This is an optimization exercise on Yosys and OpenROAD, whose aim is small area, not a production implementation.
Only simulation tests tie the RTL to the original design; equivalence was not proved.
Some runs may be left out. An edit can pass the tests and still lose a function that they never use.
No activity file was given, so power comes from the tool's default toggle rates. The clock port is modelled as an ideal driver; clocking choices that lean on that would not hold on a real chip.

==> design.v <==
`timescale 1ns/1ps
module fifo #(parameter DATA_WIDTH=8, parameter DEPTH=128)(
    input clk,
    input rst_n,
    input wr_en,
    input rd_en,
    input [DATA_WIDTH-1:0] din,
    output reg [DATA_WIDTH-1:0] dout,
    output full,
    output empty
);
    reg [DATA_WIDTH-1:0] mem [0:DEPTH-1];
    reg [$clog2(DEPTH)-1:0] wr_ptr;
    reg [$clog2(DEPTH)-1:0] rd_ptr;
    reg [$clog2(DEPTH+1)-1:0] count;
    wire do_rd = rd_en && !empty;
    wire do_wr = wr_en && (!full || do_rd);
    assign full = (count == DEPTH);
    assign empty = (count == 0);
    always @(posedge clk or negedge rst_n) begin
        if (!rst_n) begin
            wr_ptr <= 0; rd_ptr <= 0; count <= 0; dout <= 0;
        end else begin
            if (do_wr) begin
                wr_ptr <= (wr_ptr == DEPTH-1) ? 0 : wr_ptr + 1;
            end
            if (do_rd) begin
                dout <= mem[rd_ptr];
                rd_ptr <= (rd_ptr == DEPTH-1) ? 0 : rd_ptr + 1;
            end
            if (do_wr && !do_rd)
                count <= count + 1;
            else if (do_rd && !do_wr)
                count <= count - 1;
        end
    end
    always @(posedge clk) begin
        if (do_wr)
            mem[wr_ptr] <= din;
    end
endmodule
module conv2d_3x3_fifo_full #(
    parameter IMG_W = 128,
    parameter PIXEL_BITS = 8,
    parameter K00=1, K01=0, K02=-1,
    parameter K10=2, K11=0, K12=-2,
    parameter K20=1, K21=0, K22=-1
)(
    input clk,
    input rst_n,
    input [PIXEL_BITS-1:0] pixel_in,
    input pixel_valid,
    output reg [PIXEL_BITS-1:0] out_pixel,
    output reg out_valid
);
    wire [PIXEL_BITS-1:0] fifo_out1, fifo_out2;
    wire full1, full2;
    fifo #(PIXEL_BITS, IMG_W-1) linebuf1 (
        .clk(clk), .rst_n(rst_n),
        .wr_en(pixel_valid), .rd_en(pixel_valid && full1),
        .din(pixel_in), .dout(fifo_out1),
        .full(full1), .empty()
    );
    fifo #(PIXEL_BITS, IMG_W-1) linebuf2 (
        .clk(clk), .rst_n(rst_n),
        .wr_en(pixel_valid), .rd_en(pixel_valid && full2),
        .din(fifo_out1), .dout(fifo_out2),
        .full(full2), .empty()
    );
    reg [PIXEL_BITS-1:0] w00, w01, w02;
    reg [PIXEL_BITS-1:0] w10, w11, w12;
    reg [PIXEL_BITS-1:0] w20, w21, w22;
    always @(posedge clk or negedge rst_n) begin
        if (!rst_n) begin
            w00<=0; w01<=0; w02<=0;
            w10<=0; w11<=0; w12<=0;
            w20<=0; w21<=0; w22<=0;
            out_pixel<=0; out_valid<=0;
        end else if (pixel_valid) begin
            w00<=w01; w01<=w02; w02<=fifo_out2;
            w10<=w11; w11<=w12; w12<=fifo_out1;
            w20<=w21; w21<=w22; w22<=pixel_in;
            out_pixel <= (w00*K00 + w01*K01 + w02*K02
                        + w10*K10 + w11*K11 + w12*K12
                        + w20*K20 + w21*K21 + w22*K22) >>> 4;
            out_valid <= 1;
        end else begin
            out_valid <= 0;
        end
    end
endmodule
==> run.sh <==
#!/bin/bash
# synth_recipe.tcl (not shown) runs the flow's synth.tcl, then flattens the netlist and writes it again
# the make line also repeats each setting of config.mk as NAME=value (left out here)
make -C /OpenROAD-flow-scripts/flow DESIGN_CONFIG=/design/flow/config.mk WORK_HOME=/design/flow/orfs CLKGATE_MAP_FILE= SYNTH_SCRIPT=/design/flow/synth_recipe.tcl finish
==> config.mk <==
export PLATFORM = sky130hd
export DESIGN_NAME = conv2d_3x3_fifo_full
export DESIGN_NICKNAME = conv2d_3x3_fifo_full
export VERILOG_FILES = /design/flow/design.v
export SDC_FILE = /design/flow/constraint.sdc
export NUM_CORES = 4
export LEC_CHECK = 0
export CAP_MARGIN = 20
export CORE_MARGIN = 2
export CORE_UTILIZATION = 40
export SLEW_MARGIN = 20
==> constraint.sdc <==
create_clock -name core_clock -period 10.0 [get_ports {clk}]
set_input_delay 2.0000 -clock core_clock [delete_from_list [all_inputs] [get_ports {clk}]]
set_output_delay 2.0000 -clock core_clock [all_outputs]
set_load 0.01 [all_outputs]
**Run 1: sizing map**

Scale bar: 100 um.
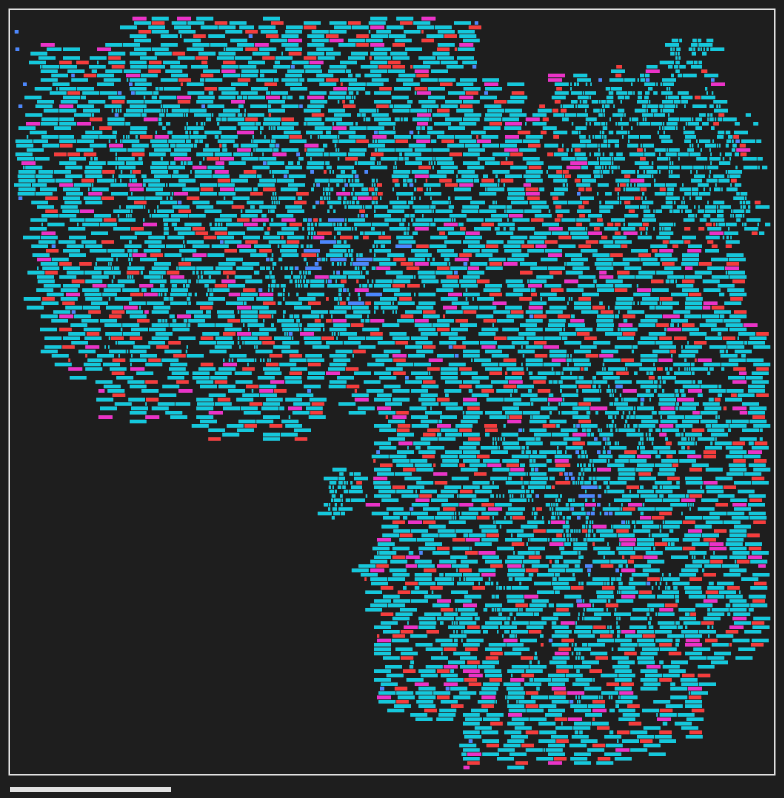
| color | size | cells | share |
|---|---|---|---|
| magenta | x6 and larger | 257 | 5.3% |
| blue | x3 and x4 | 106 | 2.2% |
| cyan | x1 and smaller | 3862 | 80% |
| red | x2 | 592 | 12% |

**Run 1: clock wiring as the flow saved it**

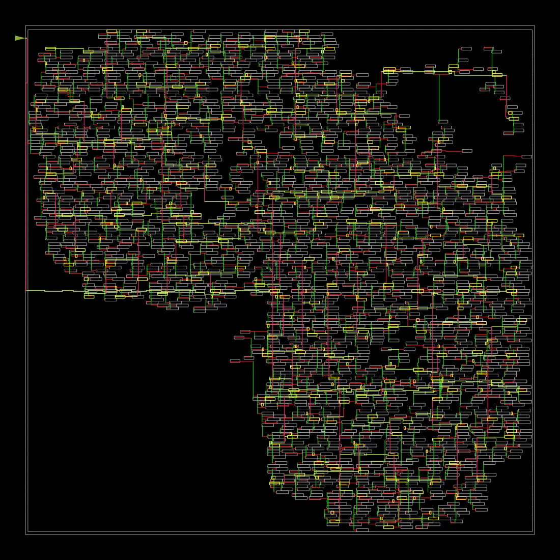
clock sink total: 2171
P_clk: 7820 uW
Clock buffer cells: 287
worst skew pair latency: 0.89 ns
Fin Clk Skew: 0.0711 ns

**Run 1: CTS result over the die**

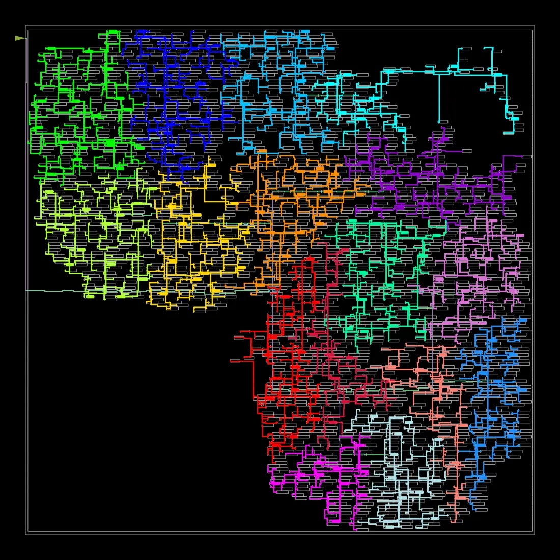
FF+latch count: 2171
CTS H-tree lvls: 4

==> summary.txt, run 1 <==
Worst setup path
  • R2R setup slack: 1.30 ns
  • Most frequent CP cell: fa_1
  • CP Launch Type: flip-flop
  • Top delay family on crit path: adder cells
  • Worst Setup SP: w12[2]
  • CP Max Fanout: 5
  • Worst reg-to-reg path cell count: 25
  • Reg-to-reg startpoint: w12[2]
  • Arrival @ worst endpoint: 9.42 ns

Placed design
  • RD Place Congestion: between 0.8 and 0.9
  • Placed cells: approximately 7400

Yosys
  • Number of synthesized flops with an enable pin: 2032
  • Synth Area in Compound Gates: 0.0347
  • Largest family of logic cells by synthesized area: multiplexers
  • Synth top area share: 0.689
  • Sequential fraction of the synthesis area: 0.728
  • Post-synth top cells: edfxtp_1 (2032), mux4_2 (445), nor2_1 (323), inv_1 (153), nand2_1 (147)
  • Flops & latches, synth: 2171
  • Area contributors post-synth: edfxtp_1 (69%), mux4_2 (11%), dfrtp_1 (3.9%)
  • Avg Inst Size Synth: 19.4 um^2
  • Mapped Cells: roughly 4600
  • Mux share of post-synthesis cell area: 0.146
  • Synth cell types: a little under 70
  • Adder-cell area share of the yosys netlist: 0.0342

STA
  • Sum Neg Setup Slack: 0 ns
  • Final Setup Violations: 0
  • Unrepaired setup endpoints after global routing: false
  • Worst slew pin tran: about 1.1 ns
  • Hold Fails Final Rpt: 0
  • Final Critical Period: slightly below 9 ns
  • Final Hold Slack: 0.459 ns

Layout
  • Biggest regs: linebuf1.mem x1016, linebuf2.mem x1016
  • Layout Cells excl Fill: 7778
  • Filler cells: 18776
  • Share of layout cells above drive strength 1: 0.198
  • Plain + repair buffers: 94
  • Comb_multi_in: 1995
  • Inserted Diodes: 3
  • Multi-input combinational cell area: 0.0222 mm^2
  • Non-CTS inverters: around 160
  • Layout net count: about 4800
  • Layout area overhead: 11.5%
  • Commonest non-fill, non-tap cell in the layout: edfxtp_1
  • Layout non-clock buf frac: 0.00806

CTS
  • Cts bufs inserted: about 220
  • Postcts setup bufs: 0
  • Root buffer cell: clkbuf_16

Die
  • Row count: roughly 170
  • DIE AREA: between 0.2 and 0.25 mm^2
  • Initial Utilization: 0.403
  • Chip Height: ~470 um
  • Die Wd: about 470 um
  • Tap Cells: between 2000 and 3000
  • Core area: 0.220 mm^2

GRT
  • Largest net degree at the start of global routing: around 110
  • Gr busiest metal: met2
  • Initial antenna violation count: 4
  • Met2 usage: 0.291
  • GRT Util Overall: 0.188

Power
  • Peak supply drop: 1530 uV
  • Logic power comb: 16400 uW
  • Clock power frac: 0.221
  • LEAKAGE: 0.0321 uW

Route
  • DRT Wirelength: 211 mm
  • Initial drt markers: between 4000 and 5000
  • DR top layer: met5
  • # DRC: 0
  • Pre-antenna DRT Iters: 5
  • Antenna-violating nets left: 0
  • Met3 routed WL: about 15 mm
  • WL/cell: 27.2 um

Min path
  • Worst Hold Class: flip-flop to flip-flop
  • Hold endpoint: w10[1]

Run status
  • Status: finished clean

Run
  • Max cap viols: 0
**Run 1: gate-type map**

Scale bar: 100 um.
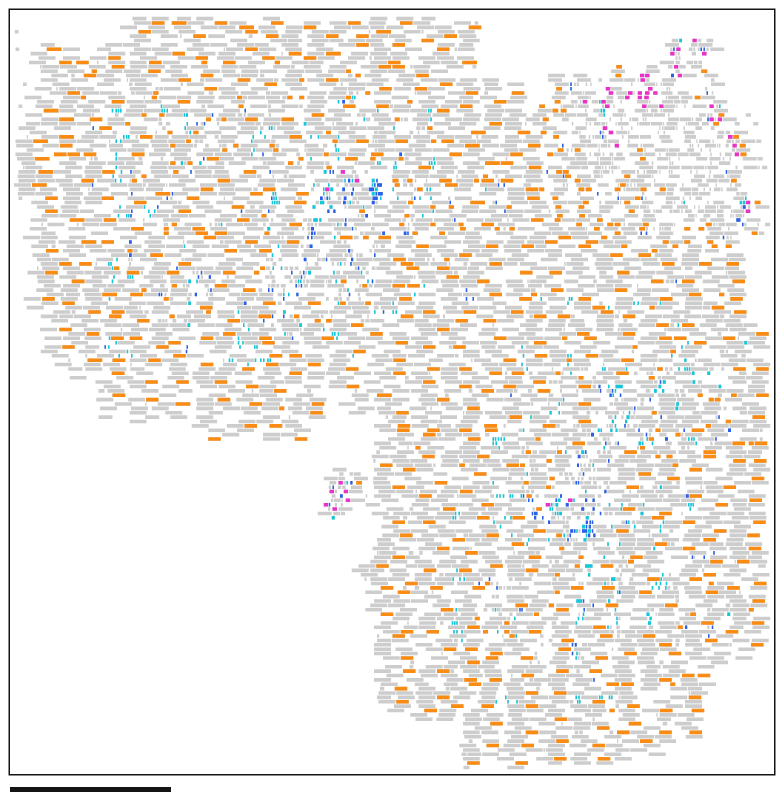

==> run 2, diff against run 1 <==
==> design.v (replaced) <==
`timescale 1ns/1ps
module conv2d_3x3_fifo_full #(
    parameter IMG_W = 128,
    parameter PIXEL_BITS = 8
)(
    input clk,
    input rst_n,
    input [PIXEL_BITS-1:0] pixel_in,
    input pixel_valid,
    output reg [PIXEL_BITS-1:0] out_pixel,
    output reg out_valid
);
    localparam N = 2*IMG_W + 3;
    reg [PIXEL_BITS-1:0] sr [1:N];
    integer k;
    always @(posedge clk) begin
        if (pixel_valid) begin
            sr[1] <= pixel_in;
            for (k = 2; k <= N; k = k + 1)
                sr[k] <= sr[k-1];
        end
    end
    reg [$clog2(N+1)-1:0] cnt;
    always @(posedge clk or negedge rst_n) begin
        if (!rst_n)
            cnt <= 0;
        else if (pixel_valid && cnt != N)
            cnt <= cnt + 1'b1;
    end
    wire [PIXEL_BITS-1:0] t1 = (cnt >= 1)         ? sr[1]         : 0;
    wire [PIXEL_BITS-1:0] t3 = (cnt >= 3)         ? sr[3]         : 0;
    wire [PIXEL_BITS-1:0] m1 = (cnt >= IMG_W+1)   ? sr[IMG_W+1]   : 0;
    wire [PIXEL_BITS-1:0] m3 = (cnt >= IMG_W+3)   ? sr[IMG_W+3]   : 0;
    wire [PIXEL_BITS-1:0] b1 = (cnt >= 2*IMG_W+1) ? sr[2*IMG_W+1] : 0;
    wire [PIXEL_BITS-1:0] b3 = (cnt >= 2*IMG_W+3) ? sr[2*IMG_W+3] : 0;
    wire [11:0] s = {4'd0, b3} - {4'd0, b1}
                  + {3'd0, m3, 1'b0} - {3'd0, m1, 1'b0}
                  + {4'd0, t3} - {4'd0, t1};
    always @(posedge clk or negedge rst_n) begin
        if (!rst_n) begin
            out_pixel <= 0;
            out_valid <= 0;
        end else begin
            out_valid <= pixel_valid;
            if (pixel_valid)
                out_pixel <= s[11:4];
        end
    end
endmodule
**Run 2: gate-type map**

Scale bar: 100 um.
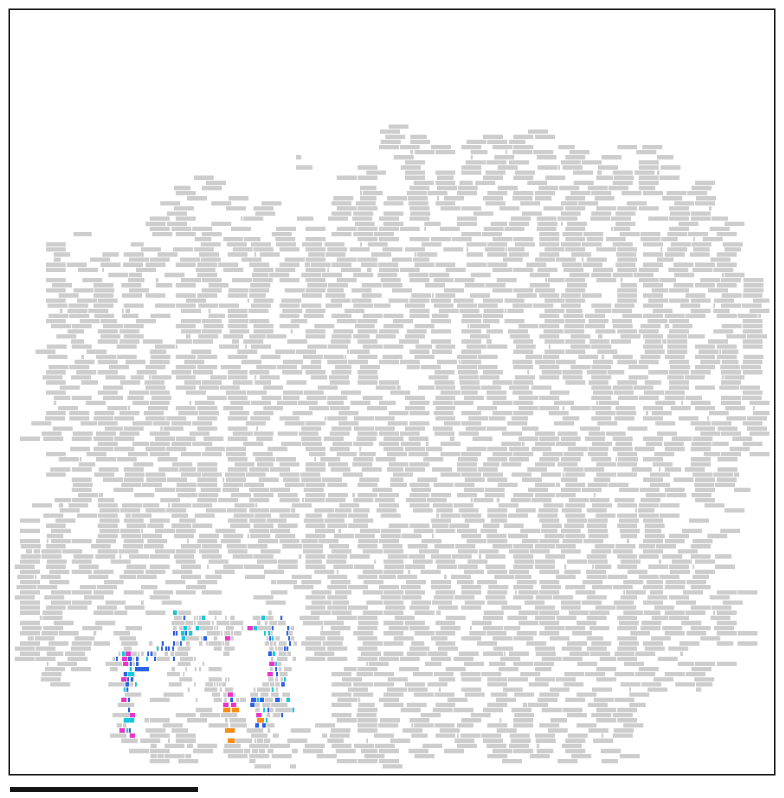
| color | family | cells | most used |
|---|---|---|---|
| cyan | nor cells | 30 | nor2_1 |
| orange | mux cells | 5 | mux2_2 |
| magenta | xor and xnor cells | 16 | xnor2_1 |
| blue | nand cells | 52 | nand2_1 |
commonest non-fill, non-tap cell in the layout: edfxtp_1
fraction of area in multi-input gates: 0.0249
Layout Cells excl Fill: 4885

==> run 2 against run 1 <==
Critical endpoint is now out_pixel[7]. Sequential share of layout area up 20 points. Power is 50% lower. Wire length decreased by 62%. Highest routed layer is now met4. Utilization grew 0.94 points. Largest cell class unchanged. First-iteration DRC count decreased by 51%.
==> summary.txt, run 2 <==
GRT
  • Gr busiest metal: met1
  • Initial antenna violation count: 0
  • GRT Util Overall: 0.0959
  • Largest net degree at the start of global routing: 217

Yosys
  • Largest family of logic cells by synthesized area: adder cells
  • Post-synth top cells: edfxtp_1 (2072), inv_1 (39), nand2_1 (35), ha_1 (26), fa_1 (23)
  • Mux share of post-synthesis cell area: 0.000929
  • Synth cell types: 44
  • Area contributors post-synth: edfxtp_1 (96%), fa_1 (0.71%), dfrtp_1 (0.70%)
  • Number of synthesized flops with an enable pin: between 2000 and 2500
  • Sequential fraction of the synthesis area: 0.969
  • Synth Area in Compound Gates: 0.00401
  • Adder-cell area share of the yosys netlist: 0.0122

Run
  • Max cap viols: 0

STA
  • Final Hold Slack: 0.387 ns
  • Max Clock Freq: just under 200 MHz
  • Unrepaired setup endpoints after global routing: false
  • Worst slew pin tran: between 1 and 1.5 ns
  • Final Critical Period: 5.15 ns
  • Hold Fails Final Rpt: 0
  • Sum Neg Setup Slack: 0 ns
  • Fin Clk Skew: ~0.03 ns

Route
  • Initial drt markers: roughly 2200
  • Pre-antenna DRT Iters: 4
  • Met3 routed WL: between 3 and 4 mm
  • WL/cell: around 16 um
  • # DRC: 0
  • DR top layer: met4

Worst setup path
  • R2R setup slack: approximately 4.9 ns
  • Reg-to-reg startpoint: cnt[7]
  • R2R Path End: out_pixel[7]
  • Top delay family on crit path: compound AO/OA/AOI/OAI gates
  • Arrival @ worst endpoint: 5.87 ns
  • Worst reg-to-reg path cell count: 16
  • Most frequent CP cell: ha_1
  • CP Max Fanout: 8
  • CP Launch Type: flip-flop
  • Worst Setup SP: cnt[7]

CTS
  • Worst skew pair latency: around 0.80 ns
  • CTS H-tree lvls: 4
  • Root buffer cell: clkbuf_16
  • Cts bufs inserted: between 150 and 200
  • Postcts setup bufs: 0
  • Clock sink total: ~2100

Layout
  • Comb_multi_in: between 200 and 250
  • Plain + repair buffers: 39
  • Clock buffer cells: 247
  • Filler cells: 12882
  • Layout net count: approximately 2600
  • FF+latch count: 2090
  • Share of layout cells above drive strength 1: 0.103
  • Layout area overhead: 13.8%
  • Non-CTS inverters: 39
  • Multi-input combinational cell area: 0.00183 mm^2
  • Biggest regs: sr x2072, cnt x9, out_pixel x8

Run status
  • Status: finished clean

Power
  • LEAKAGE: 0.0245 uW
  • Peak supply drop: between 150 and 200 uV
  • P_clk: around 6700 uW

Min path
  • Worst Hold Class: flip-flop to flip-flop

Die
  • Initial Utilization: 0.403
  • DIE AREA: roughly 0.16 mm^2
  • Chip Height: a little over 400 um
  • Die Wd: approximately 410 um
  • Tap Cells: 2160

Placed design
  • Placed cells: about 4500
**Run 2: placed cells, one color a class**

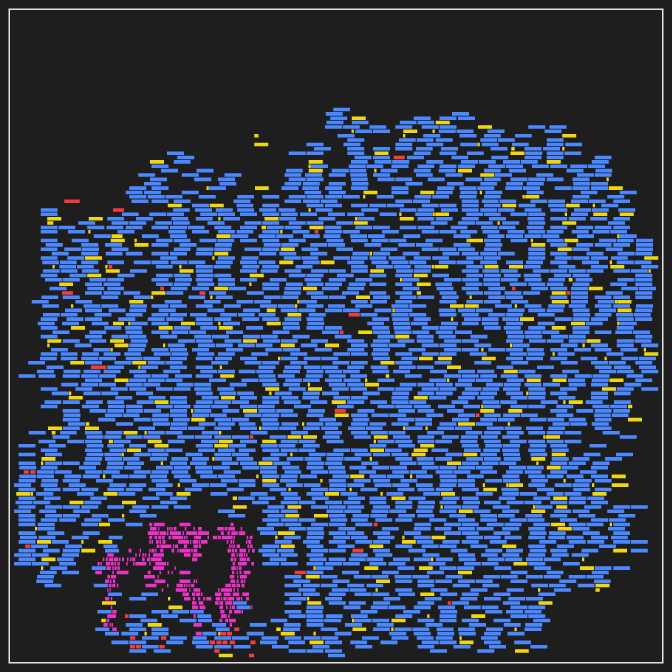
| color | class | cells |
|---|---|---|
| blue | registers | 2090 |
| magenta | remaining logic cells | 253 |
| yellow | clock drivers and dummy loads | 343 |
| red | remaining buffers and delay cells | 39 |
final core utilization: 0.458
core area: 0.161 mm^2
sequential cell area share: 0.852

**Run 2: sizing map**

Scale bar: 100 um.
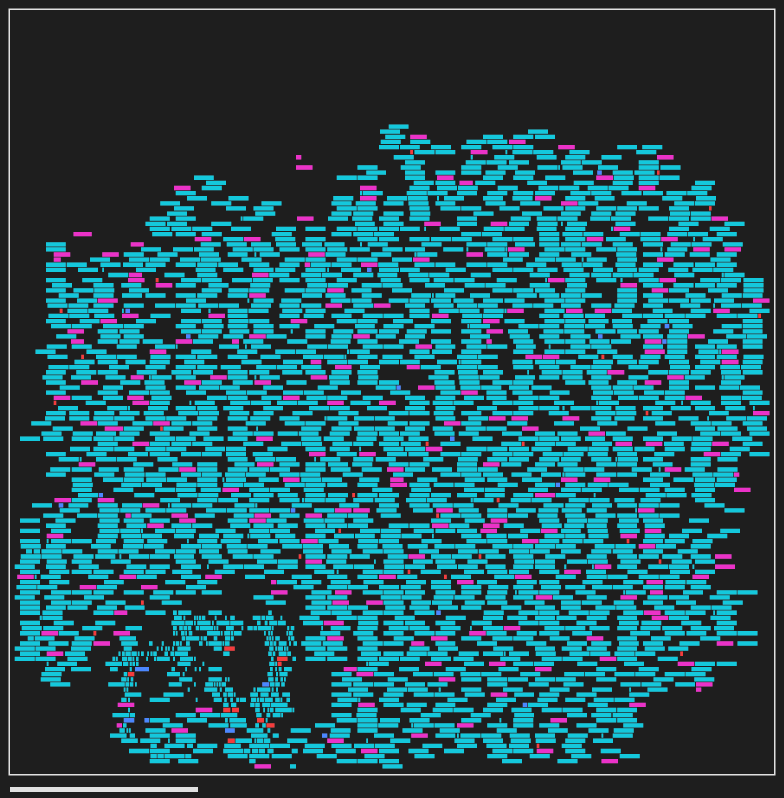

==> run 3, diff against run 2 <==
==> design.v (replaced) <==
`timescale 1ns/1ps
module conv2d_3x3_fifo_full #(
    parameter IMG_W = 128,
    parameter PIXEL_BITS = 8
)(
    input clk,
    input rst_n,
    input [PIXEL_BITS-1:0] pixel_in,
    input pixel_valid,
    output reg [PIXEL_BITS-1:0] out_pixel,
    output reg out_valid
);
    localparam N = 2*IMG_W;
    reg [PIXEL_BITS-1:0] sr [1:N];
    integer k;
    always @(posedge clk) begin
        if (pixel_valid) begin
            sr[1] <= pixel_in;
            for (k = 2; k <= N; k = k + 1)
                sr[k] <= sr[k-1];
        end
    end
    reg [$clog2(N+1)-1:0] cnt;
    always @(posedge clk or negedge rst_n) begin
        if (!rst_n)
            cnt <= 0;
        else if (pixel_valid && cnt != N)
            cnt <= cnt + 1'b1;
    end
    wire [PIXEL_BITS-1:0] mid = (cnt >= IMG_W) ? sr[IMG_W] : 0;
    wire [PIXEL_BITS-1:0] bot = (cnt >= N)     ? sr[N]     : 0;
    wire [PIXEL_BITS+1:0] v0 = pixel_in + {mid, 1'b0} + bot;
    reg  [PIXEL_BITS+1:0] v1, v2;
    wire [PIXEL_BITS+3:0] s = {2'b00, v2} - {2'b00, v0};
    reg  [PIXEL_BITS-1:0] nxt;
    always @(posedge clk or negedge rst_n) begin
        if (!rst_n) begin
            v1 <= 0; v2 <= 0; nxt <= 0;
            out_pixel <= 0;
            out_valid <= 0;
        end else begin
            out_valid <= pixel_valid;
            if (pixel_valid) begin
                v1 <= v0;
                v2 <= v1;
                nxt <= s[PIXEL_BITS+3:4];
                out_pixel <= nxt;
            end
        end
    end
endmodule
--- a/config.mk
+++ b/config.mk
@@ -7,5 +7,8 @@
 export LEC_CHECK = 0
 export CAP_MARGIN = 20
 export CORE_MARGIN = 2
-export CORE_UTILIZATION = 40
+export CORE_UTILIZATION = 60
+export CTS_BUF_LIST = sky130_fd_sc_hd__clkbuf_8
+export CTS_CLUSTER_DIAMETER = 60
+export CTS_CLUSTER_SIZE = 22
 export SLEW_MARGIN = 20
**Run 3: sizing map**

Scale bar: 100 um.
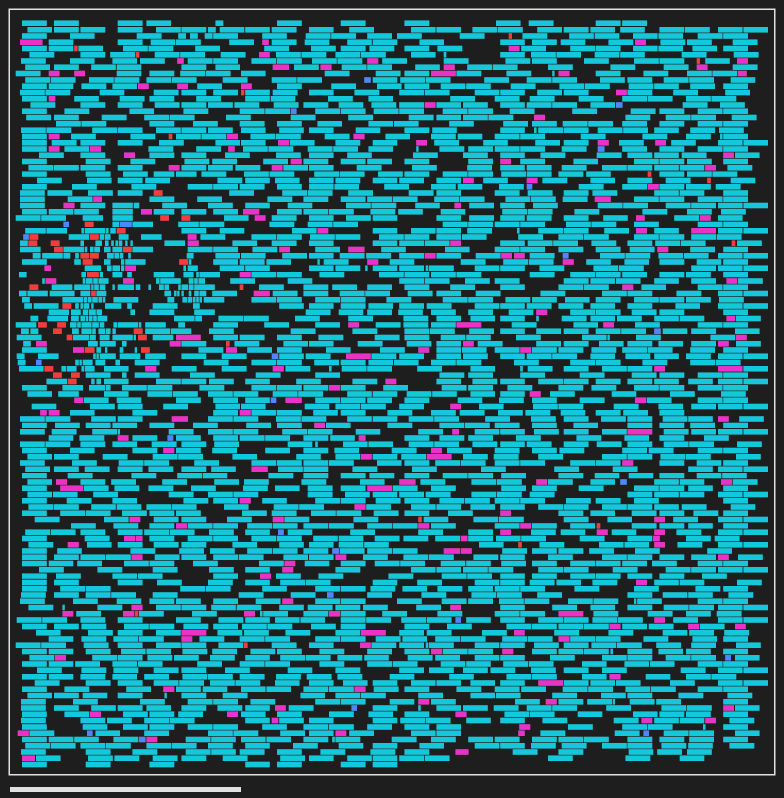
| color | size | cells | share |
|---|---|---|---|
| red | x2 | 47 | 1.8% |
| blue | x3 and x4 | 24 | 0.94% |
| magenta | x6 and larger | 193 | 7.6% |
| cyan | x1 and smaller | 2281 | 90% |
Finished Cell Area: 0.0692 mm^2
Plain + repair buffers: 32
final worst slack: 4.67 ns

**Run 3: CTS result over the die**

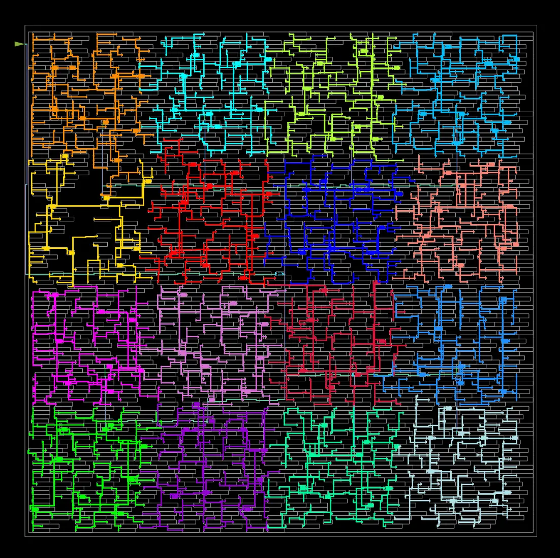
FF+latch count: 2092
cts bufs inserted: 139

==> run 3 against run 2 <==
Global-route usage rose by 3.6 points. Largest cell class unchanged. Largest power group unchanged. Power down 15%. Critical path type is now primary input to flip-flop. First-iteration DRC count shrank 3.0%. Sequential share of layout area up 5.3 points. Die area fell by 34%. Clock-buffer cell count fell by 101. Synthesized cell count decreased by 2.9%. Utilization is 20 points higher. Sequential power about the same. Register-to-register slack gained 0.40 ns.
==> summary.txt, run 3 <==
Yosys
  • Async SR Flop Fraction: 0.0210
  • Most common cell in the netlist: edfxtp_1
  • Synth Cell Area: about 0.064 mm^2
  • Largest family of logic cells by synthesized area: adder cells
  • Largest area contributor in the netlist: edfxtp_1
  • Syn_nets: between 2000 and 2500
  • Area contributors post-synth: edfxtp_1 (96%), dfrtp_1 (1.7%), mux2_2 (0.42%)
  • Synth Area in Compound Gates: 0.00426
  • Sequential fraction of the synthesis area: 0.977
  • Number of synthesized flops with an enable pin: just over 2000
  • Synth top area share: 0.960
  • Synth cell types: 43
  • Mux share of post-synthesis cell area: 0.00461
  • Flops & latches, synth: between 2000 and 2500
  • Yosys Warn Count: 2
  • Post-synth top cells: edfxtp_1 (2048), dfrtp_1 (44), mux2_2 (24), ha_1 (18), nand2_1 (15)
  • Adder-cell area share of the yosys netlist: 0.00619
  • Avg Inst Size Synth: 28.1 um^2
  • Predominant post-synthesis flop cell: edfxtp_1
  • Mapped Cells: about 2300
  • Simple-Gate Fraction of Synth Area: 0.00469

STA
  • Final Setup Violations: 0
  • Fin Clk Skew: 0.0236 ns
  • Worst slew pin tran: between 1 and 1.5 ns
  • Final Hold Slack: between 0.3 and 0.4 ns
  • Unrepaired setup endpoints after global routing: false
  • Max-slew violations: 0
  • Hold Fails Final Rpt: 0
  • Period utilization: 0.533
  • Sum Neg Setup Slack: 0 ns
  • Final Critical Period: approximately 5.3 ns
  • Slew HR: 0.290
  • Max Clock Freq: between 150 and 200 MHz

Power
  • Logic power comb: 392 uW
  • Pwr dens: approximately 220 mW/mm^2
  • Final Total Pwr: between 15000 and 20000 uW
  • Switch share: 0.199
  • Clock power frac: 0.287
  • Power in sequential cells: between 10000 and 15000 uW
  • Peak supply drop: 173 uV
  • Power Internal: about 12000 uW
  • P_clk: 4340 uW
  • Seq pwr share: 0.687
  • Top power group: registers
  • Psw: 3010 uW
  • LEAKAGE: about 0.023 uW
  • Comb pwr share: 0.026

GRT
  • GRT Util Overall: 0.132
  • Largest net degree at the start of global routing: roughly 230
  • Met2 usage: 0.158
  • First-pass GRT wire length: ~110 mm
  • Vias in the first global route: ~20000
  • Initial antenna violation count: 3
  • M3 GR Usage: 0.0277
  • Gr busiest metal: met1
  • Global routing met1 resource utilization: 0.233
  • Gr ovfl total: 0

Route
  • Vias per inst: 5.25
  • WL/cell: roughly 18 um
  • DRT Wirelength: ~72 mm
  • Met3 routed WL: between 2 and 2.5 mm
  • Antenna-violating nets left: 0
  • Routed length on met1: 40.1 mm
  • # DRC: 0
  • Initial drt markers: 2158
  • DR top layer: met4
  • Pre-antenna DRT Iters: 5
  • Metal2 WL: roughly 28 mm
  • Total number of vias: just over 20000

CTS
  • Worst skew pair latency: 0.83 ns
  • CTS Hold Bufs: 0
  • CTS tree: done
  • Postcts setup bufs: 0
  • # resized after CTS: 0
  • Root buffer cell: clkbuf_8
  • Clock Pin Slew Worst Setup and Hold Paths: between 0.1 and 0.15 ns
  • CTS H-tree lvls: 4
  • Clock sink total: 2092
  • Clock Tree Buf Depth: 3

Worst setup path
  • CP Max Fanout: 3
  • R2R Path End: nxt[4]
  • Max stage delay on crit path: around 0.57 ns
  • Worst setup EP type: flip-flop
  • Reg-to-reg startpoint: cnt[8]
  • CP Launch Type: primary input
  • R2R setup slack: between 5 and 6 ns
  • Crit. path cell count: 15
  • Top delay family on crit path: adder cells
  • Worst Path Required: between 10 and 15 ns
  • Setup CP Type: primary input to flip-flop
  • Arrival @ worst endpoint: roughly 6 ns
  • Critical path, cell by cell: clkdlybuf4s50_1, fa_1, ha_1, inv_1, fa_1, nor2b_1, o21ai_0, a21o_1, ha_1, and3_2, a221o_1, maj3_2, a21o_1, xor2_1, mux2_4
  • Worst Setup SP: pixel_in[1]
  • Slowest cell on crit path: fa_1
  • Buf+Inv Stages, Crit Path: 2
  • CP Capture Point: nxt[4]
  • Worst reg-to-reg path cell count: 16

Die
  • Top Ports: 20
  • Initial Utilization: 0.607
  • DIE AREA: 0.109 mm^2
  • Die Wd: roughly 330 um
  • Row count: around 120
  • Chip Height: approximately 330 um
  • Core area: around 0.11 mm^2
  • Tap Cells: about 1400

Layout
  • Comb_multi_in: roughly 170
  • Sequential cell area: 0.0626 mm^2
  • Layout net count: approximately 2500
  • Clock-cell share of area: 0.0427
  • Max reg flops: 2048
  • Layout area overhead: 8.00%
  • Inserted Diodes: 4
  • Biggest regs: sr x2048, v1 x10, v2 x10
  • Multi-input combinational cell area: roughly 0.0014 mm^2
  • Largest Register: sr
  • Commonest non-fill, non-tap cell in the layout: edfxtp_1
  • Layout non-clock buf frac: 0.00647
  • Layout Cells excl Fill: approximately 4000
  • Sequential cell area share: 0.904
  • Clock buffer cells: 146
  • Fraction of area in multi-input gates: 0.0204
  • Max-area cell class: registers
  • Filler cells: between 6000 and 7000
  • Commonest cells after routing, fill and taps aside: edfxtp_1 (2048), clkbuf_8 (146), dfrtp_1 (44)
  • Final core utilization: 0.656
  • Non-CTS inverters: 12
  • Share of layout cells above drive strength 1: 0.104

Placed design
  • RD Place Congestion: between 0.7 and 0.8
  • DP Area: between 0.06 and 0.07 mm^2
  • Setup Slack @ Placement: between 3 and 4 ns
  • Placed cells: around 3700
  • Dpl hpwl: 30.4 mm

Run
  • Max cap viols: 0

Min path
  • Worst Hold Class: flip-flop to flip-flop
  • Hold endpoint: sr[131][5]
  • HP Start: sr[130][5]

Run status
  • Status: finished clean
**Run 3: clock wiring as the flow saved it**

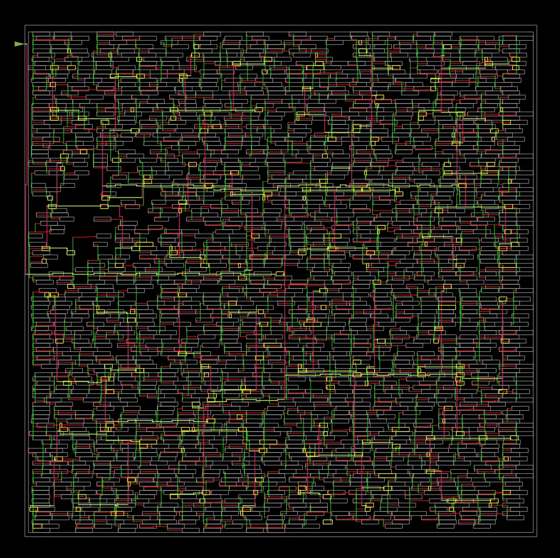

==> run 4, diff against run 3 <==
--- a/config.mk
+++ b/config.mk
@@ -8,7 +8,7 @@
 export CAP_MARGIN = 20
 export CORE_MARGIN = 2
 export CORE_UTILIZATION = 60
-export CTS_BUF_LIST = sky130_fd_sc_hd__clkbuf_8
-export CTS_CLUSTER_DIAMETER = 60
-export CTS_CLUSTER_SIZE = 22
+export CTS_BUF_LIST = sky130_fd_sc_hd__clkbuf_16
+export CTS_CLUSTER_DIAMETER = 70
+export CTS_CLUSTER_SIZE = 34
 export SLEW_MARGIN = 20
**Run 4: clock wiring as the flow saved it**

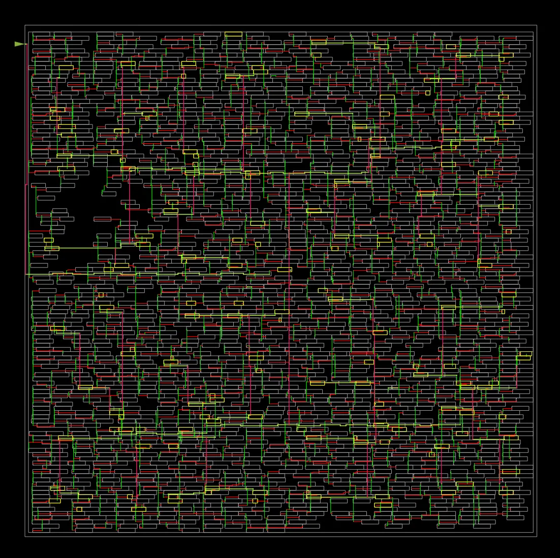
cts bufs inserted: 91
Clock buffer cells: 93
worst skew pair latency: 0.69 ns

==> run 4 against run 3 <==
Largest cell class unchanged. Utilization up 0.33 points. Global-route usage is 0.35 points lower. Clock power is 8.5% higher. Via count is 1.5% lower. Critical endpoint unchanged. Still clean on timing, DRC and antenna. Area after synthesis is the same. Power is 2.5% higher. First-iteration DRC count grew 3.0%. Clock skew shrank 0.0010 ns.
==> summary.txt, run 4 <==
Yosys
  • Predominant post-synthesis flop cell: edfxtp_1
  • Adder-cell area share of the yosys netlist: 0.00619
  • Async SR Flop Fraction: 0.0210
  • Syn_nets: around 2300
  • Sequential fraction of the synthesis area: 0.977
  • Largest area contributor in the netlist: edfxtp_1
  • Synth cell types: between 40 and 50
  • Post-synth top cells: edfxtp_1 (2048), dfrtp_1 (44), mux2_2 (24), ha_1 (18), nand2_1 (15)
  • Mapped Cells: about 2300
  • Yosys Warn Count: 2
  • Simple-Gate Fraction of Synth Area: 0.00469

Die
  • Core area: 0.106 mm^2
  • Chip Height: between 300 and 400 um
  • Initial Utilization: 0.607

Worst setup path
  • Worst setup EP type: flip-flop
  • Crit. path cell count: 15
  • CP Capture Point: nxt[4]
  • CP Max Fanout: 3
  • Critical path, cell by cell: clkdlybuf4s50_1, fa_1, ha_1, inv_1, fa_1, nor2b_1, o21ai_0, a21o_1, ha_1, and3_2, a221o_1, maj3_2, a21o_1, xor2_1, mux2_4
  • Top delay family on crit path: adder cells
  • CP Launch Type: primary input
  • Arrival @ worst endpoint: just over 6 ns
  • Slowest cell on crit path: fa_1
  • Max stage delay on crit path: ~0.57 ns
  • Setup CP Type: primary input to flip-flop

Layout
  • FF+latch count: between 2000 and 2500
  • Layout net count: around 2400
  • Sequential cell area: roughly 0.063 mm^2
  • Comb_multi_in: 167
  • Finished Cell Area: 0.0696 mm^2
  • Commonest non-fill, non-tap cell in the layout: edfxtp_1
  • Max-area cell class: registers
  • Layout Cells excl Fill: roughly 3900
  • Largest Register: sr
  • Share of layout cells above drive strength 1: 0.0834
  • Biggest regs: sr x2048, v1 x10, v2 x10
  • Filler cells: ~6500
  • Layout area overhead: 8.54%
  • Plain + repair buffers: 32
  • Fraction of area in multi-input gates: 0.0203
  • Max reg flops: 2048
  • Final core utilization: 0.659

Route
  • Met3 routed WL: 2.22 mm
  • WL/cell: approximately 18 um
  • DRT Wirelength: a little over 70 mm
  • DR top layer: met4
  • Antenna-violating nets left: 0
  • Routed length on met1: between 30 and 40 mm
  • Total number of vias: a little over 20000

STA
  • Final Setup Violations: 0
  • Unrepaired setup endpoints after global routing: false
  • Fin Clk Skew: 0.0226 ns
  • Final Hold Slack: 0.405 ns

Power
  • LEAKAGE: about 0.023 uW
  • Seq pwr share: 0.671
  • Top power group: registers
  • Power Internal: around 12000 uW
  • Peak supply drop: between 100 and 150 uV
  • Logic power comb: 392 uW
  • Psw: around 3200 uW
  • Comb pwr share: 0.025
  • Switch share: 0.204
  • Pwr dens: around 220 mW/mm^2

Placed design
  • Placed cells: around 3700
  • Dpl hpwl: 30.4 mm
  • Setup Slack @ Placement: 3.82 ns
  • RD Place Congestion: about 0.74
  • DP Area: around 0.066 mm^2

GRT
  • Gr busiest metal: met1
  • Initial antenna violation count: 2
  • Vias in the first global route: approximately 19000
  • Met2 usage: 0.157
  • Global routing met1 resource utilization: 0.231
  • Largest net degree at the start of global routing: between 200 and 250
  • GRT Util Overall: 0.128

CTS
  • CTS tree: done
  • Clock Tree Buf Depth: 3
  • # resized after CTS: 0
  • Clock Pin Slew Worst Setup and Hold Paths: 0.11 ns

Min path
  • HP Start: sr[81][5]

Run status
  • Status: finished clean
**Run 4: sizing map**

Scale bar: 100 um.
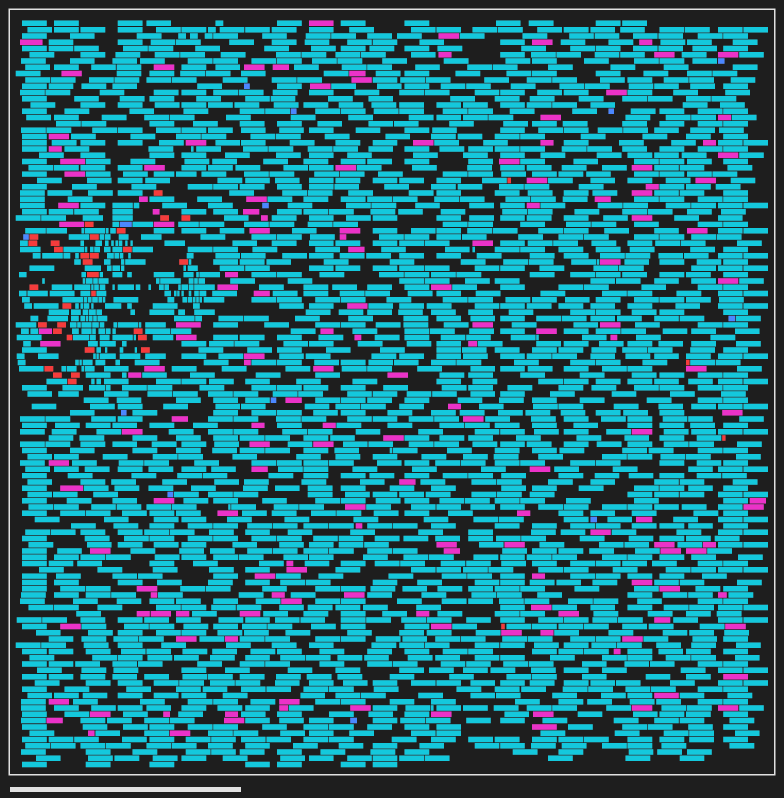
| color | size | cells | share |
|---|---|---|---|
| cyan | x1 and smaller | 2263 | 92% |
| magenta | x6 and larger | 158 | 6.4% |
| blue | x3 and x4 | 13 | 0.53% |
| red | x2 | 35 | 1.4% |

**Run 4: CTS result over the die**

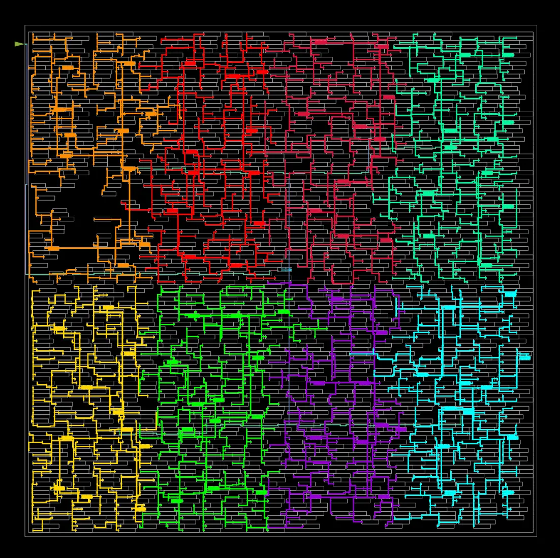

==> run 5, diff against run 4 <==
--- a/config.mk
+++ b/config.mk
@@ -7,8 +7,8 @@
 export LEC_CHECK = 0
 export CAP_MARGIN = 20
 export CORE_MARGIN = 2
-export CORE_UTILIZATION = 60
+export CORE_UTILIZATION = 70
 export CTS_BUF_LIST = sky130_fd_sc_hd__clkbuf_16
-export CTS_CLUSTER_DIAMETER = 70
-export CTS_CLUSTER_SIZE = 34
+export CTS_CLUSTER_DIAMETER = 60
+export CTS_CLUSTER_SIZE = 30
 export SLEW_MARGIN = 20
**Run 5: CTS result over the die**

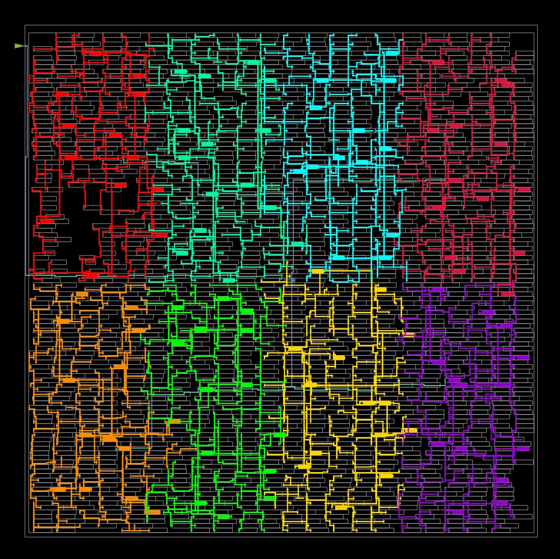
cts bufs inserted: 112
root buffer cell: clkbuf_16

**Run 5: placed cells, one color a class**

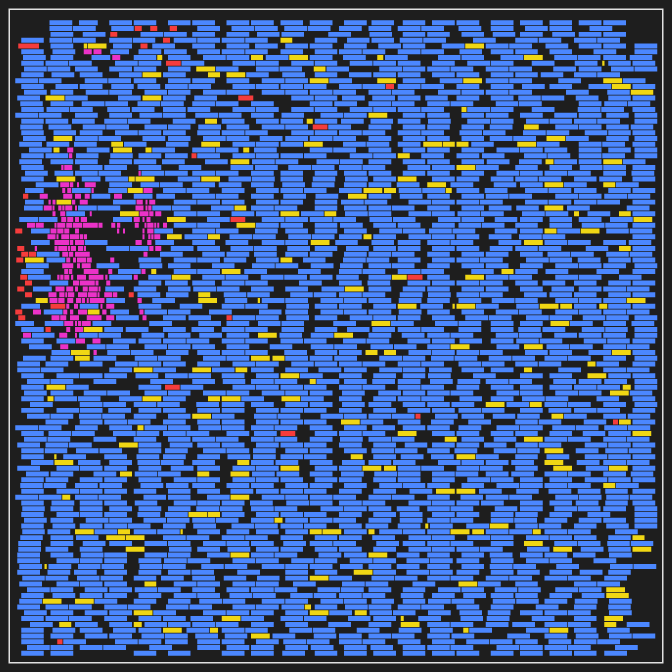
| color | class | cells |
|---|---|---|
| blue | registers | 2092 |
| red | remaining buffers and delay cells | 35 |
| magenta | remaining logic cells | 179 |
| yellow | clock drivers and dummy loads | 209 |
sequential cell area share: 0.893
core area: 0.0904 mm^2
Finished Cell Area: 0.0701 mm^2

==> run 5 against run 4 <==
Sequential cell count is the same. Clock power is 14% higher. Clock-buffer cell count grew 24. Largest power group unchanged.
==> summary.txt, run 5 <==
Min path
  • HP Start: sr[54][6]
  • Worst Hold Class: flip-flop to flip-flop
  • Hold endpoint: sr[55][6]

STA
  • Final Hold Slack: 0.403 ns
  • Max-slew violations: 0
  • Final Critical Period: 5.50 ns
  • Fin Clk Skew: roughly 0.034 ns
  • Max Clock Freq: roughly 180 MHz
  • Slew HR: 0.297
  • Final Setup Violations: 0
  • Worst slew pin tran: about 1.1 ns
  • Hold Fails Final Rpt: 0

Layout
  • Layout Cells excl Fill: roughly 3700
  • Largest Register: sr
  • Max-area cell class: registers
  • Biggest regs: sr x2048, v1 x10, v2 x10
  • Final core utilization: 0.776
  • Share of layout cells above drive strength 1: 0.101
  • FF+latch count: approximately 2100
  • Inserted Diodes: 0
  • Comb_multi_in: around 170
  • Clock buffer cells: between 100 and 150
  • Layout non-clock buf frac: 0.00612
  • Non-CTS inverters: 12
  • Clock-cell share of area: 0.0595
  • Sequential cell area: between 0.06 and 0.07 mm^2
  • Commonest cells after routing, fill and taps aside: edfxtp_1 (2048), clkbuf_16 (117), dfrtp_1 (44)
  • Plain + repair buffers: 35
  • Filler cells: around 4400
  • Commonest non-fill, non-tap cell in the layout: edfxtp_1

Run status
  • Status: finished clean

Power
  • P_clk: 5350 uW
  • Seq pwr share: 0.644
  • Psw: ~3400 uW
  • Final Total Pwr: approximately 16000 uW
  • Pwr dens: roughly 230 mW/mm^2
  • Top power group: registers
  • Comb pwr share: 0.024
  • Peak supply drop: approximately 180 uV
  • Clock power frac: 0.331
  • Power in sequential cells: roughly 10000 uW
  • LEAKAGE: 0.0235 uW
  • Power Internal: 12800 uW

Yosys
  • Flops & latches, synth: ~2100
  • Simple-Gate Fraction of Synth Area: 0.00469
  • Predominant post-synthesis flop cell: edfxtp_1
  • Synth cell types: 43
  • Async SR Flop Fraction: 0.0210
  • Mux share of post-synthesis cell area: 0.00461
  • Area contributors post-synth: edfxtp_1 (96%), dfrtp_1 (1.7%), mux2_2 (0.42%)
  • Synth top area share: 0.960
  • Sequential fraction of the synthesis area: 0.977
  • Avg Inst Size Synth: between 20 and 30 um^2
  • Most common cell in the netlist: edfxtp_1
  • Yosys Warn Count: 2
  • Synth Cell Area: between 0.06 and 0.07 mm^2
  • Mapped Cells: between 2000 and 2500
  • Largest family of logic cells by synthesized area: adder cells
  • Number of synthesized flops with an enable pin: 2048
  • Largest area contributor in the netlist: edfxtp_1

Worst setup path
  • CP Max Fanout: 3
  • Worst setup EP type: flip-flop
  • R2R setup slack: roughly 5.3 ns
  • Max stage delay on crit path: approximately 0.57 ns
  • R2R Path End: nxt[4]
  • CP Launch Type: primary input
  • Setup CP Type: primary input to flip-flop
  • Worst Path Required: about 11 ns
  • Crit. path cell count: 15
  • CP Capture Point: nxt[4]
  • Worst Setup SP: pixel_in[1]
  • Reg-to-reg startpoint: cnt[8]
  • Critical path, cell by cell: clkdlybuf4s50_1, fa_1, ha_1, inv_1, fa_1, nor2b_1, o21ai_0, a21o_1, ha_1, and3_2, a221o_1, maj3_2, a21o_1, xor2_1, mux2_4
  • Worst reg-to-reg path cell count: 16
  • Slowest cell on crit path: fa_1

GRT
  • Initial antenna violation count: 1
  • Met2 usage: 0.199
  • M3 GR Usage: 0.0269
  • Vias in the first global route: slightly below 20000
  • First-pass GRT wire length: between 100 and 150 mm
  • GRT Util Overall: 0.152

Die
  • Chip Height: approximately 310 um
  • Die Wd: around 310 um
  • Row count: 110
  • Tap Cells: around 1200
  • DIE AREA: 0.0940 mm^2

Route
  • Initial drt markers: between 2000 and 2500
  • Metal2 WL: slightly below 30 mm
  • Total number of vias: just over 20000
  • Pre-antenna DRT Iters: 5
  • Met3 routed WL: approximately 2.5 mm
  • DRT Wirelength: approximately 70 mm
  • WL/cell: 19.3 um
  • # DRC: 0
  • Vias per inst: about 5.6

CTS
  • CTS tree: done
  • Postcts setup bufs: 0
  • Clock Pin Slew Worst Setup and Hold Paths: roughly 0.090 ns
  • Clock Tree Buf Depth: 3
  • CTS H-tree lvls: 3
  • Worst skew pair latency: ~0.72 ns
  • Clock sink total: ~2100
  • CTS Hold Bufs: 0

Placed design
  • DP Area: roughly 0.066 mm^2
  • RD Place Congestion: around 0.75
  • Dpl hpwl: slightly above 30 mm
  • Placed cells: approximately 3500
  • Setup Slack @ Placement: 3.79 ns

Run
  • Max cap viols: 0
**Run 5: sizing map**

Scale bar: 100 um.
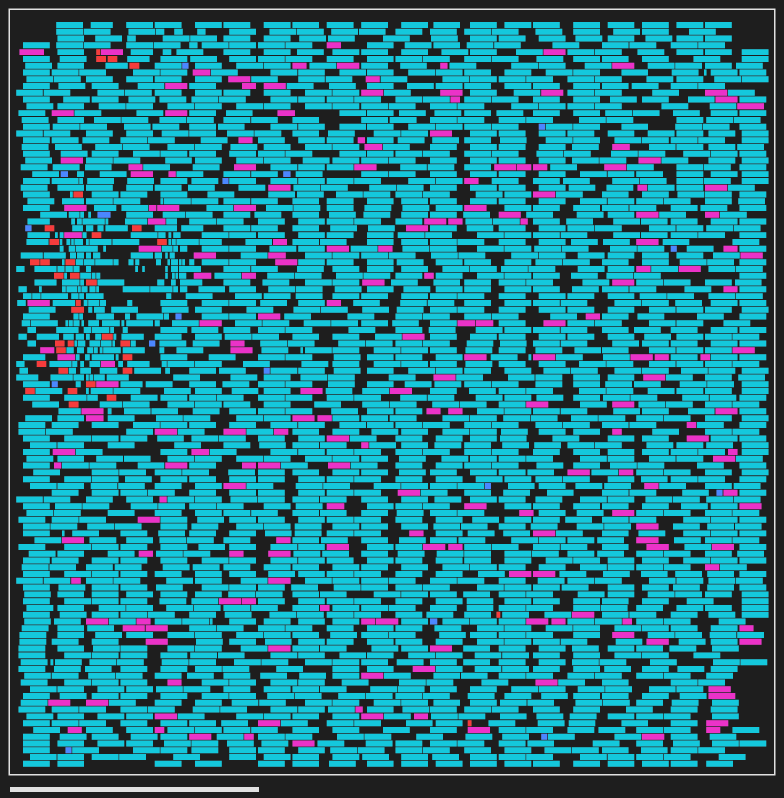

==> run 6, diff against run 5 <==
==> flow/run.sh (new file) <==
#!/bin/bash
# The standard layout, with clock tree synthesis told to add no dummy loads
# and to cluster the flip-flops into larger groups per leaf buffer.
set -euo pipefail
export CTS_ARGS="-sink_clustering_enable -repair_clock_nets -dont_use_dummy_load -sink_clustering_size 28 -sink_clustering_max_diameter 100 -buf_list sky130_fd_sc_hd__clkbuf_16"
bash standard.sh > standard.log 2>&1
==> standard.sh (new file) <==
#!/bin/bash
# synth_recipe.tcl (not shown) runs the flow's synth.tcl, then flattens the netlist and writes it again
# the make line also repeats each setting of config.mk as NAME=value (left out here)
make -C /OpenROAD-flow-scripts/flow DESIGN_CONFIG=/design/flow/config.mk WORK_HOME=/design/flow/orfs CLKGATE_MAP_FILE= SYNTH_SCRIPT=/design/flow/synth_recipe.tcl "${@:-finish}"
--- a/config.mk
+++ b/config.mk
@@ -7,8 +7,5 @@
 export LEC_CHECK = 0
 export CAP_MARGIN = 20
 export CORE_MARGIN = 2
-export CORE_UTILIZATION = 70
-export CTS_BUF_LIST = sky130_fd_sc_hd__clkbuf_16
-export CTS_CLUSTER_DIAMETER = 60
-export CTS_CLUSTER_SIZE = 30
+export CORE_UTILIZATION = 60
 export SLEW_MARGIN = 20
removed: run.sh
**Run 6: sizing map**

Scale bar: 100 um.
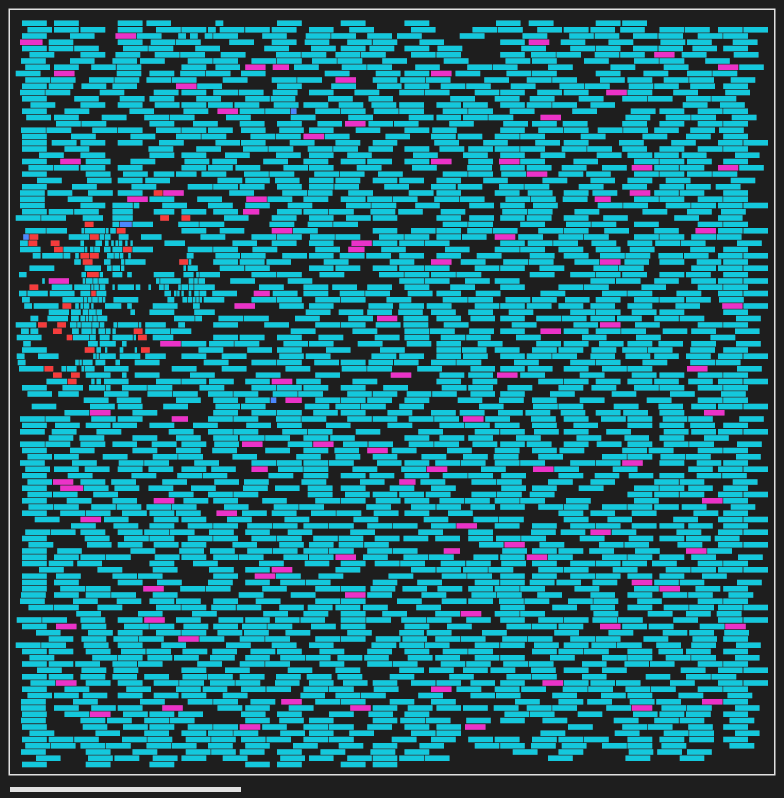
| color | size | cells | share |
|---|---|---|---|
| red | x2 | 31 | 1.3% |
| cyan | x1 and smaller | 2256 | 95% |
| blue | x3 and x4 | 4 | 0.17% |
| magenta | x6 and larger | 96 | 4.0% |

==> run 6 against run 5 <==
Still clean on timing, DRC and antenna. Sequential share of layout area up 2.3 points. Final area is 2.5% lower. Register-to-register slack got worse by 0.06 ns. Die area rose by 16%. Sequential cell count unchanged. Wire length down 0.73%. Maximum frequency decreased by 0.28%. Combinational power shrank 1%. Clock skew down 0.0047 ns. Final cell count rose by 2.4%. Highest routed layer unchanged.
==> summary.txt, run 6 <==
Run status
  • Status: finished clean

Route
  • Vias per inst: 5.39
  • Initial drt markers: about 2100
  • Antenna-violating nets left: 0
  • Total number of vias: between 20000 and 25000
  • DRT Wirelength: 70.6 mm
  • Metal2 WL: 27.5 mm
  • WL/cell: roughly 19 um
  • Pre-antenna DRT Iters: 5
  • Met3 routed WL: 2.00 mm
  • # DRC: 0

Power
  • Seq pwr share: 0.714
  • Psw: approximately 2700 uW
  • Top power group: registers
  • Pwr dens: 213 mW/mm^2
  • LEAKAGE: 0.0225 uW
  • Switch share: 0.186
  • Logic power comb: roughly 390 uW
  • Clock power frac: 0.259
  • Peak supply drop: about 140 uV
  • Power Internal: between 10000 and 15000 uW
  • Power in sequential cells: ~10000 uW
  • Comb pwr share: 0.027
  • Final Total Pwr: 14600 uW

Yosys
  • Number of synthesized flops with an enable pin: between 2000 and 2500
  • Synth cell types: 43
  • Avg Inst Size Synth: approximately 28 um^2
  • Flops & latches, synth: around 2100
  • Largest family of logic cells by synthesized area: adder cells
  • Predominant post-synthesis flop cell: edfxtp_1
  • Async SR Flop Fraction: 0.0210
  • Simple-Gate Fraction of Synth Area: 0.00469
  • Syn_nets: 2315
  • Synth Cell Area: roughly 0.064 mm^2
  • Yosys Warn Count: 2
  • Mapped Cells: 2278
  • Mux share of post-synthesis cell area: 0.00461
  • Largest area contributor in the netlist: edfxtp_1

STA
  • Worst slew pin tran: 1.07 ns
  • Fin Clk Skew: 0.0288 ns
  • Final Critical Period: approximately 5.5 ns
  • Slew HR: 0.288
  • Max-slew violations: 0
  • Unrepaired setup endpoints after global routing: false
  • Final Hold Slack: around 0.4 ns
  • Final Setup Violations: 0
  • Hold Fails Final Rpt: 0
  • Sum Neg Setup Slack: 0 ns
  • Max Clock Freq: between 150 and 200 MHz
  • Final worst slack: roughly 4.5 ns

CTS
  • Cts bufs inserted: 84
  • CTS Hold Bufs: 0
  • # resized after CTS: 0
  • CTS tree: done
  • Postcts setup bufs: 0
  • Clock Tree Buf Depth: 3

GRT
  • First-pass GRT wire length: 110 mm
  • M3 GR Usage: 0.0228
  • Global routing met1 resource utilization: 0.232
  • Largest net degree at the start of global routing: 227
  • Met2 usage: 0.157

Die
  • Row count: around 120
  • Die Wd: between 300 and 400 um
  • Core area: about 0.11 mm^2
  • Tap Cells: approximately 1400
  • Chip Height: 331 um
  • DIE AREA: 0.109 mm^2
  • Initial Utilization: 0.607

Worst setup path
  • CP Max Fanout: 3
  • Crit. path cell count: 15
  • Critical path, cell by cell: clkdlybuf4s50_1, fa_1, ha_1, inv_1, fa_1, nor2b_1, o21ai_0, a21o_1, ha_1, and3_2, a221o_1, maj3_2, a21o_1, xor2_1, mux2_4
  • Reg-to-reg startpoint: cnt[8]
  • Max stage delay on crit path: between 0.5 and 0.6 ns
  • Buf+Inv Stages, Crit Path: 2
  • Setup CP Type: primary input to flip-flop
  • R2R setup slack: between 5 and 6 ns
  • R2R Path End: nxt[4]
  • CP Launch Type: primary input
  • Worst reg-to-reg path cell count: 16
  • Slowest cell on crit path: fa_1
  • Worst setup EP type: flip-flop
  • Arrival @ worst endpoint: around 6 ns

Layout
  • Plain + repair buffers: 32
  • Final core utilization: 0.647
  • Non-CTS inverters: 12
  • Fraction of area in multi-input gates: 0.0207
  • Clock-cell share of area: 0.0308
  • Comb_multi_in: around 170
  • Sequential cell area: about 0.063 mm^2
  • Biggest regs: sr x2048, v1 x10, v2 x10
  • Finished Cell Area: around 0.068 mm^2
  • Sequential cell area share: 0.916
  • Layout area overhead: 6.65%
  • Filler cells: between 6000 and 7000
  • Share of layout cells above drive strength 1: 0.0549
  • Layout non-clock buf frac: 0.00655
  • Max reg flops: around 2000
  • FF+latch count: ~2100
  • Commonest cells after routing, fill and taps aside: edfxtp_1 (2048), clkbuf_16 (84), dfrtp_1 (44)
  • Multi-input combinational cell area: 0.00141 mm^2

Min path
  • HP Start: sr[102][0]
  • Hold endpoint: sr[103][0]
  • Worst Hold Class: flip-flop to flip-flop

Placed design
  • Placed cells: around 3700
  • Setup Slack @ Placement: approximately 3.8 ns
  • Dpl hpwl: 30.4 mm

Run
  • Max cap viols: 0
**Run 6: clock wiring as the flow saved it**

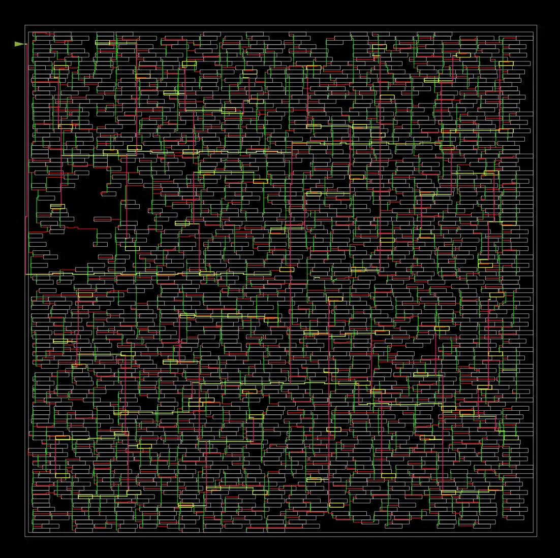
worst skew pair latency: 0.67 ns
P_clk: 3780 uW

**Run 6: placed cells, one color a class**

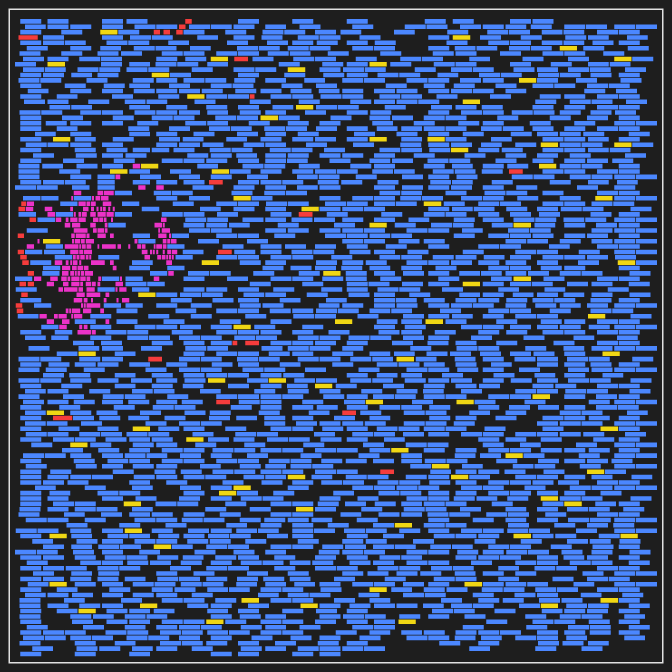

==> run 7, diff against run 6 <==
==> flow/run.sh (replaced) <==
#!/bin/bash
# The standard layout, with clock tree synthesis told to add no dummy loads
# and to cluster the flip-flops into larger groups per leaf buffer.
set -euo pipefail
export CTS_ARGS="-sink_clustering_enable -repair_clock_nets -dont_use_dummy_load -sink_clustering_size 36 -sink_clustering_max_diameter 100 -buf_list sky130_fd_sc_hd__clkbuf_16"
bash standard.sh > standard.log 2>&1
**Run 7: placed cells, one color a class**

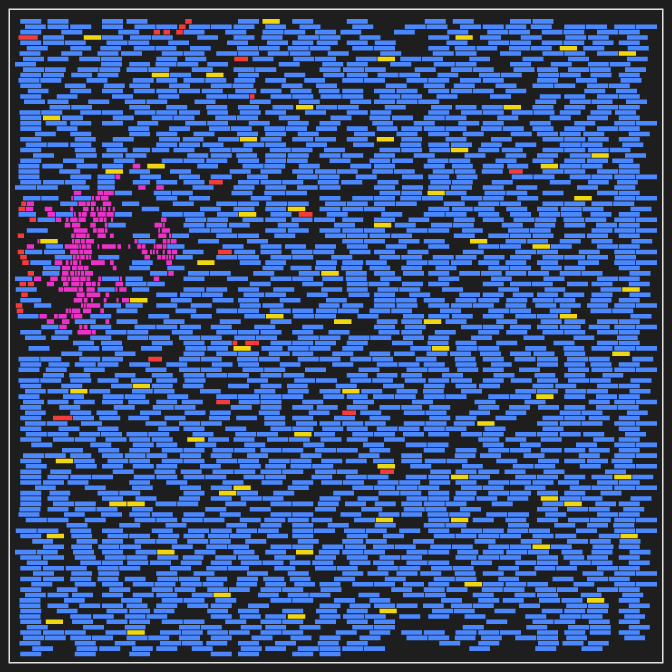
| color | class | cells |
|---|---|---|
| red | remaining buffers and delay cells | 32 |
| yellow | clock-net drivers | 68 |
| blue | registers | 2092 |
| magenta | remaining logic cells | 179 |
row count: 119
core area: 0.106 mm^2
sequential cell area share: 0.921
Finished Cell Area: 0.0679 mm^2

**Run 7: sizing map**

Scale bar: 100 um.
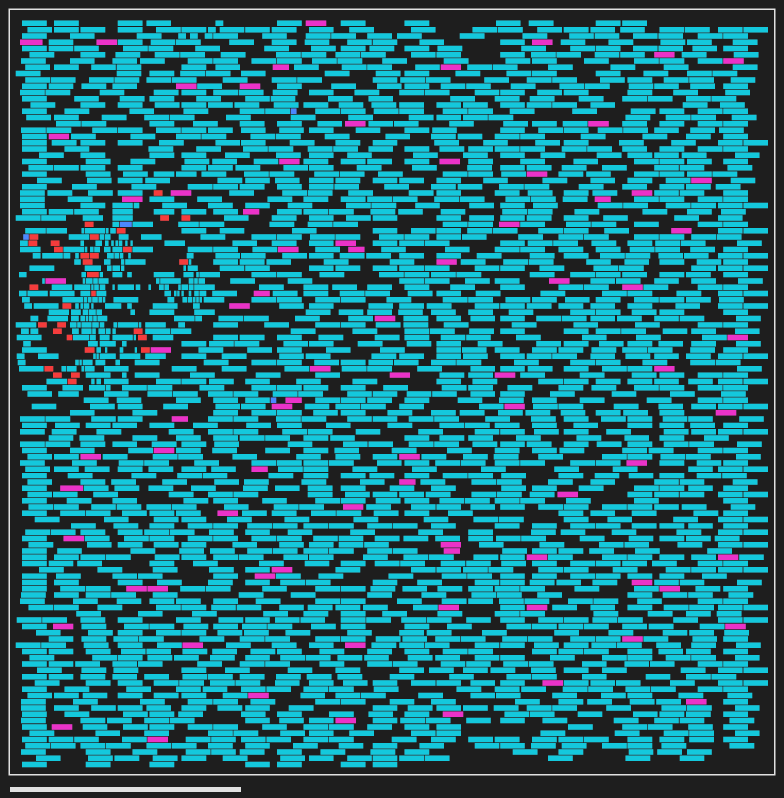
| color | size | cells | share |
|---|---|---|---|
| cyan | x1 and smaller | 2256 | 95% |
| magenta | x6 and larger | 80 | 3.4% |
| red | x2 | 31 | 1.3% |
| blue | x3 and x4 | 4 | 0.17% |

==> run 7 against run 6 <==
Clock-buffer cell count decreased by 16. Combinational power about the same. Critical path depth unchanged. Wire length decreased by 0.91%. Power decreased by 2.3%. Sequential cell count unchanged. Sequential share of layout area increased by 0.54 points. Clock power decreased by 8.7%. Setup slack improved by 0.022 ns. Largest cell class unchanged.
==> summary.txt, run 7 <==
GRT
  • Global routing met1 resource utilization: 0.229
  • M3 GR Usage: 0.0235
  • Largest net degree at the start of global routing: roughly 230
  • First-pass GRT wire length: around 110 mm
  • Vias in the first global route: 18981
  • Gr busiest metal: met1
  • Gr ovfl total: 0
  • Initial antenna violation count: 2
  • GRT Util Overall: 0.126
  • Met2 usage: 0.156

STA
  • Final Critical Period: roughly 5.5 ns
  • Sum Neg Setup Slack: 0 ns
  • Final Hold Slack: 0.373 ns
  • Final worst slack: around 4.5 ns
  • Slew HR: 0.263
  • Max Clock Freq: roughly 180 MHz
  • Period utilization: 0.550
  • Worst slew pin tran: 1.11 ns
  • Unrepaired setup endpoints after global routing: false
  • Fin Clk Skew: slightly above 0.04 ns
  • Final Setup Violations: 0
  • Hold Fails Final Rpt: 0
  • Max-slew violations: 0

Die
  • Tap Cells: around 1400
  • Initial Utilization: 0.607
  • DIE AREA: roughly 0.11 mm^2
  • Top Ports: 20
  • Die Wd: around 330 um
  • Chip Height: 331 um

Yosys
  • Post-synth top cells: edfxtp_1 (2048), dfrtp_1 (44), mux2_2 (24), ha_1 (18), nand2_1 (15)
  • Number of synthesized flops with an enable pin: ~2000
  • Post-Synth XOR/XNOR Area: 0.00232
  • Synth Area in Compound Gates: 0.00426
  • Async SR Flop Fraction: 0.0210
  • Largest area contributor in the netlist: edfxtp_1
  • Synth cell types: 43
  • Syn_nets: about 2300
  • Area contributors post-synth: edfxtp_1 (96%), dfrtp_1 (1.7%), mux2_2 (0.42%)
  • Mapped Cells: 2278
  • Sequential fraction of the synthesis area: 0.977
  • Mux share of post-synthesis cell area: 0.00461
  • Avg Inst Size Synth: 28.1 um^2
  • Simple-Gate Fraction of Synth Area: 0.00469
  • Yosys Warn Count: 2
  • Predominant post-synthesis flop cell: edfxtp_1
  • Most common cell in the netlist: edfxtp_1
  • Synth top area share: 0.960
  • Adder-cell area share of the yosys netlist: 0.00619
  • Synth Cell Area: 0.0641 mm^2
  • Largest family of logic cells by synthesized area: adder cells
  • Flops & latches, synth: ~2100

Min path
  • HP Start: sr[45][0]
  • Worst Hold Class: flip-flop to flip-flop
  • Hold endpoint: sr[46][0]

Worst setup path
  • Worst reg-to-reg path cell count: 16
  • Worst setup EP type: flip-flop
  • Setup CP Type: primary input to flip-flop
  • Buf+Inv Stages, Crit Path: 2
  • CP Max Fanout: 3
  • Crit. path cell count: 15
  • R2R setup slack: ~5.2 ns
  • Reg-to-reg startpoint: cnt[8]
  • Critical path, cell by cell: clkdlybuf4s50_1, fa_1, ha_1, inv_1, fa_1, nor2b_1, o21ai_0, a21o_1, ha_1, and3_2, a221o_1, maj3_2, a21o_1, xor2_1, mux2_4
  • CP Launch Type: primary input
  • Top delay family on crit path: adder cells
  • Arrival @ worst endpoint: just over 6 ns
  • Worst Setup SP: pixel_in[1]
  • Slowest cell on crit path: fa_1
  • CP Capture Point: nxt[4]
  • R2R Path End: nxt[4]
  • Max stage delay on crit path: approximately 0.57 ns
  • Worst Path Required: about 11 ns

Route
  • Initial drt markers: 2201
  • Total number of vias: roughly 20000
  • DR top layer: met4
  • Met3 routed WL: ~2.0 mm
  • Metal2 WL: around 27 mm
  • # DRC: 0
  • Antenna-violating nets left: 0
  • Vias per inst: roughly 5.4
  • DRT Wirelength: between 60 and 70 mm
  • Routed length on met1: around 40 mm
  • Pre-antenna DRT Iters: 5
  • WL/cell: ~19 um

Layout
  • Layout Cells excl Fill: ~3800
  • Largest Register: sr
  • Max-area cell class: registers
  • Filler cells: roughly 6700
  • Final core utilization: 0.644
  • Layout non-clock buf frac: 0.00659
  • Max reg flops: between 2000 and 2500
  • Plain + repair buffers: 32
  • Multi-input combinational cell area: roughly 0.0014 mm^2
  • Layout area overhead: 6.02%
  • Commonest non-fill, non-tap cell in the layout: edfxtp_1
  • Biggest regs: sr x2048, v1 x10, v2 x10
  • Non-CTS inverters: 12
  • Sequential cell area: about 0.063 mm^2
  • Commonest cells after routing, fill and taps aside: edfxtp_1 (2048), clkbuf_16 (68), dfrtp_1 (44)
  • Inserted Diodes: 0
  • Clock buffer cells: 68
  • Clock-cell share of area: 0.0250
  • Share of layout cells above drive strength 1: 0.0485
  • Layout net count: 2410
  • Comb_multi_in: 167
  • FF+latch count: 2092
  • Fraction of area in multi-input gates: 0.0208

Placed design
  • Placed cells: between 3000 and 4000
  • Dpl hpwl: roughly 30 mm
  • DP Area: about 0.066 mm^2
  • Setup Slack @ Placement: about 3.8 ns
  • RD Place Congestion: 0.740

Power
  • LEAKAGE: about 0.022 uW
  • Psw: 2640 uW
  • Peak supply drop: between 150 and 200 uV
  • Clock power frac: 0.242
  • Power in sequential cells: roughly 10000 uW
  • Seq pwr share: 0.730
  • Comb pwr share: 0.027
  • Logic power comb: approximately 390 uW
  • P_clk: roughly 3500 uW
  • Switch share: 0.186
  • Pwr dens: ~210 mW/mm^2
  • Power Internal: 11600 uW
  • Final Total Pwr: 14200 uW
  • Top power group: registers

CTS
  • Clock sink total: approximately 2100
  • Clock Pin Slew Worst Setup and Hold Paths: approximately 0.12 ns
  • CTS H-tree lvls: 3
  • Clock Tree Buf Depth: 3
  • Worst skew pair latency: 0.66 ns
  • Cts bufs inserted: 68
  • CTS tree: done
  • # resized after CTS: 0
  • Root buffer cell: clkbuf_16
  • Postcts setup bufs: 0
  • CTS Hold Bufs: 0

Run status
  • Status: finished clean

Run
  • Max cap viols: 0
**Run 7: gate-type map**

Scale bar: 100 um.
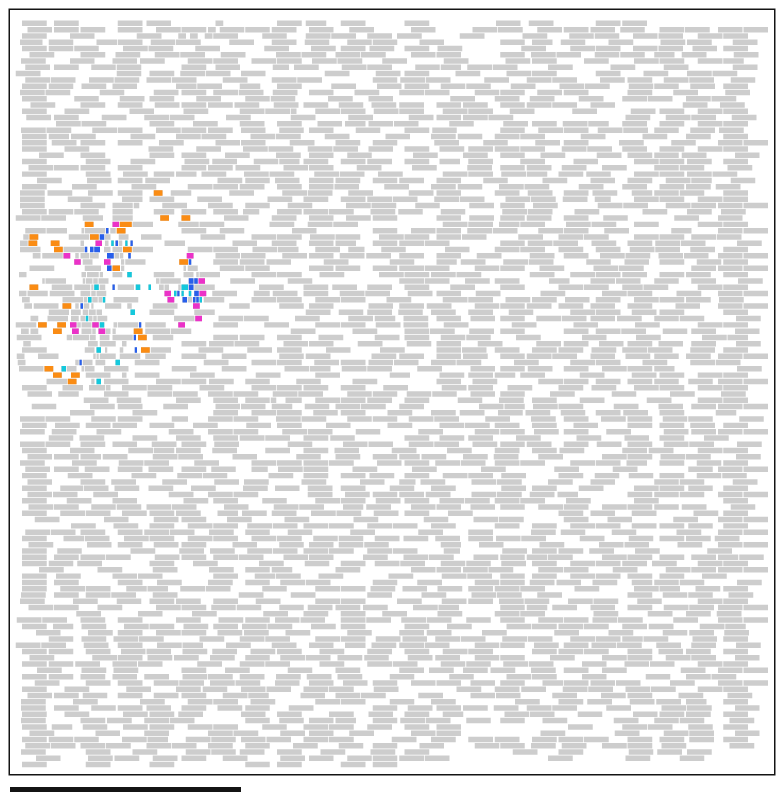

==> run 8, diff against run 7 <==
--- a/design.v
+++ b/design.v
@@ -24,11 +24,11 @@
     always @(posedge clk or negedge rst_n) begin
         if (!rst_n)
             cnt <= 0;
-        else if (pixel_valid && cnt != N)
+        else if (pixel_valid && !cnt[$clog2(N)])
             cnt <= cnt + 1'b1;
     end
-    wire [PIXEL_BITS-1:0] mid = (cnt >= IMG_W) ? sr[IMG_W] : 0;
-    wire [PIXEL_BITS-1:0] bot = (cnt >= N)     ? sr[N]     : 0;
+    wire [PIXEL_BITS-1:0] mid = (cnt[$clog2(N)] | cnt[$clog2(N)-1]) ? sr[IMG_W] : 0;
+    wire [PIXEL_BITS-1:0] bot = cnt[$clog2(N)] ? sr[N] : 0;
     wire [PIXEL_BITS+1:0] v0 = pixel_in + {mid, 1'b0} + bot;
     reg  [PIXEL_BITS+1:0] v1, v2;
     wire [PIXEL_BITS+3:0] s = {2'b00, v2} - {2'b00, v0};
==> flow/run.sh (replaced) <==
#!/bin/bash
# The standard layout, with clock tree synthesis told to add no dummy loads
# and to cluster the flip-flops into larger groups per leaf buffer.
set -euo pipefail
export BUFFER_PORTS_ARGS="-buffer_cell sky130_fd_sc_hd__buf_1"
export CTS_ARGS="-sink_clustering_enable -repair_clock_nets -dont_use_dummy_load -sink_clustering_size 36 -sink_clustering_max_diameter 100 -buf_list sky130_fd_sc_hd__clkbuf_16"
bash standard.sh > standard.log 2>&1
**Run 8: gate-type map**

Scale bar: 100 um.
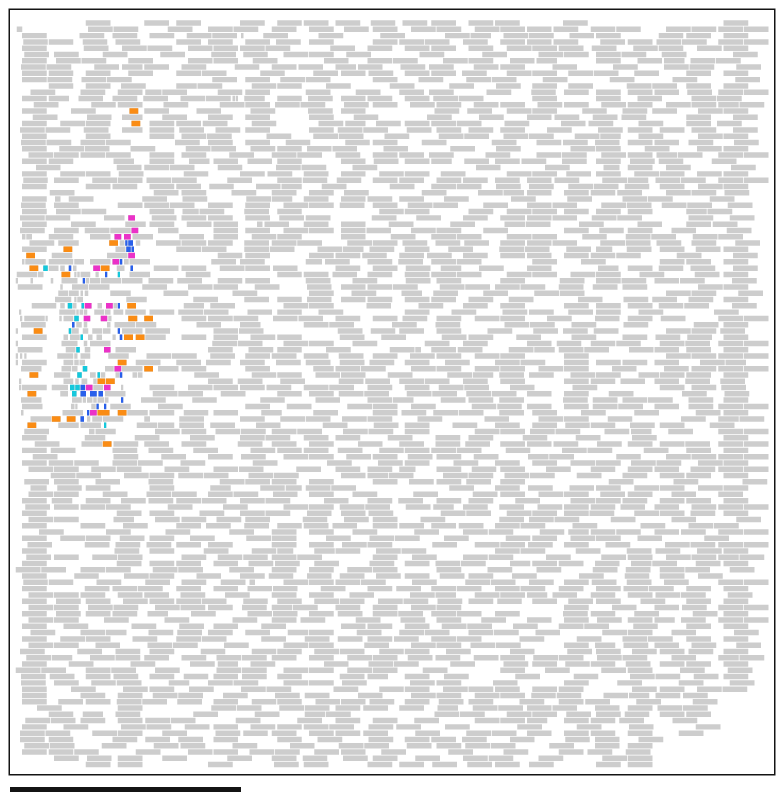
| color | family | cells | most used | where |
|---|---|---|---|---|
| magenta | xor and xnor cells | 16 | xnor2_1 | left middle |
| cyan | nor cells | 15 | nor2b_1 | left middle |
| orange | mux cells | 26 | mux2_2 | left middle |
| blue | nand cells | 23 | nand2_1 | left middle |
fraction of area in multi-input gates: 0.0202
Layout Cells excl Fill: 3760

==> run 8 against run 7 <==
Still clean on timing, DRC and antenna. Hold slack improved by 0.016 ns. Clock skew rose by 0.0037 ns. Final area fell by 0.24%. Critical endpoint unchanged.
==> summary.txt, run 8 <==
Layout
  • Layout net count: approximately 2400
  • Multi-input combinational cell area: around 0.0014 mm^2
  • Clock buffer cells: a little under 70
  • Largest Register: sr
  • Comb_multi_in: 161
  • Final core utilization: 0.642
  • Clock-cell share of area: 0.0251
  • Plain + repair buffers: 36
  • Commonest cells after routing, fill and taps aside: edfxtp_1 (2048), clkbuf_16 (68), dfrtp_1 (44)
  • Max-area cell class: registers
  • Share of layout cells above drive strength 1: 0.0494
  • Finished Cell Area: a little under 0.07 mm^2
  • Layout non-clock buf frac: 0.00485
  • FF+latch count: 2092
  • Layout area overhead: 5.85%
  • Non-CTS inverters: 11
  • Biggest regs: sr x2048, v1 x10, v2 x10
  • Sequential cell area share: 0.924
  • Commonest non-fill, non-tap cell in the layout: edfxtp_1
  • Sequential cell area: approximately 0.063 mm^2
  • Inserted Diodes: 1

Yosys
  • Mux share of post-synthesis cell area: 0.00461
  • Largest family of logic cells by synthesized area: adder cells
  • Number of synthesized flops with an enable pin: between 2000 and 2500
  • Synth Area in Compound Gates: 0.00453
  • Flops & latches, synth: 2092
  • Adder-cell area share of the yosys netlist: 0.00600
  • Synth cell types: 44
  • Sequential fraction of the synthesis area: 0.978
  • Post-Synth XOR/XNOR Area: 0.00219
  • Synth top area share: 0.960
  • Post-synth top cells: edfxtp_1 (2048), dfrtp_1 (44), mux2_2 (24), ha_1 (17), nand2_1 (16)
  • Synth Cell Area: about 0.064 mm^2
  • Predominant post-synthesis flop cell: edfxtp_1
  • Most common cell in the netlist: edfxtp_1
  • Largest area contributor in the netlist: edfxtp_1
  • Area contributors post-synth: edfxtp_1 (96%), dfrtp_1 (1.7%), mux2_2 (0.42%)
  • Syn_nets: ~2300
  • Avg Inst Size Synth: 28.2 um^2
  • Async SR Flop Fraction: 0.0210
  • Yosys Warn Count: 2
  • Simple-Gate Fraction of Synth Area: 0.00406
  • Mapped Cells: about 2300

Placed design
  • Setup Slack @ Placement: 4.16 ns
  • Placed cells: roughly 3700
  • DP Area: between 0.06 and 0.07 mm^2
  • Dpl hpwl: 30.8 mm
  • RD Place Congestion: about 0.74

Power
  • P_clk: 3440 uW
  • Pwr dens: approximately 210 mW/mm^2
  • Power Internal: between 10000 and 15000 uW
  • Peak supply drop: roughly 150 uV
  • Seq pwr share: 0.736
  • Psw: about 2600 uW
  • Top power group: registers
  • Final Total Pwr: roughly 14000 uW
  • Clock power frac: 0.244
  • Power in sequential cells: 10400 uW
  • LEAKAGE: 0.0222 uW
  • Switch share: 0.183
  • Comb pwr share: 0.020

Die
  • Chip Height: between 300 and 400 um
  • Initial Utilization: 0.607
  • Die Wd: between 300 and 400 um
  • Core area: roughly 0.11 mm^2
  • DIE AREA: between 0.1 and 0.15 mm^2
  • Row count: between 100 and 150
  • Top Ports: 20
  • Tap Cells: between 1000 and 1500

GRT
  • Met2 usage: 0.158
  • Gr ovfl total: 0
  • First-pass GRT wire length: about 110 mm
  • Initial antenna violation count: 2
  • Global routing met1 resource utilization: 0.230
  • Largest net degree at the start of global routing: about 210
  • Vias in the first global route: 18994
  • Gr busiest metal: met1
  • M3 GR Usage: 0.0223
  • GRT Util Overall: 0.127

Worst setup path
  • Arrival @ worst endpoint: about 5.7 ns
  • R2R setup slack: 5.41 ns
  • R2R Path End: nxt[4]
  • CP Max Fanout: 3
  • Critical path, cell by cell: buf_1, inv_1, fa_1, inv_1, ha_1, inv_1, fa_1, nor2b_1, o21ai_0, a21o_1, ha_1, and3_2, a221o_1, maj3_2, a21o_1, xor2_1, mux2_4
  • Top delay family on crit path: adder cells
  • Reg-to-reg startpoint: cnt[8]
  • Crit. path cell count: 17
  • Worst reg-to-reg path cell count: 15
  • Max stage delay on crit path: 0.46 ns
  • Buf+Inv Stages, Crit Path: 4
  • Slowest cell on crit path: fa_1
  • Worst setup EP type: flip-flop
  • Most frequent CP cell: inv_1
  • CP Launch Type: primary input
  • Worst Path Required: between 10 and 15 ns
  • Setup CP Type: primary input to flip-flop
  • CP Capture Point: nxt[4]
  • Worst Setup SP: pixel_in[1]

STA
  • Hold Fails Final Rpt: 0
  • Unrepaired setup endpoints after global routing: false
  • Sum Neg Setup Slack: 0 ns
  • Period utilization: 0.517
  • Fin Clk Skew: around 0.045 ns
  • Final Hold Slack: slightly below 0.4 ns
  • Worst slew pin tran: 1.08 ns
  • Final Critical Period: 5.17 ns
  • Slew HR: 0.282
  • Max-slew violations: 0
  • Final Setup Violations: 0
  • Final worst slack: around 4.8 ns
  • Max Clock Freq: roughly 190 MHz

CTS
  • CTS tree: done
  • Clock Tree Buf Depth: 3
  • Worst skew pair latency: 0.67 ns
  • Root buffer cell: clkbuf_16
  • Postcts setup bufs: 0
  • # resized after CTS: 0
  • CTS Hold Bufs: 0
  • Clock Pin Slew Worst Setup and Hold Paths: 0.12 ns

Route
  • Metal2 WL: about 28 mm
  • Routed length on met1: between 30 and 40 mm
  • Met3 routed WL: approximately 2.1 mm
  • Initial drt markers: around 2200
  • Total number of vias: between 20000 and 25000
  • Vias per inst: 5.39
  • WL/cell: roughly 19 um
  • Antenna-violating nets left: 0
  • DRT Wirelength: around 70 mm
  • # DRC: 0
  • DR top layer: met4
  • Pre-antenna DRT Iters: 5

Min path
  • Worst Hold Class: flip-flop to flip-flop
  • HP Start: sr[129][3]
  • Hold endpoint: sr[130][3]
  • Hold path cells: 0

Run
  • Max cap viols: 0

Run status
  • Status: finished clean
**Run 8: CTS result over the die**

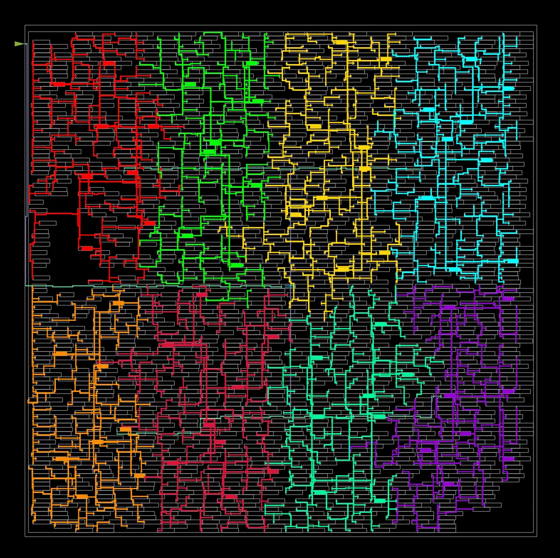
CTS H-tree lvls: 3
clock sink total: 2092
cts bufs inserted: 68

**Run 8: where the registers sit**

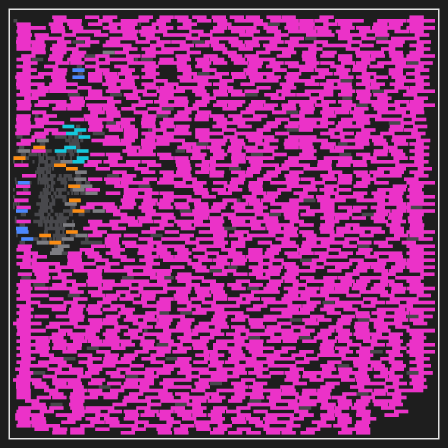

==> run 9, diff against run 8 <==
--- a/config.mk
+++ b/config.mk
@@ -5,7 +5,7 @@
 export SDC_FILE = /design/flow/constraint.sdc
 export NUM_CORES = 4
 export LEC_CHECK = 0
-export CAP_MARGIN = 20
+export CAP_MARGIN = 0
 export CORE_MARGIN = 2
 export CORE_UTILIZATION = 60
-export SLEW_MARGIN = 20
+export SLEW_MARGIN = 0
**Run 9: where the registers sit**

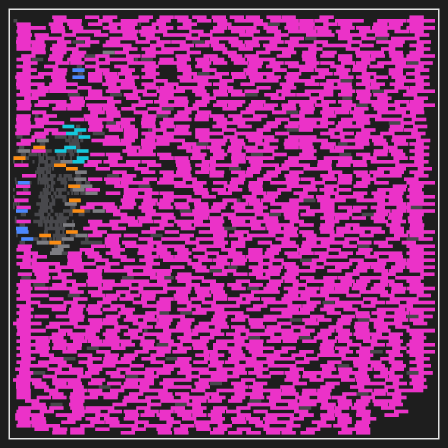
| color | netlist name | sequential cells |
|---|---|---|
| cyan | cnt | 9 |
| magenta | sr | 2048 |
| blue | out_pixel | 7 |
| orange | v1 | 10 |
not colored: 18

**Run 9: sizing map**

Scale bar: 100 um.
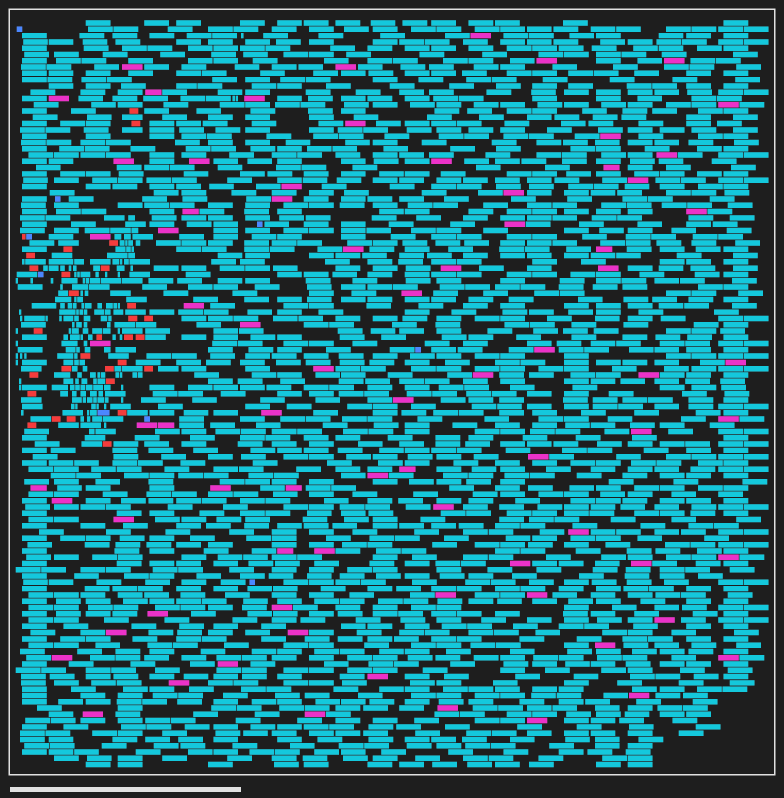
| color | size | cells | share |
|---|---|---|---|
| magenta | x6 and larger | 77 | 3.3% |
| cyan | x1 and smaller | 2251 | 95% |
| blue | x3 and x4 | 9 | 0.38% |
| red | x2 | 30 | 1.3% |

==> run 9 against run 8 <==
Non-clock buffer count decreased by 1. Synthesized cell count unchanged. Critical path depth stayed put. Register-to-register slack about the same. Sequential power barely moved. Power barely moved. Critical path type unchanged. Still clean on timing, DRC and antenna. Final cell count about the same. Clock skew rose by 0.00082 ns. Setup slack better by 0.0034 ns. Sequential cell count unchanged. Global-route usage unchanged.
==> summary.txt, run 9 <==
Run status
  • Status: finished clean

Worst setup path
  • CP Launch Type: primary input
  • Crit. path cell count: 17
  • Arrival @ worst endpoint: about 5.7 ns
  • CP Max Fanout: 3
  • Max stage delay on crit path: between 0.4 and 0.5 ns
  • Setup CP Type: primary input to flip-flop
  • Top delay family on crit path: adder cells

Yosys
  • Predominant post-synthesis flop cell: edfxtp_1
  • Synth Area in Compound Gates: 0.00453
  • Avg Inst Size Synth: 28.2 um^2
  • Largest area contributor in the netlist: edfxtp_1
  • Adder-cell area share of the yosys netlist: 0.00600
  • Area contributors post-synth: edfxtp_1 (96%), dfrtp_1 (1.7%), mux2_2 (0.42%)
  • Mux share of post-synthesis cell area: 0.00461
  • Synth cell types: 44
  • Mapped Cells: ~2300
  • Simple-Gate Fraction of Synth Area: 0.00406

Power
  • Power Internal: 11500 uW
  • P_clk: ~3500 uW
  • Logic power comb: about 280 uW
  • Top power group: registers
  • Psw: about 2600 uW
  • LEAKAGE: between 0.02 and 0.025 uW
  • Power in sequential cells: 10400 uW

STA
  • Unrepaired setup endpoints after global routing: false
  • Final worst slack: 4.84 ns
  • Final Setup Violations: 0
  • Period utilization: 0.516
  • Worst slew pin tran: about 1.1 ns
  • Max-slew violations: 0
  • Sum Neg Setup Slack: 0 ns
  • Hold Fails Final Rpt: 0
  • Fin Clk Skew: around 0.046 ns

GRT
  • Initial antenna violation count: 2
  • Global routing met1 resource utilization: 0.230
  • Vias in the first global route: roughly 19000

CTS
  • Postcts setup bufs: 0
  • Clock Tree Buf Depth: 3
  • CTS Hold Bufs: 0
  • Root buffer cell: clkbuf_16

Route
  • Vias per inst: 5.37
  • Total number of vias: about 20000
  • Initial drt markers: about 2300
  • Metal2 WL: roughly 28 mm
  • DRT Wirelength: ~70 mm
  • Pre-antenna DRT Iters: 5
  • Antenna-violating nets left: 0

Die
  • Row count: roughly 120
  • Top Ports: 20
  • Die Wd: about 330 um
  • DIE AREA: ~0.11 mm^2
  • Core area: ~0.11 mm^2
  • Tap Cells: approximately 1400

Min path
  • Hold path cells: 0
  • HP Start: sr[129][3]

Layout
  • Clock-cell share of area: 0.0251
  • Share of layout cells above drive strength 1: 0.0490
  • Inserted Diodes: 1
  • Non-CTS inverters: 11

Run
  • Max cap viols: 0
==> run 10, diff against run 9 <==
--- a/config.mk
+++ b/config.mk
@@ -7,5 +7,5 @@
 export LEC_CHECK = 0
 export CAP_MARGIN = 0
 export CORE_MARGIN = 2
-export CORE_UTILIZATION = 60
+export CORE_UTILIZATION = 80
 export SLEW_MARGIN = 0
==> run 10 against run 9 <==
The flow now stops in 3_5_place_dp. Area after synthesis unchanged. Synthesized cell count unchanged.
==> summary.txt, run 10 <==
Yosys
  • Post-Synth XOR/XNOR Area: 0.00219
  • Synth Area in Compound Gates: 0.00453
  • Syn_nets: about 2300
  • Most common cell in the netlist: edfxtp_1
  • Sequential fraction of the synthesis area: 0.978
  • Simple-Gate Fraction of Synth Area: 0.00406
  • Avg Inst Size Synth: around 28 um^2
  • Adder-cell area share of the yosys netlist: 0.00600
  • Predominant post-synthesis flop cell: edfxtp_1
  • Synth cell types: 44
  • Largest area contributor in the netlist: edfxtp_1
  • Area contributors post-synth: edfxtp_1 (96%), dfrtp_1 (1.7%), mux2_2 (0.42%)
  • Mapped Cells: between 2000 and 2500
  • Number of synthesized flops with an enable pin: between 2000 and 2500
  • Synth Cell Area: around 0.064 mm^2
  • Mux share of post-synthesis cell area: 0.00461
  • Yosys Warn Count: 2
  • Synth top area share: 0.960
  • Flops & latches, synth: 2092
  • Post-synth top cells: edfxtp_1 (2048), dfrtp_1 (44), mux2_2 (24), ha_1 (17), nand2_1 (16)
  • Largest family of logic cells by synthesized area: adder cells
  • Async SR Flop Fraction: 0.0210

Placed design
  • RD Place Congestion: ~0.8
  • Dpl hpwl: 57.9 mm
  • Number of port buffers: 19

Die
  • Chip Height: ~290 um
  • Initial Utilization: 0.809
  • Row count: slightly above 100
  • Die Wd: approximately 290 um
  • Top Ports: 20

Run status
  • Err: [ERROR DPL-0033] detailed placement checks failed during check placement.
  • Halt Stage: 3_5_place_dp
  • Status: stopped before the end
==> run 11, diff against run 10 <==
==> flow/run.sh (replaced) <==
#!/bin/bash
# The standard layout, with clock tree synthesis told to add no dummy loads
# and to cluster the flip-flops into larger groups per leaf buffer.
set -euo pipefail
export BUFFER_PORTS_ARGS="-buffer_cell sky130_fd_sc_hd__buf_1"
export CTS_ARGS="-sink_clustering_enable -repair_clock_nets -dont_use_dummy_load -sink_clustering_size 40 -sink_clustering_max_diameter 60 -buf_list sky130_fd_sc_hd__clkbuf_16"
bash standard.sh > standard.log 2>&1
--- a/config.mk
+++ b/config.mk
@@ -7,5 +7,5 @@
 export LEC_CHECK = 0
 export CAP_MARGIN = 0
 export CORE_MARGIN = 2
-export CORE_UTILIZATION = 80
+export CORE_UTILIZATION = 60
 export SLEW_MARGIN = 0
**Run 11: sizing map**

Scale bar: 100 um.
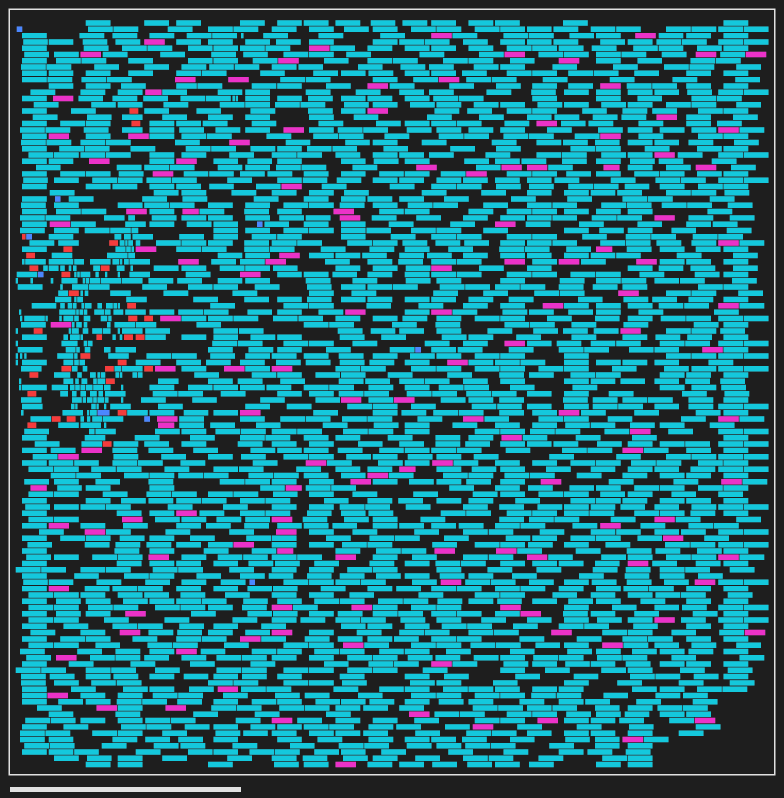
| color | size | cells | share |
|---|---|---|---|
| cyan | x1 and smaller | 2251 | 93% |
| blue | x3 and x4 | 9 | 0.37% |
| magenta | x6 and larger | 139 | 5.7% |
| red | x2 | 30 | 1.2% |

**Run 11: gate-type map**

Scale bar: 100 um.
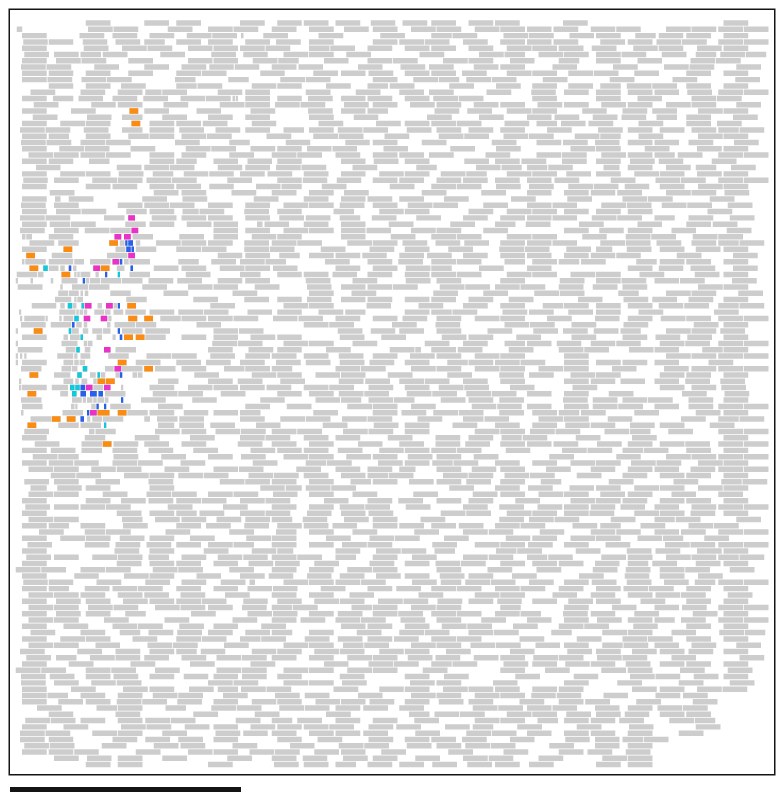
| color | family | cells | most used | where |
|---|---|---|---|---|
| orange | mux cells | 26 | mux2_2 | left middle |
| cyan | nor cells | 15 | nor2b_1 | left middle |
| blue | nand cells | 23 | nand2_1 | left middle |
| magenta | xor and xnor cells | 16 | xnor2_1 | left middle |
Layout Cells excl Fill: 3820
fraction of area in multi-input gates: 0.0198

==> run 11 against run 10 <==
The run now finishes clean. Synthesized cell count unchanged. Area after synthesis unchanged.
==> summary.txt, run 11 <==
Power
  • Psw: 2820 uW
  • Final Total Pwr: 15400 uW
  • Power Internal: roughly 13000 uW
  • Pwr dens: roughly 220 mW/mm^2
  • Logic power comb: roughly 280 uW
  • P_clk: between 4000 and 5000 uW
  • Top power group: registers
  • LEAKAGE: 0.0230 uW
  • Seq pwr share: 0.674
  • Comb pwr share: 0.018
  • Switch share: 0.183
  • Power in sequential cells: between 10000 and 15000 uW
  • Peak supply drop: around 150 uV
  • Clock power frac: 0.308

Worst setup path
  • Max stage delay on crit path: about 0.46 ns
  • Crit. path cell count: 17
  • Worst Path Required: approximately 11 ns
  • R2R setup slack: 5.45 ns
  • Top delay family on crit path: adder cells
  • R2R Path End: nxt[4]
  • CP Max Fanout: 3
  • Buf+Inv Stages, Crit Path: 4
  • Slowest cell on crit path: fa_1
  • Worst Setup SP: pixel_in[1]
  • Worst setup EP type: flip-flop
  • Setup CP Type: primary input to flip-flop
  • Most frequent CP cell: inv_1
  • CP Capture Point: nxt[4]
  • Arrival @ worst endpoint: approximately 5.7 ns
  • CP Launch Type: primary input
  • Critical path, cell by cell: buf_1, inv_1, fa_1, inv_1, ha_1, inv_1, fa_1, nor2b_1, o21ai_0, a21o_1, ha_1, and3_2, a221o_1, maj3_2, a21o_1, xor2_1, mux2_4
  • Worst reg-to-reg path cell count: 15
  • Reg-to-reg startpoint: cnt[8]

Layout
  • Layout non-clock buf frac: 0.00446
  • Biggest regs: sr x2048, v1 x10, v2 x10
  • Largest Register: sr
  • Filler cells: between 6000 and 7000
  • Comb_multi_in: roughly 160
  • Sequential cell area share: 0.903
  • FF+latch count: between 2000 and 2500
  • Inserted Diodes: 0
  • Multi-input combinational cell area: around 0.0014 mm^2
  • Sequential cell area: roughly 0.063 mm^2
  • Final core utilization: 0.657
  • Commonest non-fill, non-tap cell in the layout: edfxtp_1
  • Clock buffer cells: between 100 and 150
  • Clock-cell share of area: 0.0469
  • Finished Cell Area: 0.0693 mm^2
  • Plain + repair buffers: 35
  • Max reg flops: ~2000
  • Non-CTS inverters: 11
  • Share of layout cells above drive strength 1: 0.0733
  • Layout area overhead: 8.24%
  • Commonest cells after routing, fill and taps aside: edfxtp_1 (2048), clkbuf_16 (130), dfrtp_1 (44)
  • Max-area cell class: registers
  • Layout net count: between 2000 and 2500

Placed design
  • RD Place Congestion: around 0.74
  • Number of port buffers: 19
  • Placed cells: 3690
  • Dpl hpwl: 30.8 mm
  • Setup Slack @ Placement: 4.16 ns
  • DP Area: about 0.066 mm^2

CTS
  • Postcts setup bufs: 0
  • Clock Pin Slew Worst Setup and Hold Paths: approximately 0.09 ns
  • Worst skew pair latency: ~0.73 ns
  • Clock Tree Buf Depth: 3
  • # resized after CTS: 0
  • CTS Hold Bufs: 0
  • Root buffer cell: clkbuf_16
  • Cts bufs inserted: 130
  • Clock sink total: between 2000 and 2500
  • CTS H-tree lvls: 4
  • CTS tree: done

Die
  • Die Wd: approximately 330 um
  • Initial Utilization: 0.607
  • Core area: 0.106 mm^2
  • DIE AREA: roughly 0.11 mm^2
  • Chip Height: around 330 um
  • Row count: between 100 and 150
  • Top Ports: 20
  • Tap Cells: 1391

GRT
  • Global routing met1 resource utilization: 0.234
  • Gr ovfl total: 0
  • GRT Util Overall: 0.132
  • Met2 usage: 0.160
  • First-pass GRT wire length: 112 mm
  • Vias in the first global route: about 20000
  • M3 GR Usage: 0.0253
  • Largest net degree at the start of global routing: ~210
  • Gr busiest metal: met1
  • Initial antenna violation count: 2

Route
  • Total number of vias: between 20000 and 25000
  • Antenna-violating nets left: 0
  • DRT Wirelength: between 70 and 80 mm
  • WL/cell: between 15 and 20 um
  • Pre-antenna DRT Iters: 5
  • Vias per inst: around 5.4
  • DR top layer: met4
  • Initial drt markers: 2195
  • # DRC: 0
  • Routed length on met1: roughly 39 mm
  • Met3 routed WL: approximately 2.6 mm
  • Metal2 WL: around 28 mm

STA
  • Unrepaired setup endpoints after global routing: false
  • Sum Neg Setup Slack: 0 ns
  • Hold Fails Final Rpt: 0
  • Final Setup Violations: 0
  • Max Clock Freq: between 150 and 200 MHz
  • Worst slew pin tran: between 1 and 1.5 ns
  • Period utilization: 0.508
  • Final Hold Slack: between 0.3 and 0.4 ns
  • Slew HR: 0.266
  • Fin Clk Skew: between 0.04 and 0.05 ns
  • Final worst slack: a little under 5 ns
  • Final Critical Period: 5.08 ns
  • Max-slew violations: 0

Min path
  • Worst Hold Class: flip-flop to flip-flop
  • Hold endpoint: sr[22][5]
  • Hold path cells: 0
  • HP Start: sr[21][5]

Yosys
  • Synth Cell Area: about 0.064 mm^2
  • Adder-cell area share of the yosys netlist: 0.00600
  • Most common cell in the netlist: edfxtp_1
  • Mux share of post-synthesis cell area: 0.00461
  • Synth top area share: 0.960
  • Synth Area in Compound Gates: 0.00453
  • Largest family of logic cells by synthesized area: adder cells
  • Mapped Cells: 2270
  • Area contributors post-synth: edfxtp_1 (96%), dfrtp_1 (1.7%), mux2_2 (0.42%)
  • Async SR Flop Fraction: 0.0210
  • Post-Synth XOR/XNOR Area: 0.00219
  • Largest area contributor in the netlist: edfxtp_1
  • Predominant post-synthesis flop cell: edfxtp_1
  • Sequential fraction of the synthesis area: 0.978
  • Number of synthesized flops with an enable pin: a little over 2000
  • Post-synth top cells: edfxtp_1 (2048), dfrtp_1 (44), mux2_2 (24), ha_1 (17), nand2_1 (16)
  • Synth cell types: 44
  • Yosys Warn Count: 2
  • Flops & latches, synth: between 2000 and 2500
  • Avg Inst Size Synth: 28.2 um^2
  • Syn_nets: approximately 2300
  • Simple-Gate Fraction of Synth Area: 0.00406

Run
  • Max cap viols: 0

Run status
  • Status: finished clean
**Run 11: where the registers sit**

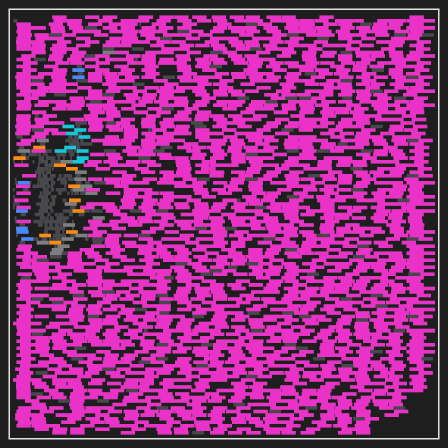

==> run 12, diff against run 11 <==
==> flow/run.sh (replaced) <==
#!/bin/bash
# The standard layout, with clock tree synthesis told to add no dummy loads
# and to cluster the flip-flops into larger groups per leaf buffer.
set -euo pipefail
export BUFFER_PORTS_ARGS="-buffer_cell sky130_fd_sc_hd__buf_1"
export CTS_ARGS="-sink_clustering_enable -repair_clock_nets -dont_use_dummy_load -sink_clustering_size 44 -sink_clustering_max_diameter 45 -buf_list sky130_fd_sc_hd__clkbuf_16"
bash standard.sh > standard.log 2>&1
**Run 12: where the registers sit**

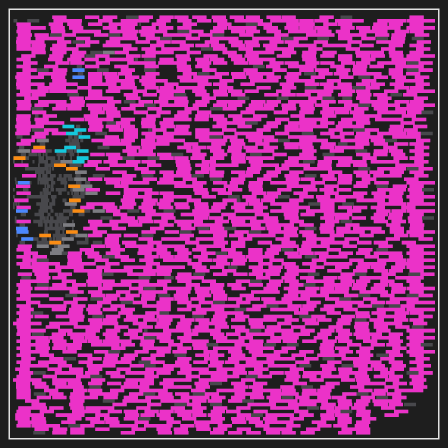
| color | netlist name | sequential cells |
|---|---|---|
| blue | out_pixel | 7 |
| orange | v1 | 10 |
| magenta | sr | 2048 |
| cyan | cnt | 9 |
sequential cell area share: 0.893
sequential cell area: 0.0626 mm^2
final core utilization: 0.664
power in sequential cells: 10400 uW

**Run 12: gate-type map**

Scale bar: 100 um.
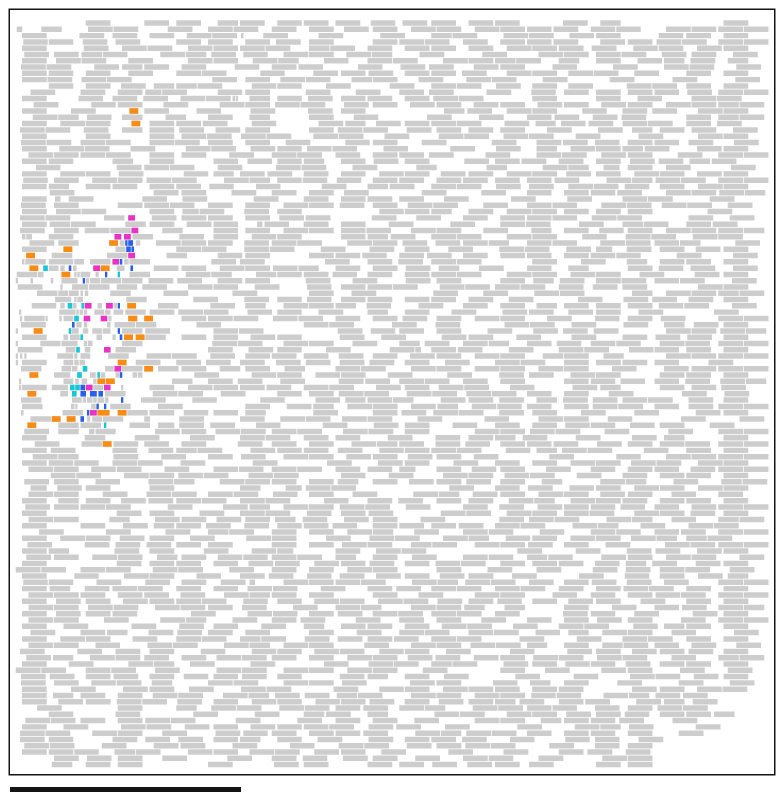
| color | family | cells | most used | where |
|---|---|---|---|---|
| cyan | nor cells | 15 | nor2b_1 | left middle |
| blue | nand cells | 23 | nand2_1 | left middle |
| magenta | xor and xnor cells | 16 | xnor2_1 | left middle |
| orange | mux cells | 26 | mux2_2 | left middle |

==> run 12 against run 11 <==
Register-to-register slack got worse by 0.03 ns. Clock power up 13%. Via count is 0.30% higher. Hold slack better by 0.0065 ns. Die area is the same. Still clean on timing, DRC and antenna. Wire length up 0.45%. Utilization rose by 0.73 points. Critical endpoint unchanged.
==> summary.txt, run 12 <==
Run status
  • Status: finished clean

Layout
  • Clock-cell share of area: 0.0575
  • Comb_multi_in: 161
  • Layout area overhead: 9.45%
  • FF+latch count: around 2100
  • Layout net count: 2498
  • Max reg flops: 2048
  • Layout non-clock buf frac: 0.00441
  • Plain + repair buffers: 35
  • Commonest cells after routing, fill and taps aside: edfxtp_1 (2048), clkbuf_16 (161), dfrtp_1 (44)
  • Inserted Diodes: 0
  • Share of layout cells above drive strength 1: 0.0850
  • Largest Register: sr
  • Max-area cell class: registers
  • Non-CTS inverters: 11
  • Layout Cells excl Fill: ~3900
  • Multi-input combinational cell area: about 0.0014 mm^2
  • Finished Cell Area: approximately 0.07 mm^2
  • Clock buffer cells: ~160
  • Filler cells: 6425
  • Commonest non-fill, non-tap cell in the layout: edfxtp_1
  • Fraction of area in multi-input gates: 0.0195
  • Biggest regs: sr x2048, v1 x10, v2 x10

Min path
  • Hold endpoint: sr[200][6]
  • Worst Hold Class: flip-flop to flip-flop
  • HP Start: sr[199][6]
  • Hold path cells: 0

Worst setup path
  • Crit. path cell count: 17
  • Setup CP Type: primary input to flip-flop
  • CP Capture Point: nxt[4]
  • Most frequent CP cell: inv_1
  • Worst Setup SP: pixel_in[1]
  • R2R Path End: nxt[4]
  • Buf+Inv Stages, Crit Path: 4
  • Reg-to-reg startpoint: cnt[8]
  • Worst Path Required: 10.60 ns
  • Critical path, cell by cell: buf_1, inv_1, fa_1, inv_1, ha_1, inv_1, fa_1, nor2b_1, o21ai_0, a21o_1, ha_1, and3_2, a221o_1, maj3_2, a21o_1, xor2_1, mux2_4
  • CP Max Fanout: 3
  • Worst reg-to-reg path cell count: 15
  • Slowest cell on crit path: fa_1
  • Max stage delay on crit path: approximately 0.46 ns
  • Worst setup EP type: flip-flop
  • Top delay family on crit path: adder cells
  • CP Launch Type: primary input
  • Arrival @ worst endpoint: 5.70 ns
  • R2R setup slack: between 5 and 6 ns

Route
  • Routed length on met1: just under 40 mm
  • WL/cell: about 19 um
  • Initial drt markers: 2144
  • Met3 routed WL: around 2.8 mm
  • # DRC: 0
  • Vias per inst: 5.37
  • Total number of vias: just over 20000
  • Pre-antenna DRT Iters: 5
  • Metal2 WL: approximately 28 mm
  • DR top layer: met4
  • DRT Wirelength: ~72 mm
  • Antenna-violating nets left: 0

Placed design
  • Setup Slack @ Placement: 4.16 ns
  • Dpl hpwl: about 31 mm
  • Number of port buffers: 19
  • RD Place Congestion: between 0.7 and 0.8
  • Placed cells: 3690
  • DP Area: approximately 0.066 mm^2

Yosys
  • Synth Area in Compound Gates: 0.00453
  • Area contributors post-synth: edfxtp_1 (96%), dfrtp_1 (1.7%), mux2_2 (0.42%)
  • Avg Inst Size Synth: about 28 um^2
  • Largest family of logic cells by synthesized area: adder cells
  • Predominant post-synthesis flop cell: edfxtp_1
  • Mapped Cells: between 2000 and 2500
  • Yosys Warn Count: 2
  • Number of synthesized flops with an enable pin: 2048
  • Synth cell types: 44
  • Sequential fraction of the synthesis area: 0.978
  • Async SR Flop Fraction: 0.0210
  • Mux share of post-synthesis cell area: 0.00461
  • Synth Cell Area: 0.0640 mm^2
  • Post-Synth XOR/XNOR Area: 0.00219
  • Simple-Gate Fraction of Synth Area: 0.00406
  • Syn_nets: roughly 2300
  • Largest area contributor in the netlist: edfxtp_1
  • Adder-cell area share of the yosys netlist: 0.00600
  • Most common cell in the netlist: edfxtp_1
  • Synth top area share: 0.960
  • Post-synth top cells: edfxtp_1 (2048), dfrtp_1 (44), mux2_2 (24), ha_1 (17), nand2_1 (16)
  • Flops & latches, synth: between 2000 and 2500

Die
  • Row count: ~120
  • Tap Cells: between 1000 and 1500
  • Core area: 0.106 mm^2
  • Die Wd: 331 um
  • Top Ports: 20
  • Chip Height: 331 um
  • Initial Utilization: 0.607
  • DIE AREA: between 0.1 and 0.15 mm^2

Power
  • Switch share: 0.182
  • Power Internal: ~13000 uW
  • Pwr dens: roughly 230 mW/mm^2
  • Logic power comb: approximately 280 uW
  • P_clk: between 5000 and 6000 uW
  • Final Total Pwr: between 15000 and 20000 uW
  • Peak supply drop: ~150 uV
  • Top power group: registers
  • Comb pwr share: 0.017
  • Seq pwr share: 0.648
  • Clock power frac: 0.335
  • Psw: approximately 2900 uW
  • LEAKAGE: roughly 0.023 uW

STA
  • Hold Fails Final Rpt: 0
  • Worst slew pin tran: ~1.1 ns
  • Slew HR: 0.266
  • Final Critical Period: a little over 5 ns
  • Fin Clk Skew: between 0.03 and 0.04 ns
  • Final worst slack: slightly below 5 ns
  • Final Hold Slack: roughly 0.39 ns
  • Unrepaired setup endpoints after global routing: false
  • Sum Neg Setup Slack: 0 ns
  • Max-slew violations: 0
  • Period utilization: 0.511
  • Max Clock Freq: 196 MHz
  • Final Setup Violations: 0

GRT
  • Gr busiest metal: met1
  • First-pass GRT wire length: between 100 and 150 mm
  • M3 GR Usage: 0.0326
  • Initial antenna violation count: 2
  • GRT Util Overall: 0.133
  • Largest net degree at the start of global routing: 211
  • Gr ovfl total: 0
  • Global routing met1 resource utilization: 0.234
  • Met2 usage: 0.159
  • Vias in the first global route: 19939

CTS
  • Postcts setup bufs: 0
  • CTS Hold Bufs: 0
  • Root buffer cell: clkbuf_16
  • CTS H-tree lvls: 4
  • Clock sink total: 2092
  • Worst skew pair latency: 0.73 ns
  • # resized after CTS: 0
  • Clock Tree Buf Depth: 3
  • Clock Pin Slew Worst Setup and Hold Paths: about 0.07 ns
  • CTS tree: done
  • Cts bufs inserted: 161

Run
  • Max cap viols: 0
**Run 12: CTS result over the die**

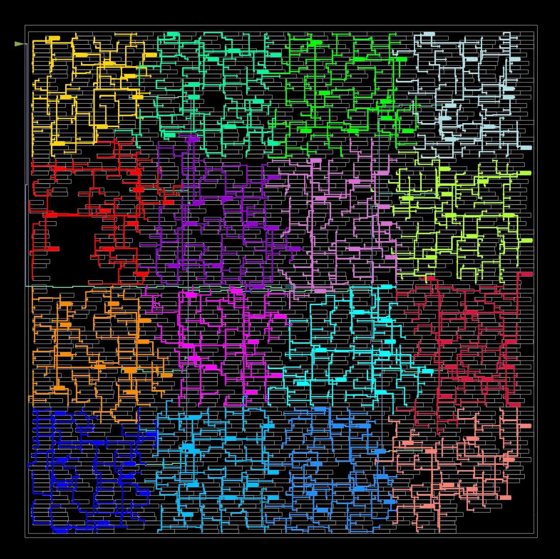

==> run 13, diff against run 12 <==
==> flow/run.sh (replaced) <==
#!/bin/bash
# The standard layout, with clock tree synthesis told to add no dummy loads
# and to cluster the flip-flops into larger groups per leaf buffer.
set -euo pipefail
export BUFFER_PORTS_ARGS="-buffer_cell sky130_fd_sc_hd__buf_1"
export CTS_ARGS="-sink_clustering_enable -repair_clock_nets -dont_use_dummy_load -sink_clustering_size 36 -sink_clustering_max_diameter 100 -buf_list sky130_fd_sc_hd__clkbuf_16 -tree_buf sky130_fd_sc_hd__clkbuf_8"
bash standard.sh > standard.log 2>&1
**Run 13: CTS result over the die**

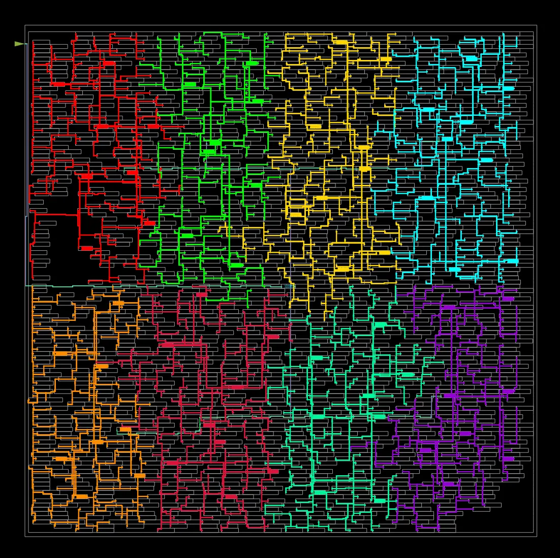

==> run 13 against run 12 <==
Register-to-register slack barely moved. Hold slack worse by 0.0014 ns. Via count is 2.3% lower. Sequential cell count stayed put. Setup slack lost 0.057 ns. Final area shrank 3.3%. Non-clock buffer count is the same. Critical path type unchanged. Critical endpoint unchanged.
==> summary.txt, run 13 <==
Route
  • Vias per inst: 5.37
  • Antenna-violating nets left: 0
  • Metal2 WL: 27.8 mm
  • Pre-antenna DRT Iters: 5
  • WL/cell: approximately 19 um
  • DRT Wirelength: about 70 mm
  • Met3 routed WL: approximately 1.9 mm
  • DR top layer: met4
  • # DRC: 0

Layout
  • Inserted Diodes: 1
  • Layout non-clock buf frac: 0.00456
  • Clock-cell share of area: 0.0251
  • Biggest regs: sr x2048, v1 x10, v2 x10
  • Layout Cells excl Fill: 3759
  • Largest Register: sr
  • Comb_multi_in: between 150 and 200
  • Non-CTS inverters: 11
  • Max-area cell class: registers
  • Fraction of area in multi-input gates: 0.0202
  • Commonest cells after routing, fill and taps aside: edfxtp_1 (2048), clkbuf_16 (68), dfrtp_1 (44)
  • Layout area overhead: 5.82%
  • Clock buffer cells: 68
  • Plain + repair buffers: 35
  • Commonest non-fill, non-tap cell in the layout: edfxtp_1
  • Layout net count: roughly 2400
  • Share of layout cells above drive strength 1: 0.0490
  • Filler cells: between 6000 and 7000

Worst setup path
  • Worst reg-to-reg path cell count: 15
  • Worst Setup SP: pixel_in[1]
  • CP Launch Type: primary input
  • R2R Path End: nxt[4]
  • Most frequent CP cell: inv_1
  • CP Capture Point: nxt[4]
  • Max stage delay on crit path: roughly 0.46 ns
  • Crit. path cell count: 17
  • R2R setup slack: 5.42 ns
  • Top delay family on crit path: adder cells
  • Worst Path Required: approximately 11 ns
  • Setup CP Type: primary input to flip-flop
  • Critical path, cell by cell: buf_1, inv_1, fa_1, inv_1, ha_1, inv_1, fa_1, nor2b_1, o21ai_0, a21o_1, ha_1, and3_2, a221o_1, maj3_2, a21o_1, xor2_1, mux2_4

STA
  • Final Setup Violations: 0
  • Hold Fails Final Rpt: 0
  • Fin Clk Skew: ~0.046 ns
  • Final Critical Period: slightly above 5 ns
  • Unrepaired setup endpoints after global routing: false
  • Slew HR: 0.272
  • Max-slew violations: 0
  • Max Clock Freq: around 190 MHz
  • Period utilization: 0.516
  • Final Hold Slack: between 0.3 and 0.4 ns
  • Final worst slack: approximately 4.8 ns

CTS
  • CTS Hold Bufs: 0
  • CTS H-tree lvls: 3
  • Clock Tree Buf Depth: 3
  • # resized after CTS: 0
  • Clock sink total: ~2100
  • Root buffer cell: clkbuf_16
  • Cts bufs inserted: 68
  • Postcts setup bufs: 0

Yosys
  • Mapped Cells: approximately 2300
  • Largest family of logic cells by synthesized area: adder cells
  • Synth cell types: 44
  • Yosys Warn Count: 2
  • Largest area contributor in the netlist: edfxtp_1
  • Area contributors post-synth: edfxtp_1 (96%), dfrtp_1 (1.7%), mux2_2 (0.42%)
  • Number of synthesized flops with an enable pin: a little over 2000
  • Post-synth top cells: edfxtp_1 (2048), dfrtp_1 (44), mux2_2 (24), ha_1 (17), nand2_1 (16)
  • Post-Synth XOR/XNOR Area: 0.00219
  • Adder-cell area share of the yosys netlist: 0.00600
  • Simple-Gate Fraction of Synth Area: 0.00406
  • Syn_nets: approximately 2300
  • Synth top area share: 0.960
  • Mux share of post-synthesis cell area: 0.00461
  • Synth Cell Area: 0.0640 mm^2
  • Predominant post-synthesis flop cell: edfxtp_1
  • Flops & latches, synth: 2092
  • Async SR Flop Fraction: 0.0210
  • Most common cell in the netlist: edfxtp_1

GRT
  • Global routing met1 resource utilization: 0.230
  • Gr busiest metal: met1
  • Vias in the first global route: between 15000 and 20000
  • Met2 usage: 0.158
  • Initial antenna violation count: 2
  • GRT Util Overall: 0.127
  • Largest net degree at the start of global routing: around 210
  • M3 GR Usage: 0.0223

Power
  • Final Total Pwr: 14100 uW
  • Psw: 2590 uW
  • LEAKAGE: about 0.022 uW
  • Clock power frac: 0.244
  • Switch share: 0.184
  • P_clk: between 3000 and 4000 uW
  • Seq pwr share: 0.736
  • Logic power comb: between 200 and 300 uW
  • Peak supply drop: ~150 uV
  • Comb pwr share: 0.020
  • Power in sequential cells: 10400 uW
  • Power Internal: approximately 12000 uW
  • Pwr dens: approximately 210 mW/mm^2

Min path
  • HP Start: sr[129][3]
  • Hold endpoint: sr[130][3]

Die
  • DIE AREA: roughly 0.11 mm^2
  • Top Ports: 20
  • Initial Utilization: 0.607
  • Row count: ~120
  • Core area: about 0.11 mm^2
  • Chip Height: 331 um
  • Die Wd: 331 um
  • Tap Cells: 1391

Placed design
  • Placed cells: between 3000 and 4000
  • DP Area: roughly 0.066 mm^2
  • Dpl hpwl: roughly 30 mm
  • Setup Slack @ Placement: 4.16 ns
  • RD Place Congestion: between 0.7 and 0.8

Run status
  • Status: finished clean
**Run 13: placed cells, one color a class**

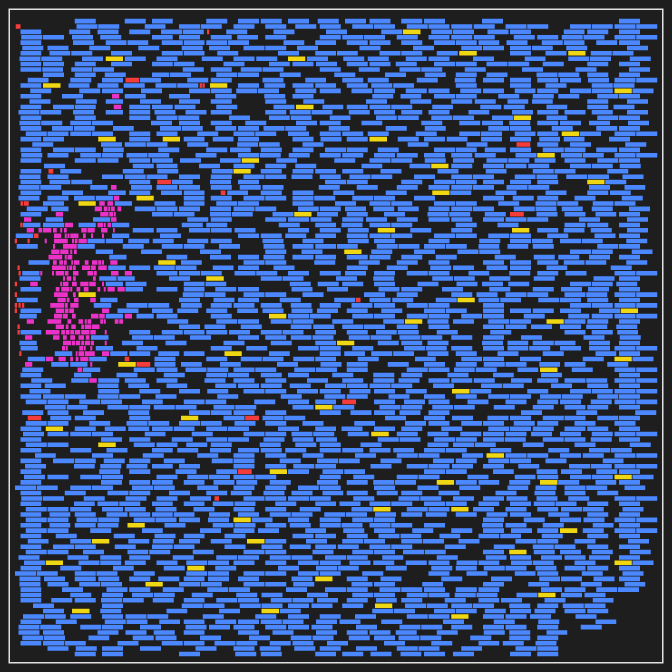
| color | class | cells |
|---|---|---|
| blue | registers | 2092 |
| yellow | clock-net drivers | 68 |
| red | remaining buffers and delay cells | 35 |
| magenta | remaining logic cells | 172 |
Finished Cell Area: 0.0678 mm^2
sequential cell area share: 0.924
final core utilization: 0.642


## Gallery

Clock wiring as the flow saved it.
image #1
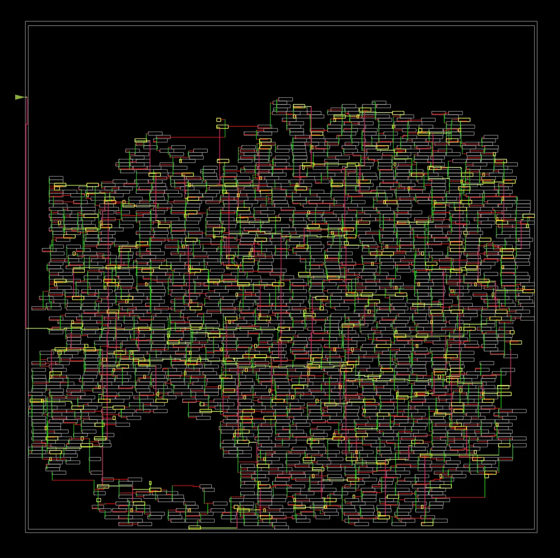
image #2
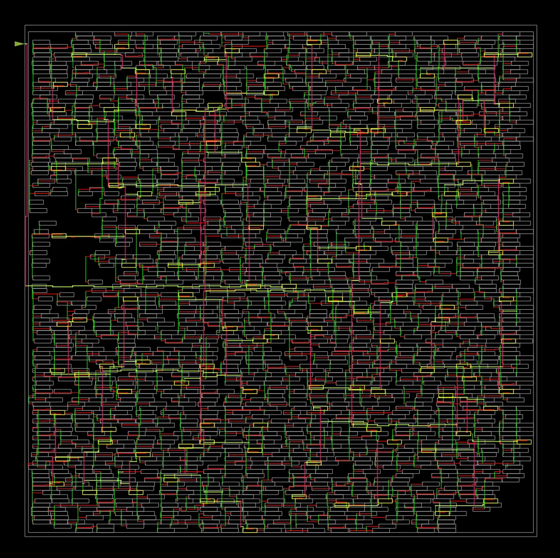
image #3
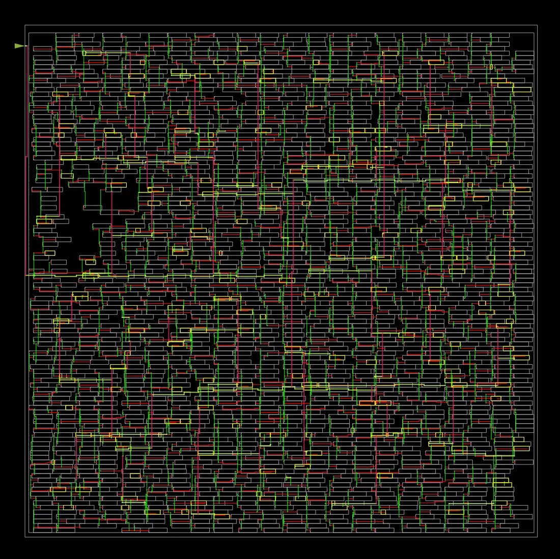
image #4
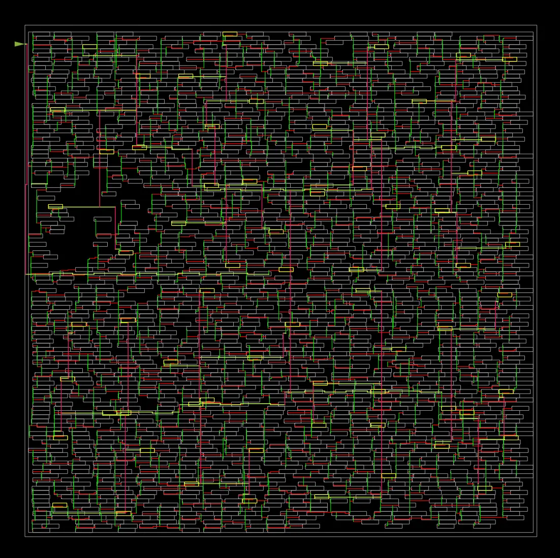
Image #4 comes from run 7.
Image #1 comes from run 2.
Image #2 comes from run 11.
Image #3 comes from run 5.


==> gallery <==
Where the registers sit.
Plate I
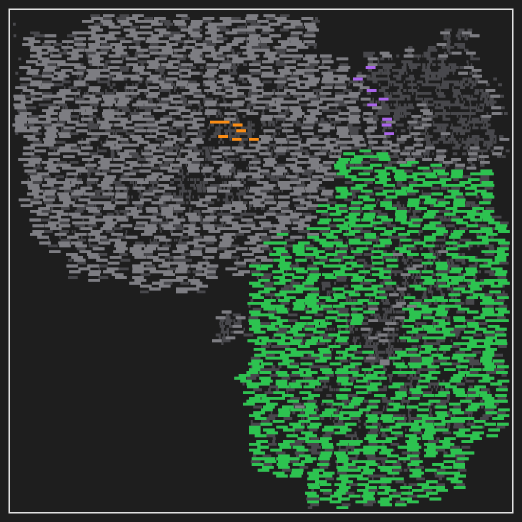
Plate II
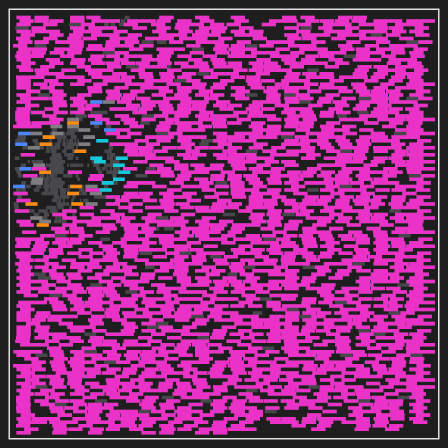
Plate III
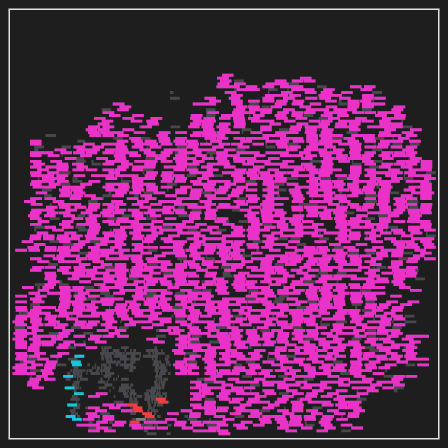
Plate IV
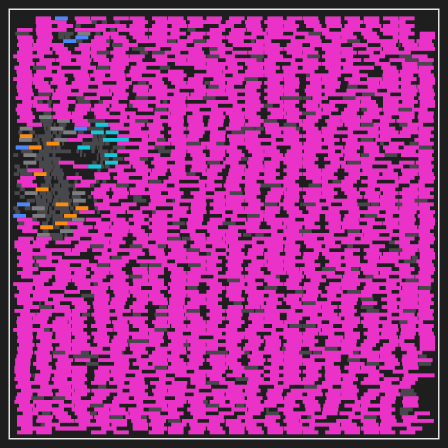
Plate II: run 6
Plate III: run 2
Plate IV: run 5
Plate I: run 1
- most cells: Plate I

Key to Plate III:
| color | netlist name | sequential cells |
|---|---|---|
| cyan | cnt | 9 |
| magenta | sr | 2072 |
| red | out_pixel | 8 |
not colored: 1

## separate check: timing with driven ports
No port has a modelled driver above. Below, the same layouts with a new extraction and two added sets of constraints.
Step 1: set_driving_cell puts a clkbuf_16 on clk and a buf_2 on each other input, an assumption about the parent block.
Step 2 also shifts input and output timing later by t, the mid clock arrival at the registers, as if the neighbouring blocks saw the same clock.
Three values: ideal ports, drivers, drivers and shift; two values: the first two.
run | t (ns) | slack for setup (ns) | worst slew at a driven data input, ns
run 1 | 0.930 | 1.304 / 1.304 / 1.304 | 0.07
run 2 | 0.854 | 4.851 / 4.851 / 4.851 | 0.12
run 3 | 0.881 | 4.673 / 4.717 / 3.836 | 0.08
run 4 | 0.756 | 4.537 / 4.585 / 3.828 | 0.08
run 5 | 0.762 | 4.497 / 4.538 / 3.775 | 0.08
run 6 | 0.722 | 4.481 / 4.529 / 3.808 | 0.08
run 7 | 0.712 | 4.504 / 4.550 / 3.838 | 0.08
run 8 | 0.716 | 4.834 / 4.874 / 4.158 | 0.03
run 9 | 0.714 | 4.837 / 4.878 / 4.163 | 0.03
run 11 | 0.774 | 4.917 / 4.958 / 4.183 | 0.03
run 12 | 0.780 | 4.894 / 4.935 / 4.155 | 0.03
run 13 | 0.714 | 4.837 / 4.878 / 4.163 | 0.03
After both steps every run listed still meets setup and hold. For run 3, which loses most, drivers alone change the setup slack by +0.044 ns; drivers and shift together by -0.837 ns.
